Context: an optimization exercise on an open-source flow, tuned for small area and a short achievable clock period. The choices shown serve that exercise and are no tape-out recipe. Only simulation tests tie the RTL to the original design; equivalence was not proved. Some runs may be left out. An edit can pass the tests and still lose a function that they never use. Power is estimated from default activity; no workload was simulated.

<file path="design/flow/run.sh">
#!/bin/bash
# synth_recipe.tcl (not shown) runs the flow's synth.tcl, then flattens the netlist and writes it again
# the make line also repeats each setting of config.mk as NAME=value (left out here)
make -C /OpenROAD-flow-scripts/flow DESIGN_CONFIG=/design/flow/config.mk WORK_HOME=/design/flow/orfs CLKGATE_MAP_FILE= SYNTH_SCRIPT=/design/flow/synth_recipe.tcl finish
</file>
<file path="design/flow/constraint.sdc">
create_clock -name core_clock -period 14.5 [get_ports {CLOCK_50}]
set_input_delay 2.9000 -clock core_clock [delete_from_list [all_inputs] [get_ports {CLOCK_50}]]
set_output_delay 2.9000 -clock core_clock [all_outputs]
set_load 0.01 [all_outputs]
</file>
<file path="design/flow/config.mk">
export PLATFORM = sky130hd
export DESIGN_NAME = processor_arm
export DESIGN_NICKNAME = processor_arm
export VERILOG_FILES = /design/flow/design.v
export SDC_FILE = /design/flow/constraint.sdc
export NUM_CORES = 4
export LEC_CHECK = 0
export CAP_MARGIN = 20
export CORE_MARGIN = 2
export CORE_UTILIZATION = 40
export PLACE_DENSITY = 0.55
export SETUP_SLACK_MARGIN = 5
export SLEW_MARGIN = 20
export SYNTH_HIERARCHICAL = 1
</file>
<file path="design/flow/design.v">
module processor_arm #(parameter N = 64)
					  (input logic CLOCK_50, reset,
					   input logic ExtIRQ,
					   output logic [N-1:0] IM_addr,
					   input logic [31:0] IM_readData,
					   input logic [N-1:0] DM_readData,
					   output logic [N-1:0] DM_writeData, DM_addr,
					   output logic DM_writeEnable, DM_readEnable,
					   output logic ExtIAck);
	logic [31:0] I;
	logic [10:0] op;
	assign I  = IM_readData;
	assign op = I[31:21];
	logic isLDUR, isSTUR, isADD, isSUB, isAND, isORR, isCBZ, isMRS, isERET, isBR;
	assign isLDUR = (op == 11'b11111000010);
	assign isSTUR = (op == 11'b11111000000);
	assign isADD  = (op == 11'b10001011000);
	assign isSUB  = (op == 11'b11001011000);
	assign isAND  = (op == 11'b10001010000);
	assign isORR  = (op == 11'b10101010000);
	assign isCBZ  = (op[10:3] == 8'b10110100);
	assign isMRS  = (op == 11'b11010101001);
	assign isERET = (op == 11'b11010110100);
	assign isBR   = (op == 11'b11010110000);
	logic valid, nai, regWrite, branch;
	assign valid    = isLDUR | isSTUR | isADD | isSUB | isAND | isORR | isCBZ | isMRS | isERET | isBR;
	assign nai      = ~valid;
	assign regWrite = (isLDUR | isADD | isSUB | isAND | isORR | isMRS) & ~reset;
	assign branch   = isCBZ | isERET | isBR;
	assign DM_readEnable  = isLDUR & ~reset;
	assign DM_writeEnable = isSTUR & ~reset;
	logic [63:0] X [0:30];
	logic [4:0] ra1, ra2, wa;
	assign ra1 = I[9:5];
	assign ra2 = I[25] ? I[20:16] : I[4:0];
	assign wa  = I[4:0];
	logic [63:0] wd, rd1, rd2, rd1n, rd2n;
	assign rd1 = ~rd1n;
	assign rd2 = ~rd2n;
	genvar gi;
	generate
		for (gi = 0; gi < 31; gi++) begin : g_reg
			always_ff @(posedge CLOCK_50)
				if (regWrite && wa == gi) X[gi] <= wd;
		end
	endgenerate
	logic [30:0] sel1, sel2;
	onehot31 D1 (.a(ra1), .y(sel1));
	onehot31 D2 (.a(ra2), .y(sel2));
	generate
		for (gi = 0; gi < 64; gi++) begin : g_rd
			logic [30:0] col;
			for (genvar r = 0; r < 31; r++) begin : g_c
				assign col[r] = X[r][gi];
			end
			rmux31 M1 (.d(col), .s(sel1), .yn(rd1n[gi]));
			rmux31 M2 (.d(col), .s(sel2), .yn(rd2n[gi]));
		end
	endgenerate
	addr_gen AG (.an(rd1n), .imm(I[20:12]), .y(DM_addr));
	assign DM_writeData = rd2;
	logic [63:0] sum;
	alu_addsub AS (.an(rd1n), .bn(rd2n), .sub(I[30]), .y(sum));
	logic [63:2] PC, ERR, ELR;
	logic [1:0]  ESR;
	logic [63:0] excData;
	always_comb
		case (I[13:12])
			2'b00: excData = {ERR, 2'b00};
			2'b01: excData = {ELR, 2'b00};
			2'b10: excData = {62'b0, ESR};
			default: excData = '0;
		endcase
	always_comb
		if (isLDUR)          wd = DM_readData;
		else if (isMRS)      wd = excData;
		else if (isAND)      wd = rd1 & rd2;
		else if (isORR)      wd = rd1 | rd2;
		else                 wd = sum;
	logic zero, taken, EProc;
	logic [63:2] pcPlus4, nextPC;
	assign zero     = ~|rd2;
	assign taken    = branch & zero;
	logic [63:2] pcBranch;
	assign pcPlus4  = PC + 62'd1;
	assign pcBranch = PC + (isCBZ ? {{43{I[23]}}, I[23:5]} : 62'd0);
	assign nextPC   = taken ? (isERET ? ERR : pcBranch) : pcPlus4;
	assign EProc    = (ExtIRQ | nai) & ~reset;
	always_ff @(posedge CLOCK_50, posedge reset)
		if (reset) PC <= '0;
		else if (EProc) PC <= 62'd54;    
		else PC <= nextPC;
	always_ff @(posedge CLOCK_50, posedge reset)
		if (reset) begin
			ERR <= '0;
			ELR <= '0;
			ESR <= '0;
		end else if (EProc) begin
			ERR <= nextPC;
			ELR <= PC;
			ESR <= nai ? 2'b10 : 2'b01;
		end
	assign IM_addr = {PC, 2'b00};
	assign ExtIAck = ExtIRQ & (PC == 62'd54);
endmodule
module onehot31 (input logic [4:0] a,
				 output logic [30:0] y);
	always_comb
		for (int i = 0; i < 31; i++) y[i] = (a == i);
endmodule
module rmux31 (input logic [30:0] d, s,
			   output logic yn);
	logic [10:0] g;
	logic [2:0]  h;
	for (genvar k = 0; k < 10; k++) begin : g_aoi
		aoi222 A (.a1(d[3*k]), .a2(s[3*k]), .b1(d[3*k+1]), .b2(s[3*k+1]),
				  .c1(d[3*k+2]), .c2(s[3*k+2]), .y(g[k]));
	end
	nand2g N0 (.a(d[30]), .b(s[30]), .y(g[10]));
	nand4g N1 (.a(g[0]), .b(g[1]), .c(g[2]), .d(g[3]), .y(h[0]));
	nand4g N2 (.a(g[4]), .b(g[5]), .c(g[6]), .d(g[7]), .y(h[1]));
	nand3g N3 (.a(g[8]), .b(g[9]), .c(g[10]), .y(h[2]));
	nor3g  O1 (.a(h[0]), .b(h[1]), .c(h[2]), .y(yn));
endmodule
module aoi222 (input logic a1, a2, b1, b2, c1, c2, output logic y);
	assign y = ~((a1 & a2) | (b1 & b2) | (c1 & c2));
endmodule
module nand2g (input logic a, b, output logic y);
	assign y = ~(a & b);
endmodule
module nand3g (input logic a, b, c, output logic y);
	assign y = ~(a & b & c);
endmodule
module nand4g (input logic a, b, c, d, output logic y);
	assign y = ~(a & b & c & d);
endmodule
module nor3g (input logic a, b, c, output logic y);
	assign y = ~(a | b | c);
endmodule
module alu_addsub (input logic [63:0] an, bn,
				   input logic sub,
				   output logic [63:0] y);
	logic [63:0] a, b;
	assign a = ~an;
	assign b = ~bn;
	logic [63:0] bb, g, p;
	assign bb = b ^ {64{sub}};
	assign g = a & bb;
	assign p = a ^ bb;
	logic [63:0] G [0:12];
	logic [63:0] P [0:12];
	logic [64:0] c;
	logic [63:0] g0;
	assign g0 = {g[63:1], g[0] | (p[0] & sub)};
	assign G[0] = g0; assign P[0] = p;
	for (genvar l = 0; l < 6; l++) begin : up
		for (genvar i = 0; i < 64; i++) begin : b
			if ((i % (2 << l)) == (2 << l) - 1) begin
				assign G[l+1][i] = G[l][i] | (P[l][i] & G[l][i - (1 << l)]);
				assign P[l+1][i] = P[l][i] & P[l][i - (1 << l)];
			end else begin
				assign G[l+1][i] = G[l][i];
				assign P[l+1][i] = P[l][i];
			end
		end
	end
	for (genvar l = 5; l > 0; l--) begin : dn
		for (genvar i = 0; i < 64; i++) begin : b
			if ((i % (1 << l)) == (1 << (l-1)) - 1 && i >= (1 << l)) begin
				assign G[12-l][i] = G[11-l][i] | (P[11-l][i] & G[11-l][i - (1 << (l-1))]);
				assign P[12-l][i] = P[11-l][i] & P[11-l][i - (1 << (l-1))];
			end else begin
				assign G[12-l][i] = G[11-l][i];
				assign P[12-l][i] = P[11-l][i];
			end
		end
	end
	assign y = p ^ {G[11][62:0], sub};
endmodule
module addr_gen (input logic [63:0] an,
				 input logic [8:0] imm,
				 output logic [63:0] y);
	logic [9:0] lo;
	logic inc, dec;
	add9 L (.an(an[8:0]), .b(imm), .s(lo));
	assign inc = ~imm[8] & lo[9];
	assign dec = imm[8] & ~lo[9];
	assign y[8:0] = lo[8:0];
	logic n1;
	nor2g G1 (.a(an[10]), .b(an[9]), .y(n1));
	logic n2;
	nor2g G2 (.a(an[12]), .b(an[11]), .y(n2));
	logic n3;
	nor2g G3 (.a(an[14]), .b(an[13]), .y(n3));
	logic n4;
	nor2g G4 (.a(an[16]), .b(an[15]), .y(n4));
	logic n5;
	nor2g G5 (.a(an[18]), .b(an[17]), .y(n5));
	logic n6;
	nor2g G6 (.a(an[20]), .b(an[19]), .y(n6));
	logic n7;
	nor2g G7 (.a(an[22]), .b(an[21]), .y(n7));
	logic n8;
	nor2g G8 (.a(an[24]), .b(an[23]), .y(n8));
	logic n9;
	nor2g G9 (.a(an[26]), .b(an[25]), .y(n9));
	logic n10;
	nor2g G10 (.a(an[28]), .b(an[27]), .y(n10));
	logic n11;
	nor2g G11 (.a(an[30]), .b(an[29]), .y(n11));
	logic n12;
	nor2g G12 (.a(an[32]), .b(an[31]), .y(n12));
	logic n13;
	nor2g G13 (.a(an[34]), .b(an[33]), .y(n13));
	logic n14;
	nor2g G14 (.a(an[36]), .b(an[35]), .y(n14));
	logic n15;
	nor2g G15 (.a(an[38]), .b(an[37]), .y(n15));
	logic n16;
	nor2g G16 (.a(an[40]), .b(an[39]), .y(n16));
	logic n17;
	nor2g G17 (.a(an[42]), .b(an[41]), .y(n17));
	logic n18;
	nor2g G18 (.a(an[44]), .b(an[43]), .y(n18));
	logic n19;
	nor2g G19 (.a(an[46]), .b(an[45]), .y(n19));
	logic n20;
	nor2g G20 (.a(an[48]), .b(an[47]), .y(n20));
	logic n21;
	nor2g G21 (.a(an[50]), .b(an[49]), .y(n21));
	logic n22;
	nor2g G22 (.a(an[52]), .b(an[51]), .y(n22));
	logic n23;
	nor2g G23 (.a(an[54]), .b(an[53]), .y(n23));
	logic n24;
	nor2g G24 (.a(an[56]), .b(an[55]), .y(n24));
	logic n25;
	nor2g G25 (.a(an[58]), .b(an[57]), .y(n25));
	logic n26;
	nor2g G26 (.a(an[60]), .b(an[59]), .y(n26));
	logic n27;
	nor2g G27 (.a(an[62]), .b(an[61]), .y(n27));
	logic n28;
	logic n28i;
	invg I28 (.a(n1), .y(n28i));
	nor2g G28 (.a(n28i), .b(an[11]), .y(n28));
	logic n29;
	nand2g G29 (.a(n2), .b(n1), .y(n29));
	logic n30;
	logic n30i;
	invg I30 (.a(n3), .y(n30i));
	nor2g G30 (.a(n30i), .b(an[15]), .y(n30));
	logic n31;
	nand2g G31 (.a(n4), .b(n3), .y(n31));
	logic n32;
	logic n32i;
	invg I32 (.a(n5), .y(n32i));
	nor2g G32 (.a(n32i), .b(an[19]), .y(n32));
	logic n33;
	nand2g G33 (.a(n6), .b(n5), .y(n33));
	logic n34;
	logic n34i;
	invg I34 (.a(n7), .y(n34i));
	nor2g G34 (.a(n34i), .b(an[23]), .y(n34));
	logic n35;
	nand2g G35 (.a(n8), .b(n7), .y(n35));
	logic n36;
	logic n36i;
	invg I36 (.a(n9), .y(n36i));
	nor2g G36 (.a(n36i), .b(an[27]), .y(n36));
	logic n37;
	nand2g G37 (.a(n10), .b(n9), .y(n37));
	logic n38;
	logic n38i;
	invg I38 (.a(n11), .y(n38i));
	nor2g G38 (.a(n38i), .b(an[31]), .y(n38));
	logic n39;
	nand2g G39 (.a(n12), .b(n11), .y(n39));
	logic n40;
	logic n40i;
	invg I40 (.a(n13), .y(n40i));
	nor2g G40 (.a(n40i), .b(an[35]), .y(n40));
	logic n41;
	nand2g G41 (.a(n14), .b(n13), .y(n41));
	logic n42;
	logic n42i;
	invg I42 (.a(n15), .y(n42i));
	nor2g G42 (.a(n42i), .b(an[39]), .y(n42));
	logic n43;
	nand2g G43 (.a(n16), .b(n15), .y(n43));
	logic n44;
	logic n44i;
	invg I44 (.a(n17), .y(n44i));
	nor2g G44 (.a(n44i), .b(an[43]), .y(n44));
	logic n45;
	nand2g G45 (.a(n18), .b(n17), .y(n45));
	logic n46;
	logic n46i;
	invg I46 (.a(n19), .y(n46i));
	nor2g G46 (.a(n46i), .b(an[47]), .y(n46));
	logic n47;
	nand2g G47 (.a(n20), .b(n19), .y(n47));
	logic n48;
	logic n48i;
	invg I48 (.a(n21), .y(n48i));
	nor2g G48 (.a(n48i), .b(an[51]), .y(n48));
	logic n49;
	nand2g G49 (.a(n22), .b(n21), .y(n49));
	logic n50;
	logic n50i;
	invg I50 (.a(n23), .y(n50i));
	nor2g G50 (.a(n50i), .b(an[55]), .y(n50));
	logic n51;
	nand2g G51 (.a(n24), .b(n23), .y(n51));
	logic n52;
	logic n52i;
	invg I52 (.a(n25), .y(n52i));
	nor2g G52 (.a(n52i), .b(an[59]), .y(n52));
	logic n53;
	nand2g G53 (.a(n26), .b(n25), .y(n53));
	logic n54;
	nor2g G54 (.a(an[13]), .b(n29), .y(n54));
	logic n55;
	logic n55i;
	invg I55 (.a(n3), .y(n55i));
	nor2g G55 (.a(n55i), .b(n29), .y(n55));
	logic n56;
	logic n56i;
	invg I56 (.a(n30), .y(n56i));
	nor2g G56 (.a(n56i), .b(n29), .y(n56));
	logic n57;
	nor2g G57 (.a(n31), .b(n29), .y(n57));
	logic n58;
	nor2g G58 (.a(an[21]), .b(n33), .y(n58));
	logic n59;
	logic n59i;
	invg I59 (.a(n7), .y(n59i));
	nor2g G59 (.a(n59i), .b(n33), .y(n59));
	logic n60;
	logic n60i;
	invg I60 (.a(n34), .y(n60i));
	nor2g G60 (.a(n60i), .b(n33), .y(n60));
	logic n61;
	nor2g G61 (.a(n35), .b(n33), .y(n61));
	logic n62;
	nor2g G62 (.a(an[29]), .b(n37), .y(n62));
	logic n63;
	logic n63i;
	invg I63 (.a(n11), .y(n63i));
	nor2g G63 (.a(n63i), .b(n37), .y(n63));
	logic n64;
	logic n64i;
	invg I64 (.a(n38), .y(n64i));
	nor2g G64 (.a(n64i), .b(n37), .y(n64));
	logic n65;
	nor2g G65 (.a(n39), .b(n37), .y(n65));
	logic n66;
	nor2g G66 (.a(an[37]), .b(n41), .y(n66));
	logic n67;
	logic n67i;
	invg I67 (.a(n15), .y(n67i));
	nor2g G67 (.a(n67i), .b(n41), .y(n67));
	logic n68;
	logic n68i;
	invg I68 (.a(n42), .y(n68i));
	nor2g G68 (.a(n68i), .b(n41), .y(n68));
	logic n69;
	nor2g G69 (.a(n43), .b(n41), .y(n69));
	logic n70;
	nor2g G70 (.a(an[45]), .b(n45), .y(n70));
	logic n71;
	logic n71i;
	invg I71 (.a(n19), .y(n71i));
	nor2g G71 (.a(n71i), .b(n45), .y(n71));
	logic n72;
	logic n72i;
	invg I72 (.a(n46), .y(n72i));
	nor2g G72 (.a(n72i), .b(n45), .y(n72));
	logic n73;
	nor2g G73 (.a(n47), .b(n45), .y(n73));
	logic n74;
	nor2g G74 (.a(an[53]), .b(n49), .y(n74));
	logic n75;
	logic n75i;
	invg I75 (.a(n23), .y(n75i));
	nor2g G75 (.a(n75i), .b(n49), .y(n75));
	logic n76;
	logic n76i;
	invg I76 (.a(n50), .y(n76i));
	nor2g G76 (.a(n76i), .b(n49), .y(n76));
	logic n77;
	nor2g G77 (.a(n51), .b(n49), .y(n77));
	logic n78;
	nor2g G78 (.a(an[61]), .b(n53), .y(n78));
	logic n79;
	logic n79i;
	invg I79 (.a(n27), .y(n79i));
	nor2g G79 (.a(n79i), .b(n53), .y(n79));
	logic n80;
	logic n80i;
	invg I80 (.a(n57), .y(n80i));
	nor2g G80 (.a(n80i), .b(an[17]), .y(n80));
	logic n81;
	nand2g G81 (.a(n5), .b(n57), .y(n81));
	logic n82;
	nand2g G82 (.a(n32), .b(n57), .y(n82));
	logic n83;
	logic n83i;
	invg I83 (.a(n57), .y(n83i));
	nor2g G83 (.a(n83i), .b(n33), .y(n83));
	logic n84;
	nand2g G84 (.a(n58), .b(n57), .y(n84));
	logic n85;
	nand2g G85 (.a(n59), .b(n57), .y(n85));
	logic n86;
	nand2g G86 (.a(n60), .b(n57), .y(n86));
	logic n87;
	nand2g G87 (.a(n61), .b(n57), .y(n87));
	logic n88;
	logic n88i;
	invg I88 (.a(n65), .y(n88i));
	nor2g G88 (.a(n88i), .b(an[33]), .y(n88));
	logic n89;
	nand2g G89 (.a(n13), .b(n65), .y(n89));
	logic n90;
	nand2g G90 (.a(n40), .b(n65), .y(n90));
	logic n91;
	logic n91i;
	invg I91 (.a(n65), .y(n91i));
	nor2g G91 (.a(n91i), .b(n41), .y(n91));
	logic n92;
	nand2g G92 (.a(n66), .b(n65), .y(n92));
	logic n93;
	nand2g G93 (.a(n67), .b(n65), .y(n93));
	logic n94;
	nand2g G94 (.a(n68), .b(n65), .y(n94));
	logic n95;
	nand2g G95 (.a(n69), .b(n65), .y(n95));
	logic n96;
	logic n96i;
	invg I96 (.a(n73), .y(n96i));
	nor2g G96 (.a(n96i), .b(an[49]), .y(n96));
	logic n97;
	nand2g G97 (.a(n21), .b(n73), .y(n97));
	logic n98;
	nand2g G98 (.a(n48), .b(n73), .y(n98));
	logic n99;
	logic n99i;
	invg I99 (.a(n73), .y(n99i));
	nor2g G99 (.a(n99i), .b(n49), .y(n99));
	logic n100;
	nand2g G100 (.a(n74), .b(n73), .y(n100));
	logic n101;
	nand2g G101 (.a(n75), .b(n73), .y(n101));
	logic n102;
	nand2g G102 (.a(n76), .b(n73), .y(n102));
	logic n103;
	nand2g G103 (.a(n77), .b(n73), .y(n103));
	logic n104;
	nor2g G104 (.a(an[25]), .b(n87), .y(n104));
	logic n105;
	logic n105i;
	invg I105 (.a(n9), .y(n105i));
	nor2g G105 (.a(n105i), .b(n87), .y(n105));
	logic n106;
	logic n106i;
	invg I106 (.a(n36), .y(n106i));
	nor2g G106 (.a(n106i), .b(n87), .y(n106));
	logic n107;
	nor2g G107 (.a(n37), .b(n87), .y(n107));
	logic n108;
	logic n108i;
	invg I108 (.a(n62), .y(n108i));
	nor2g G108 (.a(n108i), .b(n87), .y(n108));
	logic n109;
	logic n109i;
	invg I109 (.a(n63), .y(n109i));
	nor2g G109 (.a(n109i), .b(n87), .y(n109));
	logic n110;
	logic n110i;
	invg I110 (.a(n64), .y(n110i));
	nor2g G110 (.a(n110i), .b(n87), .y(n110));
	logic n111;
	logic n111i;
	invg I111 (.a(n65), .y(n111i));
	nor2g G111 (.a(n111i), .b(n87), .y(n111));
	logic n112;
	logic n112i;
	invg I112 (.a(n88), .y(n112i));
	nor2g G112 (.a(n112i), .b(n87), .y(n112));
	logic n113;
	nor2g G113 (.a(n89), .b(n87), .y(n113));
	logic n114;
	nor2g G114 (.a(n90), .b(n87), .y(n114));
	logic n115;
	logic n115i;
	invg I115 (.a(n91), .y(n115i));
	nor2g G115 (.a(n115i), .b(n87), .y(n115));
	logic n116;
	nor2g G116 (.a(n92), .b(n87), .y(n116));
	logic n117;
	nor2g G117 (.a(n93), .b(n87), .y(n117));
	logic n118;
	nor2g G118 (.a(n94), .b(n87), .y(n118));
	logic n119;
	nor2g G119 (.a(n95), .b(n87), .y(n119));
	logic n120;
	nor2g G120 (.a(an[57]), .b(n103), .y(n120));
	logic n121;
	logic n121i;
	invg I121 (.a(n25), .y(n121i));
	nor2g G121 (.a(n121i), .b(n103), .y(n121));
	logic n122;
	logic n122i;
	invg I122 (.a(n52), .y(n122i));
	nor2g G122 (.a(n122i), .b(n103), .y(n122));
	logic n123;
	nor2g G123 (.a(n53), .b(n103), .y(n123));
	logic n124;
	logic n124i;
	invg I124 (.a(n78), .y(n124i));
	nor2g G124 (.a(n124i), .b(n103), .y(n124));
	logic n125;
	logic n125i;
	invg I125 (.a(n79), .y(n125i));
	nor2g G125 (.a(n125i), .b(n103), .y(n125));
	logic n126;
	logic n126i;
	invg I126 (.a(n119), .y(n126i));
	nor2g G126 (.a(n126i), .b(an[41]), .y(n126));
	logic n127;
	nand2g G127 (.a(n17), .b(n119), .y(n127));
	logic n128;
	nand2g G128 (.a(n44), .b(n119), .y(n128));
	logic n129;
	logic n129i;
	invg I129 (.a(n119), .y(n129i));
	nor2g G129 (.a(n129i), .b(n45), .y(n129));
	logic n130;
	nand2g G130 (.a(n70), .b(n119), .y(n130));
	logic n131;
	nand2g G131 (.a(n71), .b(n119), .y(n131));
	logic n132;
	nand2g G132 (.a(n72), .b(n119), .y(n132));
	logic n133;
	nand2g G133 (.a(n73), .b(n119), .y(n133));
	logic n134;
	nand2g G134 (.a(n96), .b(n119), .y(n134));
	logic n135;
	logic n135i;
	invg I135 (.a(n119), .y(n135i));
	nor2g G135 (.a(n135i), .b(n97), .y(n135));
	logic n136;
	logic n136i;
	invg I136 (.a(n119), .y(n136i));
	nor2g G136 (.a(n136i), .b(n98), .y(n136));
	logic n137;
	nand2g G137 (.a(n99), .b(n119), .y(n137));
	logic n138;
	logic n138i;
	invg I138 (.a(n119), .y(n138i));
	nor2g G138 (.a(n138i), .b(n100), .y(n138));
	logic n139;
	logic n139i;
	invg I139 (.a(n119), .y(n139i));
	nor2g G139 (.a(n139i), .b(n101), .y(n139));
	logic n140;
	logic n140i;
	invg I140 (.a(n119), .y(n140i));
	nor2g G140 (.a(n140i), .b(n102), .y(n140));
	logic n141;
	logic n141i;
	invg I141 (.a(n119), .y(n141i));
	nor2g G141 (.a(n141i), .b(n103), .y(n141));
	logic n142;
	nand2g G142 (.a(n120), .b(n119), .y(n142));
	logic n143;
	nand2g G143 (.a(n121), .b(n119), .y(n143));
	logic n144;
	nand2g G144 (.a(n122), .b(n119), .y(n144));
	logic n145;
	nand2g G145 (.a(n123), .b(n119), .y(n145));
	logic n146;
	nand2g G146 (.a(n124), .b(n119), .y(n146));
	logic n147;
	nand2g G147 (.a(n125), .b(n119), .y(n147));
	logic n148;
	nand2g G148 (.a(an[10]), .b(an[9]), .y(n148));
	logic n149;
	nand2g G149 (.a(an[12]), .b(an[11]), .y(n149));
	logic n150;
	nand2g G150 (.a(an[14]), .b(an[13]), .y(n150));
	logic n151;
	nand2g G151 (.a(an[16]), .b(an[15]), .y(n151));
	logic n152;
	nand2g G152 (.a(an[18]), .b(an[17]), .y(n152));
	logic n153;
	nand2g G153 (.a(an[20]), .b(an[19]), .y(n153));
	logic n154;
	nand2g G154 (.a(an[22]), .b(an[21]), .y(n154));
	logic n155;
	nand2g G155 (.a(an[24]), .b(an[23]), .y(n155));
	logic n156;
	nand2g G156 (.a(an[26]), .b(an[25]), .y(n156));
	logic n157;
	nand2g G157 (.a(an[28]), .b(an[27]), .y(n157));
	logic n158;
	nand2g G158 (.a(an[30]), .b(an[29]), .y(n158));
	logic n159;
	nand2g G159 (.a(an[32]), .b(an[31]), .y(n159));
	logic n160;
	nand2g G160 (.a(an[34]), .b(an[33]), .y(n160));
	logic n161;
	nand2g G161 (.a(an[36]), .b(an[35]), .y(n161));
	logic n162;
	nand2g G162 (.a(an[38]), .b(an[37]), .y(n162));
	logic n163;
	nand2g G163 (.a(an[40]), .b(an[39]), .y(n163));
	logic n164;
	nand2g G164 (.a(an[42]), .b(an[41]), .y(n164));
	logic n165;
	nand2g G165 (.a(an[44]), .b(an[43]), .y(n165));
	logic n166;
	nand2g G166 (.a(an[46]), .b(an[45]), .y(n166));
	logic n167;
	nand2g G167 (.a(an[48]), .b(an[47]), .y(n167));
	logic n168;
	nand2g G168 (.a(an[50]), .b(an[49]), .y(n168));
	logic n169;
	nand2g G169 (.a(an[52]), .b(an[51]), .y(n169));
	logic n170;
	nand2g G170 (.a(an[54]), .b(an[53]), .y(n170));
	logic n171;
	nand2g G171 (.a(an[56]), .b(an[55]), .y(n171));
	logic n172;
	nand2g G172 (.a(an[58]), .b(an[57]), .y(n172));
	logic n173;
	nand2g G173 (.a(an[60]), .b(an[59]), .y(n173));
	logic n174;
	nand2g G174 (.a(an[62]), .b(an[61]), .y(n174));
	logic n175;
	logic n175i;
	invg I175 (.a(an[11]), .y(n175i));
	nor2g G175 (.a(n175i), .b(n148), .y(n175));
	logic n176;
	nor2g G176 (.a(n149), .b(n148), .y(n176));
	logic n177;
	logic n177i;
	invg I177 (.a(an[15]), .y(n177i));
	nor2g G177 (.a(n177i), .b(n150), .y(n177));
	logic n178;
	nor2g G178 (.a(n151), .b(n150), .y(n178));
	logic n179;
	logic n179i;
	invg I179 (.a(an[19]), .y(n179i));
	nor2g G179 (.a(n179i), .b(n152), .y(n179));
	logic n180;
	nor2g G180 (.a(n153), .b(n152), .y(n180));
	logic n181;
	logic n181i;
	invg I181 (.a(an[23]), .y(n181i));
	nor2g G181 (.a(n181i), .b(n154), .y(n181));
	logic n182;
	nor2g G182 (.a(n155), .b(n154), .y(n182));
	logic n183;
	logic n183i;
	invg I183 (.a(an[27]), .y(n183i));
	nor2g G183 (.a(n183i), .b(n156), .y(n183));
	logic n184;
	nor2g G184 (.a(n157), .b(n156), .y(n184));
	logic n185;
	logic n185i;
	invg I185 (.a(an[31]), .y(n185i));
	nor2g G185 (.a(n185i), .b(n158), .y(n185));
	logic n186;
	nor2g G186 (.a(n159), .b(n158), .y(n186));
	logic n187;
	logic n187i;
	invg I187 (.a(an[35]), .y(n187i));
	nor2g G187 (.a(n187i), .b(n160), .y(n187));
	logic n188;
	nor2g G188 (.a(n161), .b(n160), .y(n188));
	logic n189;
	logic n189i;
	invg I189 (.a(an[39]), .y(n189i));
	nor2g G189 (.a(n189i), .b(n162), .y(n189));
	logic n190;
	nor2g G190 (.a(n163), .b(n162), .y(n190));
	logic n191;
	logic n191i;
	invg I191 (.a(an[43]), .y(n191i));
	nor2g G191 (.a(n191i), .b(n164), .y(n191));
	logic n192;
	nor2g G192 (.a(n165), .b(n164), .y(n192));
	logic n193;
	logic n193i;
	invg I193 (.a(an[47]), .y(n193i));
	nor2g G193 (.a(n193i), .b(n166), .y(n193));
	logic n194;
	nor2g G194 (.a(n167), .b(n166), .y(n194));
	logic n195;
	logic n195i;
	invg I195 (.a(an[51]), .y(n195i));
	nor2g G195 (.a(n195i), .b(n168), .y(n195));
	logic n196;
	nor2g G196 (.a(n169), .b(n168), .y(n196));
	logic n197;
	logic n197i;
	invg I197 (.a(an[55]), .y(n197i));
	nor2g G197 (.a(n197i), .b(n170), .y(n197));
	logic n198;
	nor2g G198 (.a(n171), .b(n170), .y(n198));
	logic n199;
	logic n199i;
	invg I199 (.a(an[59]), .y(n199i));
	nor2g G199 (.a(n199i), .b(n172), .y(n199));
	logic n200;
	nor2g G200 (.a(n173), .b(n172), .y(n200));
	logic n201;
	nand2g G201 (.a(an[13]), .b(n176), .y(n201));
	logic n202;
	logic n202i;
	invg I202 (.a(n176), .y(n202i));
	nor2g G202 (.a(n202i), .b(n150), .y(n202));
	logic n203;
	nand2g G203 (.a(n177), .b(n176), .y(n203));
	logic n204;
	nand2g G204 (.a(n178), .b(n176), .y(n204));
	logic n205;
	nand2g G205 (.a(an[21]), .b(n180), .y(n205));
	logic n206;
	logic n206i;
	invg I206 (.a(n180), .y(n206i));
	nor2g G206 (.a(n206i), .b(n154), .y(n206));
	logic n207;
	nand2g G207 (.a(n181), .b(n180), .y(n207));
	logic n208;
	nand2g G208 (.a(n182), .b(n180), .y(n208));
	logic n209;
	nand2g G209 (.a(an[29]), .b(n184), .y(n209));
	logic n210;
	logic n210i;
	invg I210 (.a(n184), .y(n210i));
	nor2g G210 (.a(n210i), .b(n158), .y(n210));
	logic n211;
	nand2g G211 (.a(n185), .b(n184), .y(n211));
	logic n212;
	nand2g G212 (.a(n186), .b(n184), .y(n212));
	logic n213;
	nand2g G213 (.a(an[37]), .b(n188), .y(n213));
	logic n214;
	logic n214i;
	invg I214 (.a(n188), .y(n214i));
	nor2g G214 (.a(n214i), .b(n162), .y(n214));
	logic n215;
	nand2g G215 (.a(n189), .b(n188), .y(n215));
	logic n216;
	nand2g G216 (.a(n190), .b(n188), .y(n216));
	logic n217;
	nand2g G217 (.a(an[45]), .b(n192), .y(n217));
	logic n218;
	logic n218i;
	invg I218 (.a(n192), .y(n218i));
	nor2g G218 (.a(n218i), .b(n166), .y(n218));
	logic n219;
	nand2g G219 (.a(n193), .b(n192), .y(n219));
	logic n220;
	nand2g G220 (.a(n194), .b(n192), .y(n220));
	logic n221;
	nand2g G221 (.a(an[53]), .b(n196), .y(n221));
	logic n222;
	logic n222i;
	invg I222 (.a(n196), .y(n222i));
	nor2g G222 (.a(n222i), .b(n170), .y(n222));
	logic n223;
	nand2g G223 (.a(n197), .b(n196), .y(n223));
	logic n224;
	nand2g G224 (.a(n198), .b(n196), .y(n224));
	logic n225;
	nand2g G225 (.a(an[61]), .b(n200), .y(n225));
	logic n226;
	logic n226i;
	invg I226 (.a(n200), .y(n226i));
	nor2g G226 (.a(n226i), .b(n174), .y(n226));
	logic n227;
	logic n227i;
	invg I227 (.a(an[17]), .y(n227i));
	nor2g G227 (.a(n227i), .b(n204), .y(n227));
	logic n228;
	nor2g G228 (.a(n152), .b(n204), .y(n228));
	logic n229;
	logic n229i;
	invg I229 (.a(n179), .y(n229i));
	nor2g G229 (.a(n229i), .b(n204), .y(n229));
	logic n230;
	logic n230i;
	invg I230 (.a(n180), .y(n230i));
	nor2g G230 (.a(n230i), .b(n204), .y(n230));
	logic n231;
	nor2g G231 (.a(n205), .b(n204), .y(n231));
	logic n232;
	logic n232i;
	invg I232 (.a(n206), .y(n232i));
	nor2g G232 (.a(n232i), .b(n204), .y(n232));
	logic n233;
	nor2g G233 (.a(n207), .b(n204), .y(n233));
	logic n234;
	nor2g G234 (.a(n208), .b(n204), .y(n234));
	logic n235;
	logic n235i;
	invg I235 (.a(an[33]), .y(n235i));
	nor2g G235 (.a(n235i), .b(n212), .y(n235));
	logic n236;
	nor2g G236 (.a(n160), .b(n212), .y(n236));
	logic n237;
	logic n237i;
	invg I237 (.a(n187), .y(n237i));
	nor2g G237 (.a(n237i), .b(n212), .y(n237));
	logic n238;
	logic n238i;
	invg I238 (.a(n188), .y(n238i));
	nor2g G238 (.a(n238i), .b(n212), .y(n238));
	logic n239;
	nor2g G239 (.a(n213), .b(n212), .y(n239));
	logic n240;
	logic n240i;
	invg I240 (.a(n214), .y(n240i));
	nor2g G240 (.a(n240i), .b(n212), .y(n240));
	logic n241;
	nor2g G241 (.a(n215), .b(n212), .y(n241));
	logic n242;
	nor2g G242 (.a(n216), .b(n212), .y(n242));
	logic n243;
	logic n243i;
	invg I243 (.a(an[49]), .y(n243i));
	nor2g G243 (.a(n243i), .b(n220), .y(n243));
	logic n244;
	nor2g G244 (.a(n168), .b(n220), .y(n244));
	logic n245;
	logic n245i;
	invg I245 (.a(n195), .y(n245i));
	nor2g G245 (.a(n245i), .b(n220), .y(n245));
	logic n246;
	logic n246i;
	invg I246 (.a(n196), .y(n246i));
	nor2g G246 (.a(n246i), .b(n220), .y(n246));
	logic n247;
	nor2g G247 (.a(n221), .b(n220), .y(n247));
	logic n248;
	logic n248i;
	invg I248 (.a(n222), .y(n248i));
	nor2g G248 (.a(n248i), .b(n220), .y(n248));
	logic n249;
	nor2g G249 (.a(n223), .b(n220), .y(n249));
	logic n250;
	nor2g G250 (.a(n224), .b(n220), .y(n250));
	logic n251;
	nand2g G251 (.a(an[25]), .b(n234), .y(n251));
	logic n252;
	logic n252i;
	invg I252 (.a(n234), .y(n252i));
	nor2g G252 (.a(n252i), .b(n156), .y(n252));
	logic n253;
	nand2g G253 (.a(n183), .b(n234), .y(n253));
	logic n254;
	nand2g G254 (.a(n184), .b(n234), .y(n254));
	logic n255;
	logic n255i;
	invg I255 (.a(n234), .y(n255i));
	nor2g G255 (.a(n255i), .b(n209), .y(n255));
	logic n256;
	nand2g G256 (.a(n210), .b(n234), .y(n256));
	logic n257;
	logic n257i;
	invg I257 (.a(n234), .y(n257i));
	nor2g G257 (.a(n257i), .b(n211), .y(n257));
	logic n258;
	logic n258i;
	invg I258 (.a(n234), .y(n258i));
	nor2g G258 (.a(n258i), .b(n212), .y(n258));
	logic n259;
	nand2g G259 (.a(n235), .b(n234), .y(n259));
	logic n260;
	nand2g G260 (.a(n236), .b(n234), .y(n260));
	logic n261;
	nand2g G261 (.a(n237), .b(n234), .y(n261));
	logic n262;
	nand2g G262 (.a(n238), .b(n234), .y(n262));
	logic n263;
	nand2g G263 (.a(n239), .b(n234), .y(n263));
	logic n264;
	nand2g G264 (.a(n240), .b(n234), .y(n264));
	logic n265;
	nand2g G265 (.a(n241), .b(n234), .y(n265));
	logic n266;
	nand2g G266 (.a(n242), .b(n234), .y(n266));
	logic n267;
	nand2g G267 (.a(an[57]), .b(n250), .y(n267));
	logic n268;
	logic n268i;
	invg I268 (.a(n250), .y(n268i));
	nor2g G268 (.a(n268i), .b(n172), .y(n268));
	logic n269;
	nand2g G269 (.a(n199), .b(n250), .y(n269));
	logic n270;
	nand2g G270 (.a(n200), .b(n250), .y(n270));
	logic n271;
	logic n271i;
	invg I271 (.a(n250), .y(n271i));
	nor2g G271 (.a(n271i), .b(n225), .y(n271));
	logic n272;
	nand2g G272 (.a(n226), .b(n250), .y(n272));
	logic n273;
	logic n273i;
	invg I273 (.a(an[41]), .y(n273i));
	nor2g G273 (.a(n273i), .b(n266), .y(n273));
	logic n274;
	nor2g G274 (.a(n164), .b(n266), .y(n274));
	logic n275;
	logic n275i;
	invg I275 (.a(n191), .y(n275i));
	nor2g G275 (.a(n275i), .b(n266), .y(n275));
	logic n276;
	logic n276i;
	invg I276 (.a(n192), .y(n276i));
	nor2g G276 (.a(n276i), .b(n266), .y(n276));
	logic n277;
	nor2g G277 (.a(n217), .b(n266), .y(n277));
	logic n278;
	logic n278i;
	invg I278 (.a(n218), .y(n278i));
	nor2g G278 (.a(n278i), .b(n266), .y(n278));
	logic n279;
	nor2g G279 (.a(n219), .b(n266), .y(n279));
	logic n280;
	nor2g G280 (.a(n220), .b(n266), .y(n280));
	logic n281;
	logic n281i;
	invg I281 (.a(n243), .y(n281i));
	nor2g G281 (.a(n281i), .b(n266), .y(n281));
	logic n282;
	logic n282i;
	invg I282 (.a(n244), .y(n282i));
	nor2g G282 (.a(n282i), .b(n266), .y(n282));
	logic n283;
	logic n283i;
	invg I283 (.a(n245), .y(n283i));
	nor2g G283 (.a(n283i), .b(n266), .y(n283));
	logic n284;
	logic n284i;
	invg I284 (.a(n246), .y(n284i));
	nor2g G284 (.a(n284i), .b(n266), .y(n284));
	logic n285;
	logic n285i;
	invg I285 (.a(n247), .y(n285i));
	nor2g G285 (.a(n285i), .b(n266), .y(n285));
	logic n286;
	logic n286i;
	invg I286 (.a(n248), .y(n286i));
	nor2g G286 (.a(n286i), .b(n266), .y(n286));
	logic n287;
	logic n287i;
	invg I287 (.a(n249), .y(n287i));
	nor2g G287 (.a(n287i), .b(n266), .y(n287));
	logic n288;
	logic n288i;
	invg I288 (.a(n250), .y(n288i));
	nor2g G288 (.a(n288i), .b(n266), .y(n288));
	logic n289;
	nor2g G289 (.a(n267), .b(n266), .y(n289));
	logic n290;
	logic n290i;
	invg I290 (.a(n268), .y(n290i));
	nor2g G290 (.a(n290i), .b(n266), .y(n290));
	logic n291;
	nor2g G291 (.a(n269), .b(n266), .y(n291));
	logic n292;
	nor2g G292 (.a(n270), .b(n266), .y(n292));
	logic n293;
	logic n293i;
	invg I293 (.a(n271), .y(n293i));
	nor2g G293 (.a(n293i), .b(n266), .y(n293));
	logic n294;
	nor2g G294 (.a(n272), .b(n266), .y(n294));
	addr_bit0 B0 (.an(an[9]), .inc(inc), .dec(dec), .y(y[9]));
	addr_bit #(.PP(1), .PZ(0)) B1 (.an(an[10]), .p(an[9]), .z(an[9]), .inc(inc), .dec(dec), .y(y[10]));
	addr_bit #(.PP(0), .PZ(1)) B2 (.an(an[11]), .p(n1), .z(n148), .inc(inc), .dec(dec), .y(y[11]));
	addr_bit #(.PP(0), .PZ(0)) B3 (.an(an[12]), .p(n28), .z(n175), .inc(inc), .dec(dec), .y(y[12]));
	addr_bit #(.PP(1), .PZ(0)) B4 (.an(an[13]), .p(n29), .z(n176), .inc(inc), .dec(dec), .y(y[13]));
	addr_bit #(.PP(0), .PZ(1)) B5 (.an(an[14]), .p(n54), .z(n201), .inc(inc), .dec(dec), .y(y[14]));
	addr_bit #(.PP(0), .PZ(0)) B6 (.an(an[15]), .p(n55), .z(n202), .inc(inc), .dec(dec), .y(y[15]));
	addr_bit #(.PP(0), .PZ(1)) B7 (.an(an[16]), .p(n56), .z(n203), .inc(inc), .dec(dec), .y(y[16]));
	addr_bit #(.PP(0), .PZ(1)) B8 (.an(an[17]), .p(n57), .z(n204), .inc(inc), .dec(dec), .y(y[17]));
	addr_bit #(.PP(0), .PZ(0)) B9 (.an(an[18]), .p(n80), .z(n227), .inc(inc), .dec(dec), .y(y[18]));
	addr_bit #(.PP(1), .PZ(0)) B10 (.an(an[19]), .p(n81), .z(n228), .inc(inc), .dec(dec), .y(y[19]));
	addr_bit #(.PP(1), .PZ(0)) B11 (.an(an[20]), .p(n82), .z(n229), .inc(inc), .dec(dec), .y(y[20]));
	addr_bit #(.PP(0), .PZ(0)) B12 (.an(an[21]), .p(n83), .z(n230), .inc(inc), .dec(dec), .y(y[21]));
	addr_bit #(.PP(1), .PZ(0)) B13 (.an(an[22]), .p(n84), .z(n231), .inc(inc), .dec(dec), .y(y[22]));
	addr_bit #(.PP(1), .PZ(0)) B14 (.an(an[23]), .p(n85), .z(n232), .inc(inc), .dec(dec), .y(y[23]));
	addr_bit #(.PP(1), .PZ(0)) B15 (.an(an[24]), .p(n86), .z(n233), .inc(inc), .dec(dec), .y(y[24]));
	addr_bit #(.PP(1), .PZ(0)) B16 (.an(an[25]), .p(n87), .z(n234), .inc(inc), .dec(dec), .y(y[25]));
	addr_bit #(.PP(0), .PZ(1)) B17 (.an(an[26]), .p(n104), .z(n251), .inc(inc), .dec(dec), .y(y[26]));
	addr_bit #(.PP(0), .PZ(0)) B18 (.an(an[27]), .p(n105), .z(n252), .inc(inc), .dec(dec), .y(y[27]));
	addr_bit #(.PP(0), .PZ(1)) B19 (.an(an[28]), .p(n106), .z(n253), .inc(inc), .dec(dec), .y(y[28]));
	addr_bit #(.PP(0), .PZ(1)) B20 (.an(an[29]), .p(n107), .z(n254), .inc(inc), .dec(dec), .y(y[29]));
	addr_bit #(.PP(0), .PZ(0)) B21 (.an(an[30]), .p(n108), .z(n255), .inc(inc), .dec(dec), .y(y[30]));
	addr_bit #(.PP(0), .PZ(1)) B22 (.an(an[31]), .p(n109), .z(n256), .inc(inc), .dec(dec), .y(y[31]));
	addr_bit #(.PP(0), .PZ(0)) B23 (.an(an[32]), .p(n110), .z(n257), .inc(inc), .dec(dec), .y(y[32]));
	addr_bit #(.PP(0), .PZ(0)) B24 (.an(an[33]), .p(n111), .z(n258), .inc(inc), .dec(dec), .y(y[33]));
	addr_bit #(.PP(0), .PZ(1)) B25 (.an(an[34]), .p(n112), .z(n259), .inc(inc), .dec(dec), .y(y[34]));
	addr_bit #(.PP(0), .PZ(1)) B26 (.an(an[35]), .p(n113), .z(n260), .inc(inc), .dec(dec), .y(y[35]));
	addr_bit #(.PP(0), .PZ(1)) B27 (.an(an[36]), .p(n114), .z(n261), .inc(inc), .dec(dec), .y(y[36]));
	addr_bit #(.PP(0), .PZ(1)) B28 (.an(an[37]), .p(n115), .z(n262), .inc(inc), .dec(dec), .y(y[37]));
	addr_bit #(.PP(0), .PZ(1)) B29 (.an(an[38]), .p(n116), .z(n263), .inc(inc), .dec(dec), .y(y[38]));
	addr_bit #(.PP(0), .PZ(1)) B30 (.an(an[39]), .p(n117), .z(n264), .inc(inc), .dec(dec), .y(y[39]));
	addr_bit #(.PP(0), .PZ(1)) B31 (.an(an[40]), .p(n118), .z(n265), .inc(inc), .dec(dec), .y(y[40]));
	addr_bit #(.PP(0), .PZ(1)) B32 (.an(an[41]), .p(n119), .z(n266), .inc(inc), .dec(dec), .y(y[41]));
	addr_bit #(.PP(0), .PZ(0)) B33 (.an(an[42]), .p(n126), .z(n273), .inc(inc), .dec(dec), .y(y[42]));
	addr_bit #(.PP(1), .PZ(0)) B34 (.an(an[43]), .p(n127), .z(n274), .inc(inc), .dec(dec), .y(y[43]));
	addr_bit #(.PP(1), .PZ(0)) B35 (.an(an[44]), .p(n128), .z(n275), .inc(inc), .dec(dec), .y(y[44]));
	addr_bit #(.PP(0), .PZ(0)) B36 (.an(an[45]), .p(n129), .z(n276), .inc(inc), .dec(dec), .y(y[45]));
	addr_bit #(.PP(1), .PZ(0)) B37 (.an(an[46]), .p(n130), .z(n277), .inc(inc), .dec(dec), .y(y[46]));
	addr_bit #(.PP(1), .PZ(0)) B38 (.an(an[47]), .p(n131), .z(n278), .inc(inc), .dec(dec), .y(y[47]));
	addr_bit #(.PP(1), .PZ(0)) B39 (.an(an[48]), .p(n132), .z(n279), .inc(inc), .dec(dec), .y(y[48]));
	addr_bit #(.PP(1), .PZ(0)) B40 (.an(an[49]), .p(n133), .z(n280), .inc(inc), .dec(dec), .y(y[49]));
	addr_bit #(.PP(1), .PZ(0)) B41 (.an(an[50]), .p(n134), .z(n281), .inc(inc), .dec(dec), .y(y[50]));
	addr_bit #(.PP(0), .PZ(0)) B42 (.an(an[51]), .p(n135), .z(n282), .inc(inc), .dec(dec), .y(y[51]));
	addr_bit #(.PP(0), .PZ(0)) B43 (.an(an[52]), .p(n136), .z(n283), .inc(inc), .dec(dec), .y(y[52]));
	addr_bit #(.PP(1), .PZ(0)) B44 (.an(an[53]), .p(n137), .z(n284), .inc(inc), .dec(dec), .y(y[53]));
	addr_bit #(.PP(0), .PZ(0)) B45 (.an(an[54]), .p(n138), .z(n285), .inc(inc), .dec(dec), .y(y[54]));
	addr_bit #(.PP(0), .PZ(0)) B46 (.an(an[55]), .p(n139), .z(n286), .inc(inc), .dec(dec), .y(y[55]));
	addr_bit #(.PP(0), .PZ(0)) B47 (.an(an[56]), .p(n140), .z(n287), .inc(inc), .dec(dec), .y(y[56]));
	addr_bit #(.PP(0), .PZ(0)) B48 (.an(an[57]), .p(n141), .z(n288), .inc(inc), .dec(dec), .y(y[57]));
	addr_bit #(.PP(1), .PZ(0)) B49 (.an(an[58]), .p(n142), .z(n289), .inc(inc), .dec(dec), .y(y[58]));
	addr_bit #(.PP(1), .PZ(0)) B50 (.an(an[59]), .p(n143), .z(n290), .inc(inc), .dec(dec), .y(y[59]));
	addr_bit #(.PP(1), .PZ(0)) B51 (.an(an[60]), .p(n144), .z(n291), .inc(inc), .dec(dec), .y(y[60]));
	addr_bit #(.PP(1), .PZ(0)) B52 (.an(an[61]), .p(n145), .z(n292), .inc(inc), .dec(dec), .y(y[61]));
	addr_bit #(.PP(1), .PZ(0)) B53 (.an(an[62]), .p(n146), .z(n293), .inc(inc), .dec(dec), .y(y[62]));
	addr_bit #(.PP(1), .PZ(0)) B54 (.an(an[63]), .p(n147), .z(n294), .inc(inc), .dec(dec), .y(y[63]));
endmodule
module add9 (input logic [8:0] an, b, output logic [9:0] s);
	assign s = {1'b0, ~an} + {1'b0, b};
endmodule
module addr_bit #(parameter PP = 0, PZ = 0)
				 (input logic an, p, z, inc, dec, output logic y);
	logic pt, zt;
	assign pt = PP ? ~p : p;
	assign zt = PZ ? ~z : z;
	assign y = ~an ^ ((inc & pt) | (dec & zt));
endmodule
module addr_bit0 (input logic an, inc, dec, output logic y);
	assign y = ~an ^ (inc | dec);
endmodule
module nor2g (input logic a, b, output logic y);
	assign y = ~(a | b);
endmodule
module invg (input logic a, output logic y);
	assign y = ~a;
endmodule
</file>
Fig. 1: run 1, a small window of the routed layout
Window x 370 to 390, y 117 to 137 µm. Cells in gray, sequential cells in the stronger gray; small squares are vias.
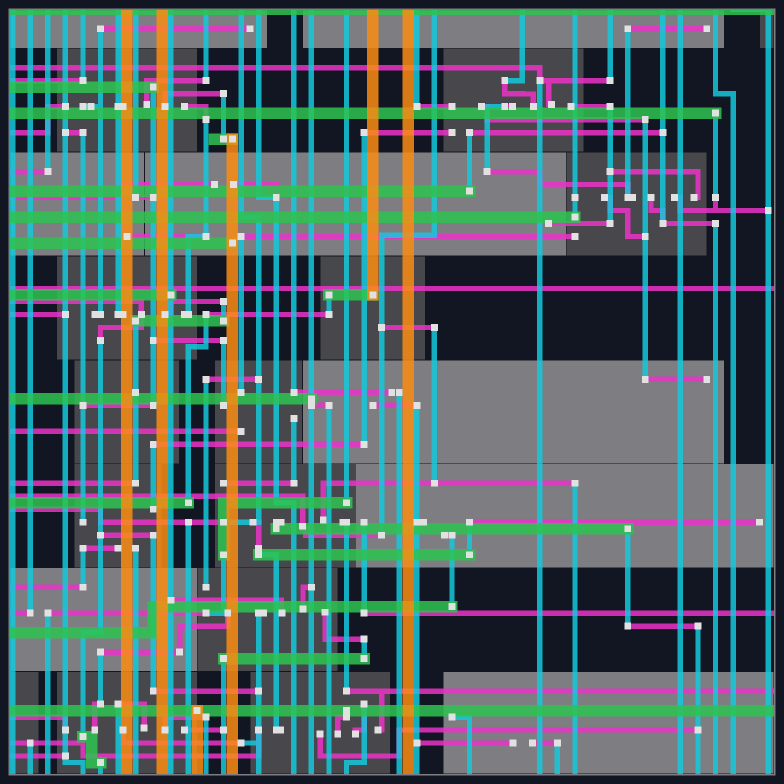
Green marks met3. Cyan marks met2. Orange marks met4. Magenta marks met1.
Netlist names of flops here include X (4). Sequential cells in the window: 4. Most frequent: a222oi_1 (8), edfxtp_1 (4). 16 logic cells have their middle in the window.

Fig. 2: run 1, final layout
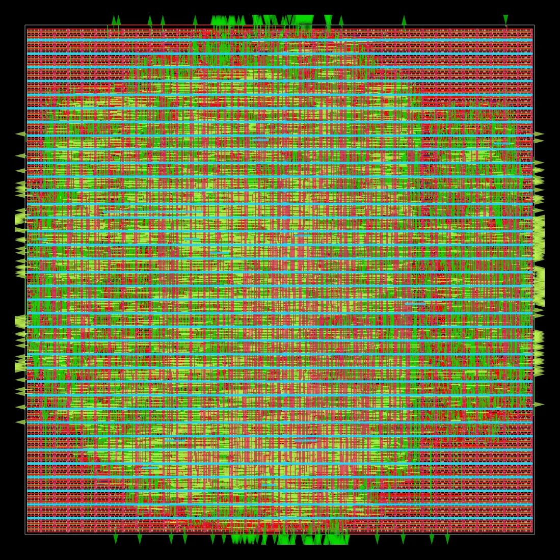
final non-filler cell total: 12300
detailed-route wire length: 506000 µm

Fig. 3: run 1, sequential cells grouped by signal name
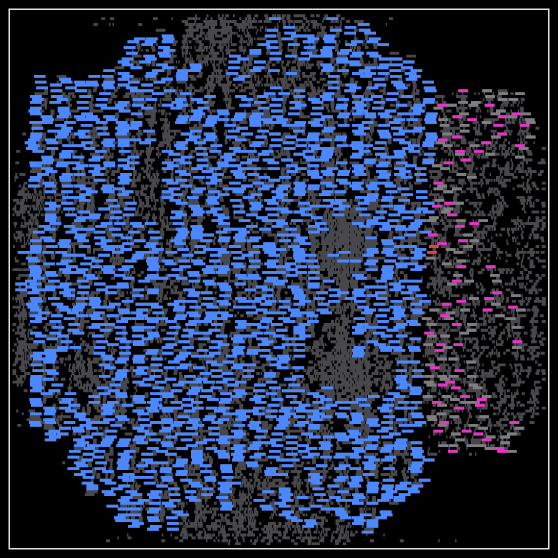
Red marks ESR, flops 2. Blue marks X, flops 1984. Magenta marks ERR, flops 62.
Another 124 sequential cells are not colored.

-- run 1: Yosys cell counts, types with 24 or more instances --
library cell and count:
sky130_fd_sc_hd__a222oi_1 1280, sky130_fd_sc_hd__buf_2 30, sky130_fd_sc_hd__edfxtp_1 1984, sky130_fd_sc_hd__inv_1 338, sky130_fd_sc_hd__nor3_2 130, sky130_fd_sc_hd__and3_1 24
sky130_fd_sc_hd__nand4_1 326, sky130_fd_sc_hd__a21o_1 42, sky130_fd_sc_hd__a21oi_1 297, sky130_fd_sc_hd__nand3_1 188, sky130_fd_sc_hd__nor4_1 35, sky130_fd_sc_hd__dfrtp_1 188
sky130_fd_sc_hd__nand2_1 627, sky130_fd_sc_hd__o211ai_1 26, sky130_fd_sc_hd__clkbuf_1 160, sky130_fd_sc_hd__a22oi_2 54, sky130_fd_sc_hd__nor2_1 752, sky130_fd_sc_hd__ha_1 89
sky130_fd_sc_hd__or3_1 24, sky130_fd_sc_hd__o21ai_0 124, sky130_fd_sc_hd__xnor2_1 133, sky130_fd_sc_hd__mux2i_1 82, sky130_fd_sc_hd__fa_1 34, sky130_fd_sc_hd__nor3_1 69
sky130_fd_sc_hd__and2_1 35, sky130_fd_sc_hd__a211oi_1 78, sky130_fd_sc_hd__xor2_1 102
-- run 1: per-layer routing --
layer / up-vias / track usage [%] / wire length [µm]
met4: 24 / 24.1 / 39300
met3: 1637 / 14.6 / 82800
met1: 44100 / 47.2 / 172000
li1: 34800 / - / -
met5: - / 0.0926 / 259
met2: 8201 / 53.8 / 211000
-- run 1: worst min path at each step --
stage	to	startpoint	cells past startpoint	slack [ns]
floorplan	ELR[10]$_DFFE_PP0N_	ELR[10]$_DFFE_PP0N_	2	0.44
global placement	ELR[33]$_DFFE_PP0N_	ELR[33]$_DFFE_PP0N_	2	0.45
detailed placement	ELR[63]$_DFFE_PP0N_	ELR[63]$_DFFE_PP0N_	2	0.46
CTS	ELR[14]$_DFFE_PP0N_	ELR[14]$_DFFE_PP0N_	2	0.47
global route	ELR[30]$_DFFE_PP0N_	ELR[30]$_DFFE_PP0N_	2	0.49
finish	ELR[42]$_DFFE_PP0N_	ELR[42]$_DFFE_PP0N_	2	0.46
==> impl_summary.txt, run 1 <==
----------------------------------------------------
[Global route]
  Largest net degree at the start of global routing ... 97
  Global routing usage summed across all routing layers ... between 30% and 40%
  Global-route wire length before repair ... roughly 670000 µm
  Residual overflow from global routing ... 0
  Via count of the first global-routing pass ... 83300

[Placement]
  Post-placement setup slack ... around 1.8 ns
  IO buf count ... 291
  DP Area ... around 110000 µm²
  Placer's final routability congestion estimate ... 0.944
  HPWL after detailed placement ... roughly 310000 µm
  Number of cells after detailed placement ... about 11000

[Timing]
  Final worst-path cycle share ... 68.9%
  Least-Margin Pin Slew ... approximately 1.2 ns
  Hold WS ... 0.465 ns
  Unrepaired setup endpoints after global routing ... yes
  Max-slew violation count ... 0
  Min Clock Period, post-route ... ~10 ns
  Slew headroom ... between 10% and 20%
  Setup-violating endpoint count in the final report ... 0
  Final-report hold violation count ... 0
  Maximum achievable frequency ... 0.100 GHz
  Min setup slack post-route ... around 4.5 ns
  Clock tree skew after final layout ... 0.0713 ns

[Cells and area]
  Commonest non-fill, non-tap cells in the layout ... sky130_fd_sc_hd__edfxtp_1 (1984), sky130_fd_sc_hd__a222oi_1 (1280), sky130_fd_sc_hd__nor2_1 (622)
  Filler cells ... ~22000
  Reg area ... roughly 64000 µm²
  Multi-input gate share of total cell area ... ~30%
  Logic inverters ... approximately 340
  Count of flip-flops and latches ... ~2200
  Leading cell category by total area ... registers
  Post-layout net count ... slightly below 9000
  Sequential fraction of total cell area ... roughly 51%
  Diode insertion count for antenna repair ... 40
  Layout cells sized above 1 ... 20.0%
  Area growth from synthesis to layout ... 24.4%
  Nonclk buf count ... between 1000 and 1500
  Top register by number of flip-flops ... X
  Multi-input gate area in the final layout ... around 38000 µm²
  Most frequent standard cell in the layout excluding fill and tap cells ... sky130_fd_sc_hd__edfxtp_1
  Flip-flop count of the largest register after layout ... between 1500 and 2000
  Final clock-cell share ... 5.90%

[Floorplan]
  FP Rows ... about 180
  Chip Height ... around 510 µm
  Effective utilization at floorplan ... 40.3%
  Die area ... approximately 260000 µm²
  Core area ... 252000 µm²
  Tap cell instance count ... 3348
  Num ports ... just under 300

[Synth]
  Seq/Total Area, Yosys ... between 60% and 70%
  Fraction of registers with async set/reset ... roughly 8.7%
  Compound-gate portion of the synthesized area ... a little under a fifth
  Cell taking the most area after synthesis ... sky130_fd_sc_hd__edfxtp_1
  Most area-consuming cells after synthesis ... sky130_fd_sc_hd__edfxtp_1 (59%), sky130_fd_sc_hd__a222oi_1 (13%), sky130_fd_sc_hd__dfrtp_1 (4.6%), sky130_fd_sc_hd__nor2_1 (2.8%), sky130_fd_sc_hd__nand2_1 (2.3%)
  Post-synth top flop ... sky130_fd_sc_hd__edfxtp_1
  Simple logic cell fraction of the synthesized area ... 11.4%
  Post-synthesis mux area share ... a little over 1%
  Post-synth EDFFs ... 1984
  Area share of xor/xnor cells in the synthesized design ... 2.03%

[Routing]
  Detail Route Antenna Nets ... 0
  Remaining DRCs ... 0
  Number of detailed-routing iterations run before antenna repair ... 14
  Via density per instance ... 7.21
  Vias post-DR ... slightly below 90000
  WL per Instance ... ~41 µm

[Pwr]
  Sequential Power ... ~0.0084 W
  Combinational cell power ... slightly below 0.005 W
  Leak Pwr ... ~43 nW
  Clk. pwr ... slightly below 0.006 W
  Largest voltage drop on the vdd net ... around 0.13 mV
  Power density over the cells ... around 150 nW/µm²
  Switching power share of the total ... between 30% and 40%
  Total power ... about 0.019 W
  Part of the power in combinational logic ... 25.5%

[Critical path]
  Critical path endpoint ... DM_addr[32]
  Register-to-register path setup slack ... approximately 8 ns
  Critical register-to-register path endpoint ... X[9][55]$_DFFE_PP_
  Worst R2R Path Depth ... 22
  Crit path buffers/inverters ... 8
  Total stage count of the critical path ... 20
  Origin of the worst setup path ... IM_readData[8]
  Data arrival time of the critical path ... approximately 7.1 ns
  Max Fanout on Critical Path ... 18
  Worst Path Class, Setup ... input port to output pin
  Required time worst endpoint ... 11.60 ns
  Cell with the most instances on the worst path ... sky130_fd_sc_hd__buf_12
  CP top delay family ... simple AND/OR/NAND/NOR gates
  Start of the worst register-to-register path ... X[0][17]$_DFFE_PP_

[Clocking]
  Post-CTS setup buffers ... between 200 and 300
  Clock network latency to the later pin of the worst-skew pair ... just over 0.9 ns
  Clock tree from TritonCTS ... built
  Hold Buf Count CTS ... 0
  Number of cells upsized or downsized after cts ... 600
  Number of buffers between clock root and the deepest sink ... 3
  Number of clock sinks seen by CTS ... 2172
  Number of H-tree branching levels ... 4

[Job]
  Max-cap violations ... 0

[Status]
  Run status ... no timing/DRC/antenna violations

----------------------------------------------------
==> inputs of run 2 (changes only) <==
--- a/design/flow/design.v
+++ b/design/flow/design.v
@@ -183,6 +183,5 @@
 	logic [9:0] lo;
-	logic inc, dec;
+	logic c9;
 	add9 L (.an(an[8:0]), .b(imm), .s(lo));
-	assign inc = ~imm[8] & lo[9];
-	assign dec = imm[8] & ~lo[9];
+	carry9 C (.an(an[8:0]), .b(imm), .c(c9));
 	assign y[8:0] = lo[8:0];
@@ -984,57 +983,57 @@
 	nor2g G294 (.a(n272), .b(n266), .y(n294));
-	addr_bit0 B0 (.an(an[9]), .inc(inc), .dec(dec), .y(y[9]));
-	addr_bit #(.PP(1), .PZ(0)) B1 (.an(an[10]), .p(an[9]), .z(an[9]), .inc(inc), .dec(dec), .y(y[10]));
-	addr_bit #(.PP(0), .PZ(1)) B2 (.an(an[11]), .p(n1), .z(n148), .inc(inc), .dec(dec), .y(y[11]));
-	addr_bit #(.PP(0), .PZ(0)) B3 (.an(an[12]), .p(n28), .z(n175), .inc(inc), .dec(dec), .y(y[12]));
-	addr_bit #(.PP(1), .PZ(0)) B4 (.an(an[13]), .p(n29), .z(n176), .inc(inc), .dec(dec), .y(y[13]));
-	addr_bit #(.PP(0), .PZ(1)) B5 (.an(an[14]), .p(n54), .z(n201), .inc(inc), .dec(dec), .y(y[14]));
-	addr_bit #(.PP(0), .PZ(0)) B6 (.an(an[15]), .p(n55), .z(n202), .inc(inc), .dec(dec), .y(y[15]));
-	addr_bit #(.PP(0), .PZ(1)) B7 (.an(an[16]), .p(n56), .z(n203), .inc(inc), .dec(dec), .y(y[16]));
-	addr_bit #(.PP(0), .PZ(1)) B8 (.an(an[17]), .p(n57), .z(n204), .inc(inc), .dec(dec), .y(y[17]));
-	addr_bit #(.PP(0), .PZ(0)) B9 (.an(an[18]), .p(n80), .z(n227), .inc(inc), .dec(dec), .y(y[18]));
-	addr_bit #(.PP(1), .PZ(0)) B10 (.an(an[19]), .p(n81), .z(n228), .inc(inc), .dec(dec), .y(y[19]));
-	addr_bit #(.PP(1), .PZ(0)) B11 (.an(an[20]), .p(n82), .z(n229), .inc(inc), .dec(dec), .y(y[20]));
-	addr_bit #(.PP(0), .PZ(0)) B12 (.an(an[21]), .p(n83), .z(n230), .inc(inc), .dec(dec), .y(y[21]));
-	addr_bit #(.PP(1), .PZ(0)) B13 (.an(an[22]), .p(n84), .z(n231), .inc(inc), .dec(dec), .y(y[22]));
-	addr_bit #(.PP(1), .PZ(0)) B14 (.an(an[23]), .p(n85), .z(n232), .inc(inc), .dec(dec), .y(y[23]));
-	addr_bit #(.PP(1), .PZ(0)) B15 (.an(an[24]), .p(n86), .z(n233), .inc(inc), .dec(dec), .y(y[24]));
-	addr_bit #(.PP(1), .PZ(0)) B16 (.an(an[25]), .p(n87), .z(n234), .inc(inc), .dec(dec), .y(y[25]));
-	addr_bit #(.PP(0), .PZ(1)) B17 (.an(an[26]), .p(n104), .z(n251), .inc(inc), .dec(dec), .y(y[26]));
-	addr_bit #(.PP(0), .PZ(0)) B18 (.an(an[27]), .p(n105), .z(n252), .inc(inc), .dec(dec), .y(y[27]));
-	addr_bit #(.PP(0), .PZ(1)) B19 (.an(an[28]), .p(n106), .z(n253), .inc(inc), .dec(dec), .y(y[28]));
-	addr_bit #(.PP(0), .PZ(1)) B20 (.an(an[29]), .p(n107), .z(n254), .inc(inc), .dec(dec), .y(y[29]));
-	addr_bit #(.PP(0), .PZ(0)) B21 (.an(an[30]), .p(n108), .z(n255), .inc(inc), .dec(dec), .y(y[30]));
-	addr_bit #(.PP(0), .PZ(1)) B22 (.an(an[31]), .p(n109), .z(n256), .inc(inc), .dec(dec), .y(y[31]));
-	addr_bit #(.PP(0), .PZ(0)) B23 (.an(an[32]), .p(n110), .z(n257), .inc(inc), .dec(dec), .y(y[32]));
-	addr_bit #(.PP(0), .PZ(0)) B24 (.an(an[33]), .p(n111), .z(n258), .inc(inc), .dec(dec), .y(y[33]));
-	addr_bit #(.PP(0), .PZ(1)) B25 (.an(an[34]), .p(n112), .z(n259), .inc(inc), .dec(dec), .y(y[34]));
-	addr_bit #(.PP(0), .PZ(1)) B26 (.an(an[35]), .p(n113), .z(n260), .inc(inc), .dec(dec), .y(y[35]));
-	addr_bit #(.PP(0), .PZ(1)) B27 (.an(an[36]), .p(n114), .z(n261), .inc(inc), .dec(dec), .y(y[36]));
-	addr_bit #(.PP(0), .PZ(1)) B28 (.an(an[37]), .p(n115), .z(n262), .inc(inc), .dec(dec), .y(y[37]));
-	addr_bit #(.PP(0), .PZ(1)) B29 (.an(an[38]), .p(n116), .z(n263), .inc(inc), .dec(dec), .y(y[38]));
-	addr_bit #(.PP(0), .PZ(1)) B30 (.an(an[39]), .p(n117), .z(n264), .inc(inc), .dec(dec), .y(y[39]));
-	addr_bit #(.PP(0), .PZ(1)) B31 (.an(an[40]), .p(n118), .z(n265), .inc(inc), .dec(dec), .y(y[40]));
-	addr_bit #(.PP(0), .PZ(1)) B32 (.an(an[41]), .p(n119), .z(n266), .inc(inc), .dec(dec), .y(y[41]));
-	addr_bit #(.PP(0), .PZ(0)) B33 (.an(an[42]), .p(n126), .z(n273), .inc(inc), .dec(dec), .y(y[42]));
-	addr_bit #(.PP(1), .PZ(0)) B34 (.an(an[43]), .p(n127), .z(n274), .inc(inc), .dec(dec), .y(y[43]));
-	addr_bit #(.PP(1), .PZ(0)) B35 (.an(an[44]), .p(n128), .z(n275), .inc(inc), .dec(dec), .y(y[44]));
-	addr_bit #(.PP(0), .PZ(0)) B36 (.an(an[45]), .p(n129), .z(n276), .inc(inc), .dec(dec), .y(y[45]));
-	addr_bit #(.PP(1), .PZ(0)) B37 (.an(an[46]), .p(n130), .z(n277), .inc(inc), .dec(dec), .y(y[46]));
-	addr_bit #(.PP(1), .PZ(0)) B38 (.an(an[47]), .p(n131), .z(n278), .inc(inc), .dec(dec), .y(y[47]));
-	addr_bit #(.PP(1), .PZ(0)) B39 (.an(an[48]), .p(n132), .z(n279), .inc(inc), .dec(dec), .y(y[48]));
-	addr_bit #(.PP(1), .PZ(0)) B40 (.an(an[49]), .p(n133), .z(n280), .inc(inc), .dec(dec), .y(y[49]));
-	addr_bit #(.PP(1), .PZ(0)) B41 (.an(an[50]), .p(n134), .z(n281), .inc(inc), .dec(dec), .y(y[50]));
-	addr_bit #(.PP(0), .PZ(0)) B42 (.an(an[51]), .p(n135), .z(n282), .inc(inc), .dec(dec), .y(y[51]));
-	addr_bit #(.PP(0), .PZ(0)) B43 (.an(an[52]), .p(n136), .z(n283), .inc(inc), .dec(dec), .y(y[52]));
-	addr_bit #(.PP(1), .PZ(0)) B44 (.an(an[53]), .p(n137), .z(n284), .inc(inc), .dec(dec), .y(y[53]));
-	addr_bit #(.PP(0), .PZ(0)) B45 (.an(an[54]), .p(n138), .z(n285), .inc(inc), .dec(dec), .y(y[54]));
-	addr_bit #(.PP(0), .PZ(0)) B46 (.an(an[55]), .p(n139), .z(n286), .inc(inc), .dec(dec), .y(y[55]));
-	addr_bit #(.PP(0), .PZ(0)) B47 (.an(an[56]), .p(n140), .z(n287), .inc(inc), .dec(dec), .y(y[56]));
-	addr_bit #(.PP(0), .PZ(0)) B48 (.an(an[57]), .p(n141), .z(n288), .inc(inc), .dec(dec), .y(y[57]));
-	addr_bit #(.PP(1), .PZ(0)) B49 (.an(an[58]), .p(n142), .z(n289), .inc(inc), .dec(dec), .y(y[58]));
-	addr_bit #(.PP(1), .PZ(0)) B50 (.an(an[59]), .p(n143), .z(n290), .inc(inc), .dec(dec), .y(y[59]));
-	addr_bit #(.PP(1), .PZ(0)) B51 (.an(an[60]), .p(n144), .z(n291), .inc(inc), .dec(dec), .y(y[60]));
-	addr_bit #(.PP(1), .PZ(0)) B52 (.an(an[61]), .p(n145), .z(n292), .inc(inc), .dec(dec), .y(y[61]));
-	addr_bit #(.PP(1), .PZ(0)) B53 (.an(an[62]), .p(n146), .z(n293), .inc(inc), .dec(dec), .y(y[62]));
-	addr_bit #(.PP(1), .PZ(0)) B54 (.an(an[63]), .p(n147), .z(n294), .inc(inc), .dec(dec), .y(y[63]));
+	addr_bit0 B0 (.an(an[9]), .s(imm[8]), .c(c9), .y(y[9]));
+	addr_bit #(.PP(1), .PZ(0)) B1 (.an(an[10]), .p(an[9]), .z(an[9]), .s(imm[8]), .c(c9), .y(y[10]));
+	addr_bit #(.PP(0), .PZ(1)) B2 (.an(an[11]), .p(n1), .z(n148), .s(imm[8]), .c(c9), .y(y[11]));
+	addr_bit #(.PP(0), .PZ(0)) B3 (.an(an[12]), .p(n28), .z(n175), .s(imm[8]), .c(c9), .y(y[12]));
+	addr_bit #(.PP(1), .PZ(0)) B4 (.an(an[13]), .p(n29), .z(n176), .s(imm[8]), .c(c9), .y(y[13]));
+	addr_bit #(.PP(0), .PZ(1)) B5 (.an(an[14]), .p(n54), .z(n201), .s(imm[8]), .c(c9), .y(y[14]));
+	addr_bit #(.PP(0), .PZ(0)) B6 (.an(an[15]), .p(n55), .z(n202), .s(imm[8]), .c(c9), .y(y[15]));
+	addr_bit #(.PP(0), .PZ(1)) B7 (.an(an[16]), .p(n56), .z(n203), .s(imm[8]), .c(c9), .y(y[16]));
+	addr_bit #(.PP(0), .PZ(1)) B8 (.an(an[17]), .p(n57), .z(n204), .s(imm[8]), .c(c9), .y(y[17]));
+	addr_bit #(.PP(0), .PZ(0)) B9 (.an(an[18]), .p(n80), .z(n227), .s(imm[8]), .c(c9), .y(y[18]));
+	addr_bit #(.PP(1), .PZ(0)) B10 (.an(an[19]), .p(n81), .z(n228), .s(imm[8]), .c(c9), .y(y[19]));
+	addr_bit #(.PP(1), .PZ(0)) B11 (.an(an[20]), .p(n82), .z(n229), .s(imm[8]), .c(c9), .y(y[20]));
+	addr_bit #(.PP(0), .PZ(0)) B12 (.an(an[21]), .p(n83), .z(n230), .s(imm[8]), .c(c9), .y(y[21]));
+	addr_bit #(.PP(1), .PZ(0)) B13 (.an(an[22]), .p(n84), .z(n231), .s(imm[8]), .c(c9), .y(y[22]));
+	addr_bit #(.PP(1), .PZ(0)) B14 (.an(an[23]), .p(n85), .z(n232), .s(imm[8]), .c(c9), .y(y[23]));
+	addr_bit #(.PP(1), .PZ(0)) B15 (.an(an[24]), .p(n86), .z(n233), .s(imm[8]), .c(c9), .y(y[24]));
+	addr_bit #(.PP(1), .PZ(0)) B16 (.an(an[25]), .p(n87), .z(n234), .s(imm[8]), .c(c9), .y(y[25]));
+	addr_bit #(.PP(0), .PZ(1)) B17 (.an(an[26]), .p(n104), .z(n251), .s(imm[8]), .c(c9), .y(y[26]));
+	addr_bit #(.PP(0), .PZ(0)) B18 (.an(an[27]), .p(n105), .z(n252), .s(imm[8]), .c(c9), .y(y[27]));
+	addr_bit #(.PP(0), .PZ(1)) B19 (.an(an[28]), .p(n106), .z(n253), .s(imm[8]), .c(c9), .y(y[28]));
+	addr_bit #(.PP(0), .PZ(1)) B20 (.an(an[29]), .p(n107), .z(n254), .s(imm[8]), .c(c9), .y(y[29]));
+	addr_bit #(.PP(0), .PZ(0)) B21 (.an(an[30]), .p(n108), .z(n255), .s(imm[8]), .c(c9), .y(y[30]));
+	addr_bit #(.PP(0), .PZ(1)) B22 (.an(an[31]), .p(n109), .z(n256), .s(imm[8]), .c(c9), .y(y[31]));
+	addr_bit #(.PP(0), .PZ(0)) B23 (.an(an[32]), .p(n110), .z(n257), .s(imm[8]), .c(c9), .y(y[32]));
+	addr_bit #(.PP(0), .PZ(0)) B24 (.an(an[33]), .p(n111), .z(n258), .s(imm[8]), .c(c9), .y(y[33]));
+	addr_bit #(.PP(0), .PZ(1)) B25 (.an(an[34]), .p(n112), .z(n259), .s(imm[8]), .c(c9), .y(y[34]));
+	addr_bit #(.PP(0), .PZ(1)) B26 (.an(an[35]), .p(n113), .z(n260), .s(imm[8]), .c(c9), .y(y[35]));
+	addr_bit #(.PP(0), .PZ(1)) B27 (.an(an[36]), .p(n114), .z(n261), .s(imm[8]), .c(c9), .y(y[36]));
+	addr_bit #(.PP(0), .PZ(1)) B28 (.an(an[37]), .p(n115), .z(n262), .s(imm[8]), .c(c9), .y(y[37]));
+	addr_bit #(.PP(0), .PZ(1)) B29 (.an(an[38]), .p(n116), .z(n263), .s(imm[8]), .c(c9), .y(y[38]));
+	addr_bit #(.PP(0), .PZ(1)) B30 (.an(an[39]), .p(n117), .z(n264), .s(imm[8]), .c(c9), .y(y[39]));
+	addr_bit #(.PP(0), .PZ(1)) B31 (.an(an[40]), .p(n118), .z(n265), .s(imm[8]), .c(c9), .y(y[40]));
+	addr_bit #(.PP(0), .PZ(1)) B32 (.an(an[41]), .p(n119), .z(n266), .s(imm[8]), .c(c9), .y(y[41]));
+	addr_bit #(.PP(0), .PZ(0)) B33 (.an(an[42]), .p(n126), .z(n273), .s(imm[8]), .c(c9), .y(y[42]));
+	addr_bit #(.PP(1), .PZ(0)) B34 (.an(an[43]), .p(n127), .z(n274), .s(imm[8]), .c(c9), .y(y[43]));
+	addr_bit #(.PP(1), .PZ(0)) B35 (.an(an[44]), .p(n128), .z(n275), .s(imm[8]), .c(c9), .y(y[44]));
+	addr_bit #(.PP(0), .PZ(0)) B36 (.an(an[45]), .p(n129), .z(n276), .s(imm[8]), .c(c9), .y(y[45]));
+	addr_bit #(.PP(1), .PZ(0)) B37 (.an(an[46]), .p(n130), .z(n277), .s(imm[8]), .c(c9), .y(y[46]));
+	addr_bit #(.PP(1), .PZ(0)) B38 (.an(an[47]), .p(n131), .z(n278), .s(imm[8]), .c(c9), .y(y[47]));
+	addr_bit #(.PP(1), .PZ(0)) B39 (.an(an[48]), .p(n132), .z(n279), .s(imm[8]), .c(c9), .y(y[48]));
+	addr_bit #(.PP(1), .PZ(0)) B40 (.an(an[49]), .p(n133), .z(n280), .s(imm[8]), .c(c9), .y(y[49]));
+	addr_bit #(.PP(1), .PZ(0)) B41 (.an(an[50]), .p(n134), .z(n281), .s(imm[8]), .c(c9), .y(y[50]));
+	addr_bit #(.PP(0), .PZ(0)) B42 (.an(an[51]), .p(n135), .z(n282), .s(imm[8]), .c(c9), .y(y[51]));
+	addr_bit #(.PP(0), .PZ(0)) B43 (.an(an[52]), .p(n136), .z(n283), .s(imm[8]), .c(c9), .y(y[52]));
+	addr_bit #(.PP(1), .PZ(0)) B44 (.an(an[53]), .p(n137), .z(n284), .s(imm[8]), .c(c9), .y(y[53]));
+	addr_bit #(.PP(0), .PZ(0)) B45 (.an(an[54]), .p(n138), .z(n285), .s(imm[8]), .c(c9), .y(y[54]));
+	addr_bit #(.PP(0), .PZ(0)) B46 (.an(an[55]), .p(n139), .z(n286), .s(imm[8]), .c(c9), .y(y[55]));
+	addr_bit #(.PP(0), .PZ(0)) B47 (.an(an[56]), .p(n140), .z(n287), .s(imm[8]), .c(c9), .y(y[56]));
+	addr_bit #(.PP(0), .PZ(0)) B48 (.an(an[57]), .p(n141), .z(n288), .s(imm[8]), .c(c9), .y(y[57]));
+	addr_bit #(.PP(1), .PZ(0)) B49 (.an(an[58]), .p(n142), .z(n289), .s(imm[8]), .c(c9), .y(y[58]));
+	addr_bit #(.PP(1), .PZ(0)) B50 (.an(an[59]), .p(n143), .z(n290), .s(imm[8]), .c(c9), .y(y[59]));
+	addr_bit #(.PP(1), .PZ(0)) B51 (.an(an[60]), .p(n144), .z(n291), .s(imm[8]), .c(c9), .y(y[60]));
+	addr_bit #(.PP(1), .PZ(0)) B52 (.an(an[61]), .p(n145), .z(n292), .s(imm[8]), .c(c9), .y(y[61]));
+	addr_bit #(.PP(1), .PZ(0)) B53 (.an(an[62]), .p(n146), .z(n293), .s(imm[8]), .c(c9), .y(y[62]));
+	addr_bit #(.PP(1), .PZ(0)) B54 (.an(an[63]), .p(n147), .z(n294), .s(imm[8]), .c(c9), .y(y[63]));
 endmodule
@@ -1043,4 +1042,31 @@
 endmodule
+module carry9 (input logic [8:0] an, b, output logic c);
+	logic [8:0] g, p;
+	assign g = ~an & b;
+	assign p = ~an | b;
+	logic [3:0] g1n, p1n;       
+	for (genvar k = 0; k < 4; k++) begin : l1
+		aoi21g A (.a(g[2*k+2]), .b(p[2*k+2]), .c(g[2*k+1]), .y(g1n[k]));
+		nand2g N (.a(p[2*k+2]), .b(p[2*k+1]), .y(p1n[k]));
+	end
+	logic [1:0] g2, p2;         
+	for (genvar k = 0; k < 2; k++) begin : l2
+		oai21g O (.a(g1n[2*k+1]), .b(p1n[2*k+1]), .c(g1n[2*k]), .y(g2[k]));
+		nor2g  R (.a(p1n[2*k+1]), .b(p1n[2*k]), .y(p2[k]));
+	end
+	logic g3n, p3n;             
+	aoi21g A3 (.a(g2[1]), .b(p2[1]), .c(g2[0]), .y(g3n));
+	nand2g N3 (.a(p2[1]), .b(p2[0]), .y(p3n));
+	logic g0n;
+	assign g0n = an[0] | ~b[0];
+	oai21g O4 (.a(g3n), .b(p3n), .c(g0n), .y(c));
+endmodule
+module aoi21g (input logic a, b, c, output logic y);
+	assign y = ~(a | (b & c));
+endmodule
+module oai21g (input logic a, b, c, output logic y);
+	assign y = ~(a & (b | c));
+endmodule
 module addr_bit #(parameter PP = 0, PZ = 0)
-				 (input logic an, p, z, inc, dec, output logic y);
+				 (input logic an, p, z, s, c, output logic y);
 	logic pt, zt;
@@ -1048,6 +1074,6 @@
 	assign zt = PZ ? ~z : z;
-	assign y = ~an ^ ((inc & pt) | (dec & zt));
+	assign y = ~an ^ (c ? (~s & pt) : (s & zt));
 endmodule
-module addr_bit0 (input logic an, inc, dec, output logic y);
-	assign y = ~an ^ (inc | dec);
+module addr_bit0 (input logic an, s, c, output logic y);
+	assign y = ~an ^ (c ^ s);
 endmodule
--- a/design/flow/config.mk
+++ b/design/flow/config.mk
@@ -10,2 +10,4 @@
 export CORE_UTILIZATION = 40
+export CTS_CLUSTER_DIAMETER = 60
+export CTS_CLUSTER_SIZE = 30
 export PLACE_DENSITY = 0.55
Fig. 4: run 2, sequential cells grouped by signal name
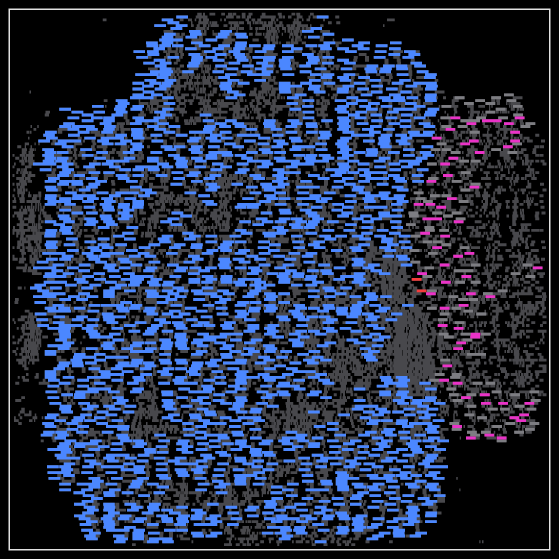
Red marks ESR, flops 2. Blue marks X, flops 1984. Magenta marks ERR, flops 62.

Fig. 5: run 2, final layout
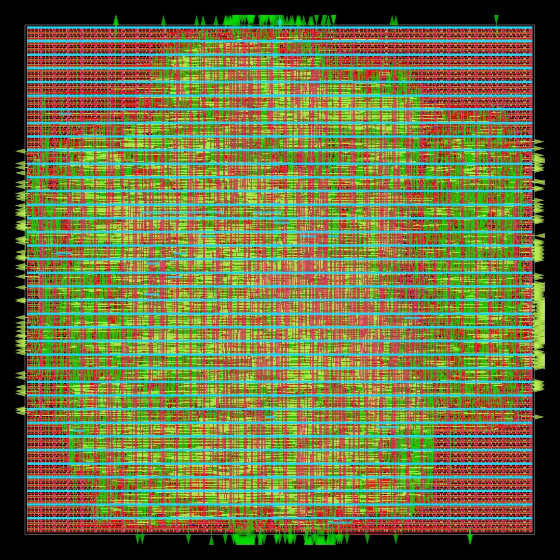
final core utilization: 49.7%
width of the chip: 508 µm
Chip Height: 508 µm

Fig. 6: run 2, critical path on the layout
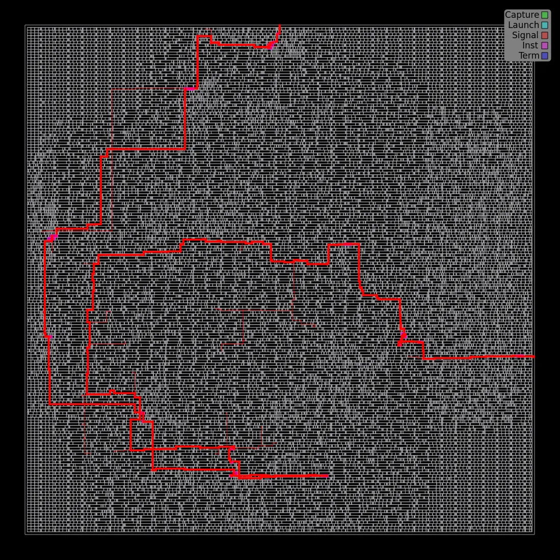
min setup slack post-route: 4.54 ns
Setup TNS Final: 0 ns
final non-filler cell total: 12300

Fig. 7: run 2, pin map
Bar = 200 µm. Pins as bars across the die edge, other pins in gray.
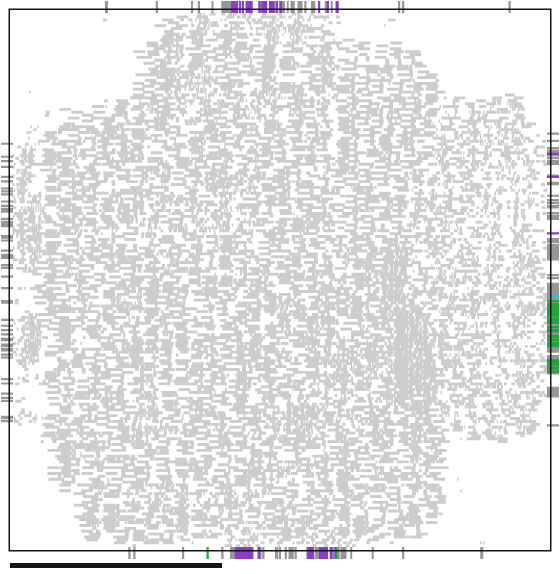
Cyan marks DM_readEnable, pins 1, direction output, edge east. Purple marks DM_readData, pins 64, direction input, edge 33 south, 28 north, 3 east. Green marks IM_readData, pins 32, direction input, edge 30 east, 2 south.

==> run 2 against run 1 <==
  * Via count grew 1.7%
  * Flip-flop and latch count unchanged
  * Clock power fell by 15%
  * Area after synthesis is 0.44% higher
  * First-iteration DRC count increased by 6.6%
  * Fmax increased by 0.30%
  * Critical path depth increased by 2
  * Critical endpoint is now DM_addr[59]
==> impl_summary.txt, run 2 <==
----------------------------------------------------
[Routing]
  Vias post-DR ... ~90000
  WL per Instance ... slightly above 40 µm
  Remaining DRCs ... 0
  Detail Route Antenna Nets ... 0
  Wl on met1 ... roughly 180000 µm
  First DRT Iteration DRCs ... around 23000
  Via density per instance ... approximately 7.3
  Sum of met3 wire segment lengths after detailed routing ... between 80000 and 90000 µm
  Met2 wire length ... ~210000 µm
  Top Metal Used ... met5
  Detailed-route wire length ... 511000 µm
  Number of detailed-routing iterations run before antenna repair ... 15

[Critical path]
  Max Fanout on Critical Path ... 40
  Worst Setup End Kind ... output pin
  Data arrival time of the critical path ... roughly 7 ns
  Critical path endpoint ... DM_addr[59]
  Critical register-to-register path endpoint ... X[27][53]$_DFFE_PP_
  Origin of the worst setup path ... IM_readData[9]
  Startpoint types ... input port
  Worst R2R Path Depth ... 21
  Required time worst endpoint ... about 12 ns
  Start of the worst register-to-register path ... X[15][9]$_DFFE_PP_
  Worst Path Class, Setup ... input port to output pin
  Register-to-register path setup slack ... ~7.8 ns

[Hold path]
  Critical hold path startpoint ... ELR[30]$_DFFE_PP0N_
  Path category of the worst min-delay check ... flop to flop
  Instance count along the most critical hold path ... 2
  Hold endpoint ... ELR[30]$_DFFE_PP0N_

[Placement]
  IO buf count ... about 290
  HPWL after detailed placement ... ~300000 µm
  Post-placement setup slack ... 2.03 ns
  DP Area ... ~110000 µm²
  Placer's final routability congestion estimate ... about 0.95

[Global route]
  Residual overflow from global routing ... 0
  Global-route wire length before repair ... ~680000 µm
  Global routing usage summed across all routing layers ... ~38%
  Number of antenna violations at the first check in global routing ... 29
  Via count of the first global-routing pass ... around 83000
  Largest net degree at the start of global routing ... roughly 180

[Cells and area]
  Top register by number of flip-flops ... X
  Layout cells sized above 1 ... ~21%
  Most frequent standard cell in the layout excluding fill and tap cells ... sky130_fd_sc_hd__edfxtp_1
  Flip-flop count of the largest register after layout ... slightly below 2000
  Cell area after layout ... roughly 130000 µm²
  Area growth from synthesis to layout ... 23.8%
  Multi-input gate area in the final layout ... 38700 µm²
  Post-layout net count ... around 9000
  Reg area ... around 64000 µm²
  Commonest non-fill, non-tap cells in the layout ... sky130_fd_sc_hd__edfxtp_1 (1984), sky130_fd_sc_hd__a222oi_1 (1280), sky130_fd_sc_hd__nand2_1 (653)
  Filler cells ... between 20000 and 25000

[Timing]
  Max-slew violation count ... 0
  Least-Margin Pin Slew ... ~1.4 ns
  Final worst-path cycle share ... between 60% and 70%
  Final-report hold violation count ... 0
  Setup-violating endpoint count in the final report ... 0
  Unrepaired setup endpoints after global routing ... yes
  Slew headroom ... between 3 and 4%
  Min Clock Period, post-route ... approximately 10 ns
  Hold WS ... ~0.47 ns
  Maximum achievable frequency ... 0.100 GHz
  Clock tree skew after final layout ... between 0.06 and 0.07 ns

[Synth]
  Synthesized area per cell ... between 10 and 15 µm²
  Post-synthesis instance area ... slightly above 100000 µm²
  Number of instances in the synthesized netlist ... 7715
  Yosys synthesis warning count ... 12

[Clocking]
  Number of clock sinks seen by CTS ... between 2000 and 2500
  Hold Buf Count CTS ... 0
  Clock root buffer ... sky130_fd_sc_hd__clkbuf_16
  Clk slew on worst S/H paths ... about 0.070 ns
  Number of buffers between clock root and the deepest sink ... 3
  Clock tree from TritonCTS ... built
  Number of buffers created by CTS ... 156
  Clock network latency to the later pin of the worst-skew pair ... 0.91 ns
  Number of H-tree branching levels ... 4

[Floorplan]
  Num ports ... a little under 300
  Die area ... between 200000 and 300000 µm²
  FP Rows ... ~190
  Effective utilization at floorplan ... between 40% and 50%
  Core area ... between 200000 and 300000 µm²

[Job]
  Max-cap violations ... 0

[Pwr]
  Leak Pwr ... roughly 43 nW
  Power density over the cells ... approximately 150 nW/µm²
  Largest voltage drop on the vdd net ... 0.136 mV

[Status]
  Run status ... no timing/DRC/antenna violations

----------------------------------------------------
[run 2: cell types whose count changed in the layout (fill, tap and decap cells not counted), sizes merged, moves of 46 or more]
cell	delta
xnor2	+54
clkbuf	-115
xor2	-55
nand2	+74
o22ai	+54
buf	+76
nand2b	+46
a22oi	-54
clkinv	-58
[run 2: repair_timing]
item / 4_1_cts / 5_1_grt
pin swaps: 259 / 189
buffers inserted: 367 / 81
setup endpoints to repair: 1808 / 881
gates resized for setup: 591 / 265
cloned: 40 / 23
[run 2: critical path, cell delays in order]
cell and delay, ns:
sky130_fd_sc_hd__buf_12 0.11, sky130_fd_sc_hd__nand2b_4 0.17, sky130_fd_sc_hd__buf_4 0.13, sky130_fd_sc_hd__buf_4 0.13, sky130_fd_sc_hd__nor2_4 0.07, sky130_fd_sc_hd__buf_12 0.20
sky130_fd_sc_hd__a222oi_1 0.47, sky130_fd_sc_hd__nand4_1 0.40, sky130_fd_sc_hd__nor3_4 0.41, sky130_fd_sc_hd__nand2_2 0.11, sky130_fd_sc_hd__nor2_4 0.25, sky130_fd_sc_hd__nand2_2 0.10
sky130_fd_sc_hd__nor2_4 0.21, sky130_fd_sc_hd__buf_6 0.19, sky130_fd_sc_hd__nand2_8 0.07, sky130_fd_sc_hd__buf_12 0.15, sky130_fd_sc_hd__buf_16 0.18, sky130_fd_sc_hd__nor2_4 0.10
sky130_fd_sc_hd__nand2_1 0.06, sky130_fd_sc_hd__o22ai_2 0.14, sky130_fd_sc_hd__xnor2_1 0.14, sky130_fd_sc_hd__buf_2 0.15
[run 2: through the flow]
step / power (W) / instances
global route: 0.0188 / 12300
detailed placement: 0.0128 / 11500
CTS: 0.0181 / 12200
floorplan: 0.0106 / 7716
finish: 0.0185 / 12300
global placement: 0.0127 / 11500
[run 2: layout make-up]
type	count	share of cell area, %
timing repair buffer	1126	9.43
clock inverter	126	1.39
inverter	300	0.903
multi-input combinational	5052	30.7
antenna	15	0.0298
clock buffer	167	3.17
sequential	2172	51.0
tap	3366	3.34
[run 2: report_power, final]
group	leakage, nW	internal [W]	switching [W]
clock	2.77	0.00234	0.00268
combinational	19.9	0.00135	0.00375
sequential	20.4	0.00840	0.0000129
total	43.0	0.0121	0.00644
[run 2: routing by layer]
metal  global-route usage [%]  vias up
met5                        0        -
met1                     47.9    44600
met3                     16.1     1798
li1                         -    35100
met4                     22.5       34
met2                     52.8     8670
--- run 3: outline of the changes from run 2 ---
design/flow/design.v: 1085 -> 1107 lines; modules unchanged: 13
  processor_arm: edited, 105 -> 100 lines
  rmux31p: new, 14 lines
  or3g: new, 3 lines
  alu_addsub: edited, 40 -> 39 lines
  wb_mux: new, 8 lines
  pc_adders: new, 13 lines
  addr_gen: edited, 860 -> 860 lines
  removed: addr_bit, addr_bit0
==> module alu_addsub as of run 3 <==
module alu_addsub (input logic [63:0] an, b,
				   input logic sub,
				   output logic [63:0] y);
	logic [63:0] a;
	assign a = ~an;
	logic [63:0] bb, g, p;
	assign bb = b ^ {64{sub}};
	assign g = a & bb;
	assign p = a ^ bb;
	logic [63:0] G [0:12];
	logic [63:0] P [0:12];
	logic [64:0] c;
	logic [63:0] g0;
	assign g0 = {g[63:1], g[0] | (p[0] & sub)};
	assign G[0] = g0; assign P[0] = p;
	for (genvar l = 0; l < 6; l++) begin : up
		for (genvar i = 0; i < 64; i++) begin : b
			if ((i % (2 << l)) == (2 << l) - 1) begin
				assign G[l+1][i] = G[l][i] | (P[l][i] & G[l][i - (1 << l)]);
				assign P[l+1][i] = P[l][i] & P[l][i - (1 << l)];
			end else begin
				assign G[l+1][i] = G[l][i];
				assign P[l+1][i] = P[l][i];
			end
		end
	end
	for (genvar l = 5; l > 0; l--) begin : dn
		for (genvar i = 0; i < 64; i++) begin : b
			if ((i % (1 << l)) == (1 << (l-1)) - 1 && i >= (1 << l)) begin
				assign G[12-l][i] = G[11-l][i] | (P[11-l][i] & G[11-l][i - (1 << (l-1))]);
				assign P[12-l][i] = P[11-l][i] & P[11-l][i - (1 << (l-1))];
			end else begin
				assign G[12-l][i] = G[11-l][i];
				assign P[12-l][i] = P[11-l][i];
			end
		end
	end
	assign y = p ^ {G[11][62:0], sub};
endmodule
==> module pc_adders as of run 3 <==
module pc_adders (input logic [63:2] pc,
				  input logic [18:0] off,
				  output logic [63:2] plus1, branch);
	logic [19:0] lo1, loB;
	logic [63:21] hi, hiInc, hiDec;
	assign lo1   = {1'b0, pc[20:2]} + 20'd1;
	assign loB   = {1'b0, pc[20:2]} + {1'b0, off};
	assign hi    = pc[63:21];
	assign hiInc = hi + 43'd1;
	assign hiDec = hi - 43'd1;
	assign plus1  = {lo1[19] ? hiInc : hi, lo1[18:0]};
	assign branch = {(loB[19] & ~off[18]) ? hiInc : ((~loB[19] & off[18]) ? hiDec : hi), loB[18:0]};
endmodule
==> module processor_arm as of run 3 <==
module processor_arm #(parameter N = 64)
					  (input logic CLOCK_50, reset,
					   input logic ExtIRQ,
					   output logic [N-1:0] IM_addr,
					   input logic [31:0] IM_readData,
					   input logic [N-1:0] DM_readData,
					   output logic [N-1:0] DM_writeData, DM_addr,
					   output logic DM_writeEnable, DM_readEnable,
					   output logic ExtIAck);
	logic [31:0] I;
	logic [10:0] op;
	assign I  = IM_readData;
	assign op = I[31:21];
	logic isLDUR, isSTUR, isADD, isSUB, isAND, isORR, isCBZ, isMRS, isERET, isBR;
	assign isLDUR = (op == 11'b11111000010);
	assign isSTUR = (op == 11'b11111000000);
	assign isADD  = (op == 11'b10001011000);
	assign isSUB  = (op == 11'b11001011000);
	assign isAND  = (op == 11'b10001010000);
	assign isORR  = (op == 11'b10101010000);
	assign isCBZ  = (op[10:3] == 8'b10110100);
	assign isMRS  = (op == 11'b11010101001);
	assign isERET = (op == 11'b11010110100);
	assign isBR   = (op == 11'b11010110000);
	logic valid, nai, regWrite, branch;
	assign valid    = isLDUR | isSTUR | isADD | isSUB | isAND | isORR | isCBZ | isMRS | isERET | isBR;
	assign nai      = ~valid;
	assign regWrite = (isLDUR | isADD | isSUB | isAND | isORR | isMRS) & ~reset;
	assign branch   = isCBZ | isERET | isBR;
	assign DM_readEnable  = isLDUR & ~reset;
	assign DM_writeEnable = isSTUR & ~reset;
	logic [63:0] X [0:30];
	logic [4:0] ra1, ra2, wa;
	assign ra1 = I[9:5];
	assign ra2 = I[25] ? I[20:16] : I[4:0];
	assign wa  = I[4:0];
	logic [63:0] wd, rd1, rd2, rd1n;
	assign rd1 = ~rd1n;
	genvar gi;
	generate
		for (gi = 0; gi < 31; gi++) begin : g_reg
			always_ff @(posedge CLOCK_50)
				if (regWrite && wa == gi) X[gi] <= wd;
		end
	endgenerate
	logic [30:0] sel1, sel2;
	onehot31 D1 (.a(ra1), .y(sel1));
	onehot31 D2 (.a(ra2), .y(sel2));
	generate
		for (gi = 0; gi < 64; gi++) begin : g_rd
			logic [30:0] col;
			for (genvar r = 0; r < 31; r++) begin : g_c
				assign col[r] = X[r][gi];
			end
			rmux31 M1 (.d(col), .s(sel1), .yn(rd1n[gi]));
			rmux31p M2 (.d(col), .s(sel2), .y(rd2[gi]));
		end
	endgenerate
	addr_gen AG (.an(rd1n), .imm(I[20:12]), .y(DM_addr));
	assign DM_writeData = rd2;
	logic [63:0] sum;
	alu_addsub AS (.an(rd1n), .b(rd2), .sub(I[30]), .y(sum));
	logic [63:2] PC, ERR, ELR;
	logic [1:0]  ESR;
	logic [63:0] excData;
	always_comb
		case (I[13:12])
			2'b00: excData = {ERR, 2'b00};
			2'b01: excData = {ELR, 2'b00};
			2'b10: excData = {62'b0, ESR};
			default: excData = '0;
		endcase
	wb_mux WB (.ld(DM_readData), .exc(excData), .an(rd1n), .b(rd2), .sum(sum),
			   .sLD(I[28] & I[27]), .sMRS(I[28] & ~I[27]), .sAS(~I[28] & I[24]),
			   .sLG(~I[28] & ~I[24]), .sORR(I[29]), .y(wd));
	logic zero, taken, EProc;
	logic [63:2] pcPlus4, nextPC;
	assign zero     = ~|rd2;
	assign taken    = branch & zero;
	logic [63:2] pcBranch;
	pc_adders PA (.pc(PC), .off(isCBZ ? I[23:5] : 19'd0), .plus1(pcPlus4), .branch(pcBranch));
	assign nextPC   = taken ? (isERET ? ERR : pcBranch) : pcPlus4;
	assign EProc    = (ExtIRQ | nai) & ~reset;
	always_ff @(posedge CLOCK_50, posedge reset)
		if (reset) PC <= '0;
		else if (EProc) PC <= 62'd54;    
		else PC <= nextPC;
	always_ff @(posedge CLOCK_50, posedge reset)
		if (reset) begin
			ERR <= '0;
			ELR <= '0;
			ESR <= '0;
		end else if (EProc) begin
			ERR <= nextPC;
			ELR <= PC;
			ESR <= nai ? 2'b10 : 2'b01;
		end
	assign IM_addr = {PC, 2'b00};
	assign ExtIAck = ExtIRQ & (PC == 62'd54);
endmodule
==> module rmux31p as of run 3 <==
module rmux31p (input logic [30:0] d, s,
				output logic y);
	logic [10:0] g;
	logic [2:0]  h;
	for (genvar k = 0; k < 10; k++) begin : g_aoi
		aoi222 A (.a1(d[3*k]), .a2(s[3*k]), .b1(d[3*k+1]), .b2(s[3*k+1]),
				  .c1(d[3*k+2]), .c2(s[3*k+2]), .y(g[k]));
	end
	nand2g N0 (.a(d[30]), .b(s[30]), .y(g[10]));
	nand4g N1 (.a(g[0]), .b(g[1]), .c(g[2]), .d(g[3]), .y(h[0]));
	nand4g N2 (.a(g[4]), .b(g[5]), .c(g[6]), .d(g[7]), .y(h[1]));
	nand3g N3 (.a(g[8]), .b(g[9]), .c(g[10]), .y(h[2]));
	or3g   O1 (.a(h[0]), .b(h[1]), .c(h[2]), .y(y));
endmodule
==> module wb_mux as of run 3 <==
module wb_mux (input logic [63:0] ld, exc, an, b, sum,
			   input logic sLD, sMRS, sAS, sLG, sORR,
			   output logic [63:0] y);
	logic [63:0] a, lg;
	assign a  = ~an;
	assign lg = (a & b) | (a & {64{sORR}}) | (b & {64{sORR}});
	assign y = ({64{sLD}} & ld) | ({64{sMRS}} & exc) | ({64{sAS}} & sum) | ({64{sLG}} & lg);
endmodule
==> module or3g as of run 3 <==
module or3g (input logic a, b, c, output logic y);
	assign y = a | b | c;
endmodule
--- a/design/flow/config.mk
+++ b/design/flow/config.mk
@@ -8,8 +8,8 @@
 export CAP_MARGIN = 20
 export CORE_MARGIN = 2
-export CORE_UTILIZATION = 40
+export CORE_UTILIZATION = 45
 export CTS_CLUSTER_DIAMETER = 60
 export CTS_CLUSTER_SIZE = 30
-export PLACE_DENSITY = 0.55
+export PLACE_DENSITY = 0.58
 export SETUP_SLACK_MARGIN = 5
 export SLEW_MARGIN = 20
Fig. 8: run 3, pin map
Bar = 100 µm. Pins as bars across the die edge, other pins in gray.
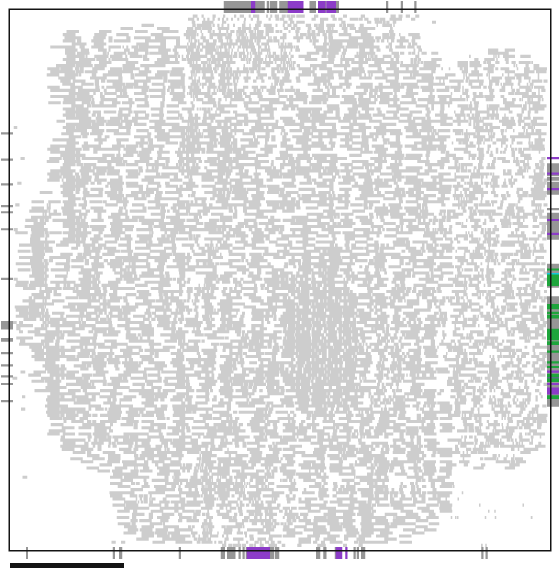
Purple marks DM_readData, pins 64, direction input, edge 29 north, 23 south, 12 east. Cyan marks DM_readEnable, pins 1, direction output, edge east. Green marks IM_readData, pins 32, direction input, edge east.

Fig. 9: run 3, a small window of the routed layout
Window x 346 to 366, y 109 to 129 µm. Cells in gray, sequential cells in the stronger gray; small squares are vias.
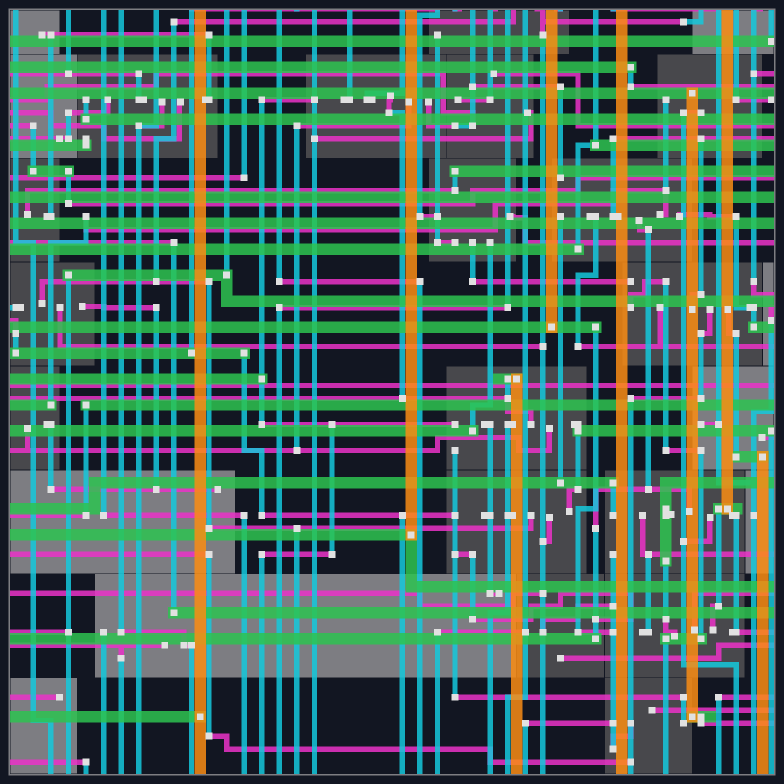
Orange marks met4. Magenta marks met1. Green marks met3. Cyan marks met2.
Sequential cells in the window: 2. Most frequent: a222oi_1 (9), nand4_1 (4), edfxtp_1 (2). Netlist names of flops here include X (2). 16 logic cells have their middle in the window.

Fig. 10: run 3, sequential cells grouped by signal name
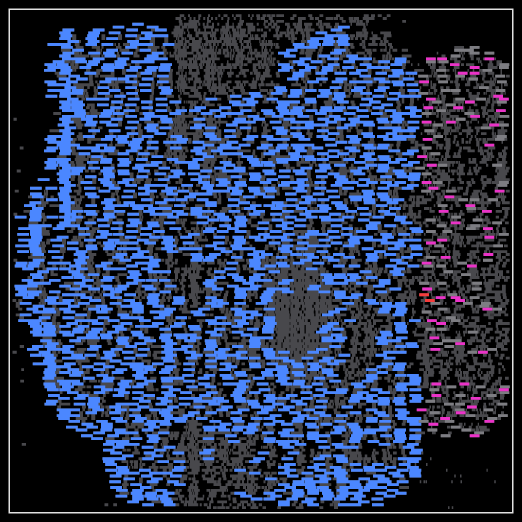
Blue marks X, flops 1984, where all over the die. Magenta marks ERR, flops 62, where a vertical strip on the right. Red marks ESR, flops 2.

Fig. 11: run 3, final layout
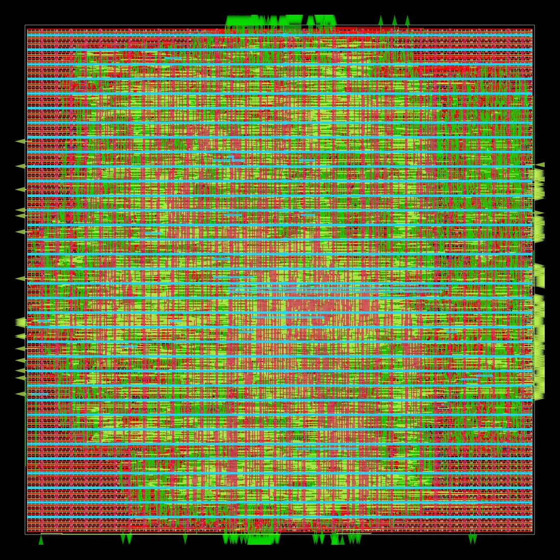
final non-filler cell total: 11100
Chip Height: 475 µm
width of the chip: 475 µm

==> run 3 against run 2 <==
  * Hold slack better by 0.011 ns
  * Final area down 4.1%
  * Fmax up 0.15%
  * Cell count down 9.6%
  * Critical path type unchanged
  * Sequential share of layout area up 2.2 points
  * Clock skew down 0.010 ns
  * Critical endpoint is now DM_addr[63]
  * Largest power group unchanged
  * Total power down 18%
  * Clock-buffer cell count up 1
==> impl_summary.txt, run 3 <==
----------------------------------------------------
[Status]
  Run status ... no timing/DRC/antenna violations

[Global route]
  Grt met1 use ... about half
  Residual overflow from global routing ... 0
  Most crowded layer after global routing ... met2
  Global-route wire length before repair ... approximately 630000 µm
  Number of antenna violations at the first check in global routing ... 45
  Largest net degree at the start of global routing ... roughly 180
  Global routing usage summed across all routing layers ... roughly two fifths
  Global routing usage on met3 ... between 10% and 20%

[Clocking]
  Number of cells upsized or downsized after cts ... between 500 and 600
  Number of buffers between clock root and the deepest sink ... 3
  Number of buffers created by CTS ... approximately 150
  Number of clock sinks seen by CTS ... 2172
  Number of H-tree branching levels ... 4
  Clk slew on worst S/H paths ... ~0.060 ns
  Clock tree from TritonCTS ... built
  Clock network latency to the later pin of the worst-skew pair ... slightly below 0.9 ns
  Post-CTS setup buffers ... around 300

[Pwr]
  Sequential Power ... 0.00731 W
  Part of the power in combinational logic ... between 20% and 30%
  Clock network power share ... a little under a third
  Power share of the sequential group ... around 48%
  Power density over the cells ... 126 nW/µm²
  Largest voltage drop on the vdd net ... 0.0920 mV
  Switching power share of the total ... 31.0%
  Top contributor to total power ... registers
  Leak Pwr ... just over 40 nW
  Clk. pwr ... between 0.004 and 0.005 W
  Combinational cell power ... between 0.003 and 0.004 W
  Internal Power ... 0.0105 W

[Timing]
  Max-slew violation count ... 0
  Setup TNS Final ... 0 ns
  Final worst-path cycle share ... roughly 69%
  Final-report hold violation count ... 0
  Unrepaired setup endpoints after global routing ... yes
  Maximum achievable frequency ... approximately 0.10 GHz
  Slew headroom ... under 10%
  Clock tree skew after final layout ... between 0.05 and 0.06 ns
  Least-Margin Pin Slew ... ~1.4 ns
  Setup-violating endpoint count in the final report ... 0

[Critical path]
  Worst Setup End Kind ... output pin
  Register-to-register path setup slack ... 7.74 ns
  Max Fanout on Critical Path ... 15
  Startpoint types ... input port
  Start of the worst register-to-register path ... X[0][0]$_DFFE_PP_
  Data arrival time of the critical path ... just over 7 ns
  Required time worst endpoint ... 11.60 ns

[Synth]
  Yosys synthesis warning count ... 12
  Number of instances in the synthesized netlist ... between 7000 and 8000
  Synthesized area per cell ... approximately 14 µm²

[Hold path]
  Instance count along the most critical hold path ... 2
  Hold endpoint ... ELR[23]$_DFFE_PP0P_
  Critical hold path startpoint ... ELR[23]$_DFFE_PP0P_

[Floorplan]
  Num ports ... around 290
  Core area ... around 220000 µm²
  Effective utilization at floorplan ... a little under half
  FP Rows ... 172
  Die area ... between 200000 and 250000 µm²

[Routing]
  Vias post-DR ... around 85000
  Wl on met1 ... approximately 160000 µm
  Detail Route Antenna Nets ... 0
  Top Metal Used ... met5
  Via density per instance ... around 7.7
  Remaining DRCs ... 0
  Sum of met3 wire segment lengths after detailed routing ... roughly 83000 µm
  WL per Instance ... approximately 42 µm

[Job]
  Max-cap violations ... 0

[Placement]
  HPWL after detailed placement ... 280000 µm
  IO buf count ... 291
  Placer's final routability congestion estimate ... around 0.99

[Cells and area]
  Top register by number of flip-flops ... X
  Area growth from synthesis to layout ... 21.3%
  Layout cells sized above 1 ... 19.8%

----------------------------------------------------
[run 3: metrics by stage]
stage / area, µm² / setup WS (ns) / util [%] / instances / hold slack, ns
6_report: 121000 / 4.56 / 54.9 / 11100 / 0.478
3_5_place_dp: 109000 / 1.34 / 49.4 / 10400 / 0.463
5_1_grt: 121000 / 4.60 / 54.9 / 11100 / 0.500
2_1_floorplan: 100000 / 5.01 / - / 7011 / 0.442
3_3_place_gp: 109000 / 1.44 / 49.4 / 10400 / 0.458
4_1_cts: 119000 / 4.79 / 54.1 / 11000 / 0.480
[run 3: cell type report]
type	count	area (µm²)
inverter	232	875
timing repair buffer	1055	10500
fill	17800	99100
multi-input combinational	4424	36100
clock inverter	117	1380
clock buffer	168	4010
sequential	2172	64300
antenna	18	45.0
tap	2958	3700
[run 3: worst max path at each step]
| stage | endpoint | slack [ns] | startpoint | depth (start not counted) |
|---|---|---|---|---|
| detailed placement | DM_addr[63] | 1.34 | IM_readData[9] | 15 |
| global placement | DM_addr[63] | 1.44 | IM_readData[7] | 15 |
| CTS | DM_addr[63] | 4.79 | IM_readData[5] | 21 |
| finish | DM_addr[63] | 4.56 | IM_readData[6] | 19 |
| global route | DM_addr[42] | 4.60 | IM_readData[6] | 22 |
| floorplan | X[0][63]$_DFFE_PP_ | 5.01 | IM_readData[25] | 22 |
[run 3: critical path, stage by stage]
cell,delay [ns]
sky130_fd_sc_hd__buf_12,0.14
sky130_fd_sc_hd__or3b_4,0.32
sky130_fd_sc_hd__nor2_4,0.10
sky130_fd_sc_hd__buf_4,0.20
sky130_fd_sc_hd__a222oi_1,0.41
sky130_fd_sc_hd__nand4_1,0.49
sky130_fd_sc_hd__nor3_4,0.38
sky130_fd_sc_hd__buf_4,0.15
sky130_fd_sc_hd__nor2b_2,0.03
sky130_fd_sc_hd__a21oi_2,0.10
sky130_fd_sc_hd__o21ai_1,0.09
sky130_fd_sc_hd__a21oi_2,0.17
sky130_fd_sc_hd__o21ai_4,0.08
sky130_fd_sc_hd__buf_12,0.15
sky130_fd_sc_hd__nand2b_4,0.22
sky130_fd_sc_hd__buf_12,0.25
sky130_fd_sc_hd__o2bb2ai_4,0.19
sky130_fd_sc_hd__xnor2_4,0.40
sky130_fd_sc_hd__buf_6,0.17
==> inputs of run 4 (changes only) <==
--- a/design/flow/config.mk
+++ b/design/flow/config.mk
@@ -7,8 +7,8 @@
 export LEC_CHECK = 0
-export CAP_MARGIN = 20
+export CAP_MARGIN = 30
 export CORE_MARGIN = 2
-export CORE_UTILIZATION = 45
+export CORE_UTILIZATION = 40
 export CTS_CLUSTER_DIAMETER = 60
 export CTS_CLUSTER_SIZE = 30
-export PLACE_DENSITY = 0.58
+export PLACE_DENSITY = 0.55
 export SETUP_SLACK_MARGIN = 5
Fig. 12: run 4, pin map
Bar = 200 µm. Pins as bars across the die edge, other pins in gray.
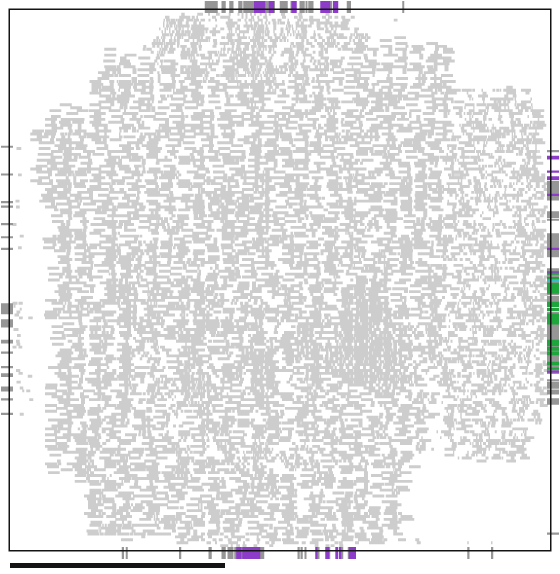
Purple marks DM_readData, pins 64, direction input, edge 31 south, 24 north, 9 east. Green marks IM_readData, pins 32, direction input, edge east. Cyan marks DM_readEnable, pins 1, direction output, edge east.
All pins by edge: 122 east, 79 north, 63 south, 30 west.

Fig. 13: run 4, sequential cells grouped by signal name
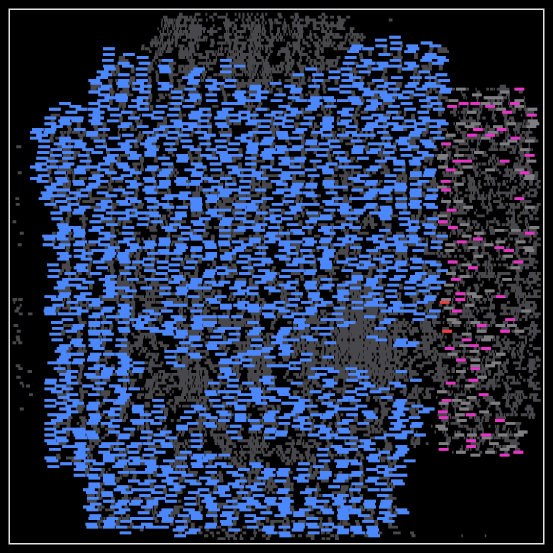
Magenta marks ERR, flops 62. Red marks ESR, flops 2. Blue marks X, flops 1984.
Another 124 sequential cells are not colored.

Fig. 14: run 4, critical path on the layout
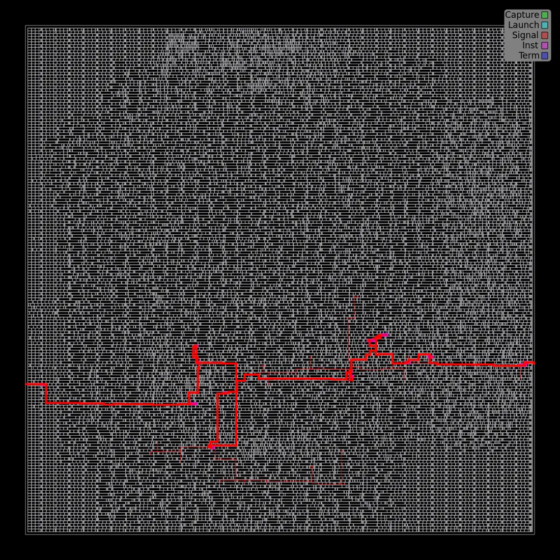
final non-filler cell total: 11600
Min Clock Period, post-route: 10.09 ns

Fig. 15: run 4, a small window of the routed layout
Window x 367 to 387, y 116 to 136 µm. Cells in gray, sequential cells in the stronger gray; small squares are vias.
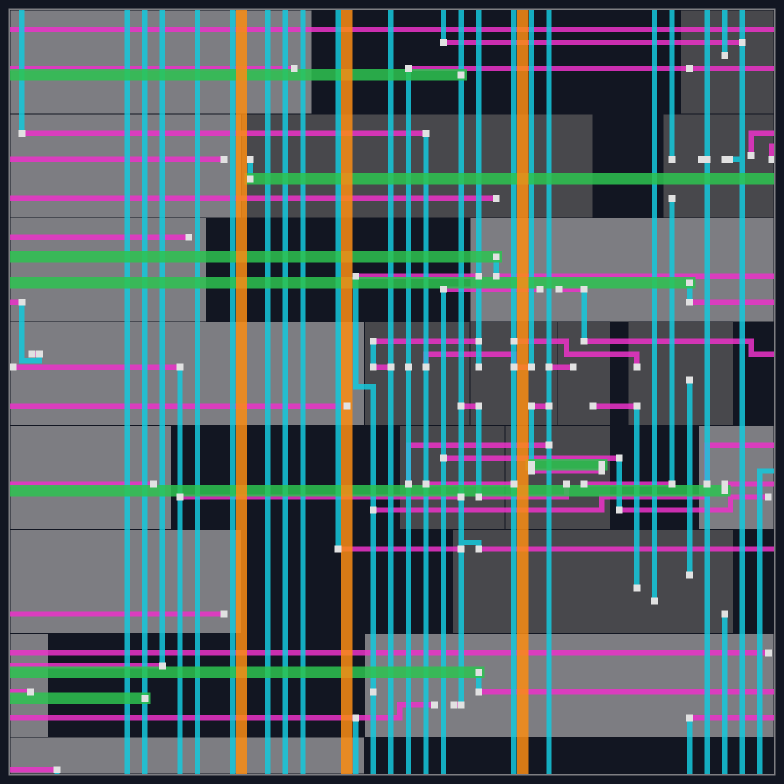
Magenta marks met1. Orange marks met4. Cyan marks met2. Green marks met3.
Most frequent: edfxtp_1 (6), buf_4 (3). 16 logic cells have their middle in the window. Netlist names of flops here include X (6). Sequential cells in the window: 6.

==> run 4 against run 3 <==
  * Fmax is 1.5% lower
  * Worst setup slack worse by 0.15 ns
  * Clock skew up 0.030 ns
  * Sequential share of layout area fell by 0.86 points
  * First-iteration DRC count is 8.7% lower
  * Largest power group unchanged
  * Utilization decreased by 5.5 points
  * Flip-flop and latch count did not move
  * Clock power rose by 4%
  * Combinational power hardly changed
  * Routed wire length increased by 2.7%
  * Synthesized cell count stayed put
  * Clock-buffer cell count increased by 2
==> impl_summary.txt, run 4 <==
----------------------------------------------------
[Clocking]
  Clock tree from TritonCTS ... built
  Clk slew on worst S/H paths ... about 0.06 ns
  Number of buffers created by CTS ... 157
  Number of buffers between clock root and the deepest sink ... 3
  Hold Buf Count CTS ... 0
  Number of clock sinks seen by CTS ... approximately 2200
  Number of H-tree branching levels ... 4
  Clock network latency to the later pin of the worst-skew pair ... 0.89 ns
  Clock root buffer ... sky130_fd_sc_hd__clkbuf_16

[Critical path]
  Cell-by-cell listing of the critical path ... clkdlybuf4s50_1, buf_12, mux2_4, nand2b_4, buf_12, buf_12, nor2_4, buf_4, buf_4, a222oi_1, nand4_1, or3_4, buf_12, clkdlybuf4s50_1
  Startpoint types ... input port
  Max Fanout on Critical Path ... 16
  Worst Path Class, Setup ... input port to output pin
  Cell with the most instances on the worst path ... sky130_fd_sc_hd__buf_12
  Critical path's largest stage delay ... between 1 and 1.5 ns
  Data arrival time of the critical path ... ~7 ns
  Worst Setup End Kind ... output pin
  Critical-path top delay cell ... sky130_fd_sc_hd__a222oi_1
  Worst R2R Path Depth ... 18
  Required time worst endpoint ... between 10 and 15 ns

[Routing]
  First DRT Iteration DRCs ... around 21000
  Remaining DRCs ... 0
  Vias post-DR ... 84800
  Detail Route Antenna Nets ... 0
  Via density per instance ... approximately 7.3
  Detailed-route wire length ... 481000 µm
  Number of detailed-routing iterations run before antenna repair ... 15
  WL per Instance ... a little over 40 µm

[Timing]
  Max-slew violation count ... 0
  Clock tree skew after final layout ... around 0.08 ns
  Unrepaired setup endpoints after global routing ... yes
  Hold WS ... ~0.47 ns
  Maximum achievable frequency ... 0.0991 GHz
  Slew headroom ... around an eighth
  Least-Margin Pin Slew ... 1.31 ns
  Final-report hold violation count ... 0
  Final worst-path cycle share ... between 60 and 70%
  Min setup slack post-route ... 4.41 ns
  Setup-violating endpoint count in the final report ... 0
  Setup TNS Final ... 0 ns

[Floorplan]
  Effective utilization at floorplan ... 40.1%
  Chip Height ... roughly 500 µm
  Die area ... ~250000 µm²
  Num ports ... 294
  Width of the chip ... roughly 500 µm
  Core area ... ~250000 µm²
  FP Rows ... ~180

[Synth]
  Synthesized area per cell ... around 14 µm²
  Yosys synthesis warning count ... 12
  Post-synthesis instance area ... about 100000 µm²
  Number of instances in the synthesized netlist ... 7010

[Cells and area]
  Layout cells sized above 1 ... roughly 21%
  Cell area after layout ... about 120000 µm²
  Most frequent standard cell in the layout excluding fill and tap cells ... sky130_fd_sc_hd__edfxtp_1
  Top register by number of flip-flops ... X
  Area growth from synthesis to layout ... 23.3%
  Filler cells ... ~21000
  Commonest non-fill, non-tap cells in the layout ... sky130_fd_sc_hd__edfxtp_1 (1984), sky130_fd_sc_hd__a222oi_1 (1343), sky130_fd_sc_hd__nand2_1 (609)
  Final core utilization ... 49.5%
  Post-layout net count ... ~8300
  Flip-flop count of the largest register after layout ... roughly 2000

[Global route]
  Global routing usage summed across all routing layers ... 36.0%
  Global-route wire length before repair ... approximately 640000 µm
  Number of antenna violations at the first check in global routing ... 40
  Largest net degree at the start of global routing ... 92
  Residual overflow from global routing ... 0
  Via count of the first global-routing pass ... 77900

[Placement]
  Post-placement setup slack ... between 1.5 and 2 ns
  Placer's final routability congestion estimate ... approximately 0.99
  HPWL after detailed placement ... 288000 µm
  IO buf count ... around 290
  DP Area ... about 110000 µm²
  Number of cells after detailed placement ... 10800

[Hold path]
  Instance count along the most critical hold path ... 2
  Path category of the worst min-delay check ... flop to flop

[Job]
  Max-cap violations ... 0

[Status]
  Run status ... no timing/DRC/antenna violations

[Pwr]
  Total power ... 0.0154 W
  Power density over the cells ... between 100 and 150 nW/µm²
  Largest voltage drop on the vdd net ... 0.105 mV
  Leak Pwr ... 41.7 nW

----------------------------------------------------
run 4: cell types whose count changed in the layout (fill, tap and decap cells not counted), moves of 13 or more:
cell / previous run / this run
sky130_fd_sc_hd__nor3_2: 28 / 45
sky130_fd_sc_hd__buf_16: 13 / 32
sky130_fd_sc_hd__diode_2: 18 / 32
sky130_fd_sc_hd__nor3_4: 48 / 31
sky130_fd_sc_hd__clkbuf_16: 161 / 178
sky130_fd_sc_hd__inv_8: 19 / 32
run 4: final timing paths:
| kind | from | to | slack [ns] |
|---|---|---|---|
| min in group asynchronous | reset | PC[29]$_DFF_PP0_ | 2.72 |
| worst min register to register | ELR[13]$_DFFE_PP0P_ | ELR[13]$_DFFE_PP0P_ | 0.47 |
| max in group asynchronous | reset | ELR[38]$_DFFE_PP0P_ | 10.37 |
| worst min-delay path | ELR[13]$_DFFE_PP0P_ | ELR[13]$_DFFE_PP0P_ | 0.47 |
| worst max register to register | X[6][20]$_DFFE_PP_ | X[28][44]$_DFFE_PP_ | 7.88 |
| worst max-delay path | IM_readData[20] | DM_writeData[20] | 4.41 |
run 4: layout make-up:
cell class | instances | area, µm² | share of cell area, %
diodes | 32 | 80.1 | 0.0652
inverters | 232 | 878 | 0.715
repair buffers | 1109 | 11700 | 9.53
clock inverters | 123 | 1580 | 1.28
well taps | 3330 | 4170 | 3.39
clock buffers | 170 | 4130 | 3.36
multi-input cells | 4408 | 36000 | 29.3
flip-flops and latches | 2172 | 64300 | 52.3
run 4: metal layers:
layer	vias to the layer above	track usage [%]	routed length (µm)
li1	32900	-	-
met1	42400	46.1	166000
met2	7804	52.4	202000
met3	1662	12.2	74300
met4	30	21.5	37700
met5	-	2.46	850
run 4: timing repair:
item | in CTS | in global routing
gates cloned | 25 | 18
setup buffers | 249 | 145
pin swaps | 171 | 214
gates resized for setup | 612 | 290
setup endpoints to repair | 1670 | 675
run 4: power by group:
part | leakage, nW | internal (W) | switching [W]
registers | 20.5 | 0.00729 | 0.0000185
clock network | 2.74 | 0.00231 | 0.00264
logic | 18.5 | 0.00104 | 0.00211
run 4: critical path: cells and delay by family:
kind	cells	cell delay, ns
AOI/OAI and AO/OA	1	1.03
buffers and inverters	8	1.96
muxes	1	0.23
and+or+nand+nor	4	1.02

## re-timing with driven ports
The flow's constraints put no driver on any port. The routed layouts listed below were extracted and timed again, unchanged, in two steps. Step 1: set_driving_cell puts a clkbuf_16 on CLOCK_50 and a buf_2 on each other input, an assumption about the parent block. Step 2 also shifts input and output timing later by t, the mid clock arrival at the registers, as if the neighbouring blocks saw the same clock. Slacks: ideal / step 1 / step 2; pairs: ideal / step 1.
run | t, ns | setup WS [ns] | hold slack, ns | worst setup path at the end
run 1 | 0.995 | 4.513 / 4.367 / 3.647 | 0.465 / 0.465 / 0.465 | input to register
run 2 | 0.990 | 4.543 / 4.387 / 3.837 | 0.468 / 0.468 / 0.468 | input to register
run 3 | 0.936 | 4.558 / 4.328 / 4.002 | 0.478 / 0.478 / 0.478 | input to register
run 4 | 0.949 | 4.408 / 4.381 / 3.603 | 0.474 / 0.474 / 0.474 | input to register
After both steps every run listed still meets setup and hold. For run 1, which loses most, drivers alone change the setup slack by -0.146 ns; drivers and shift together by -0.866 ns.
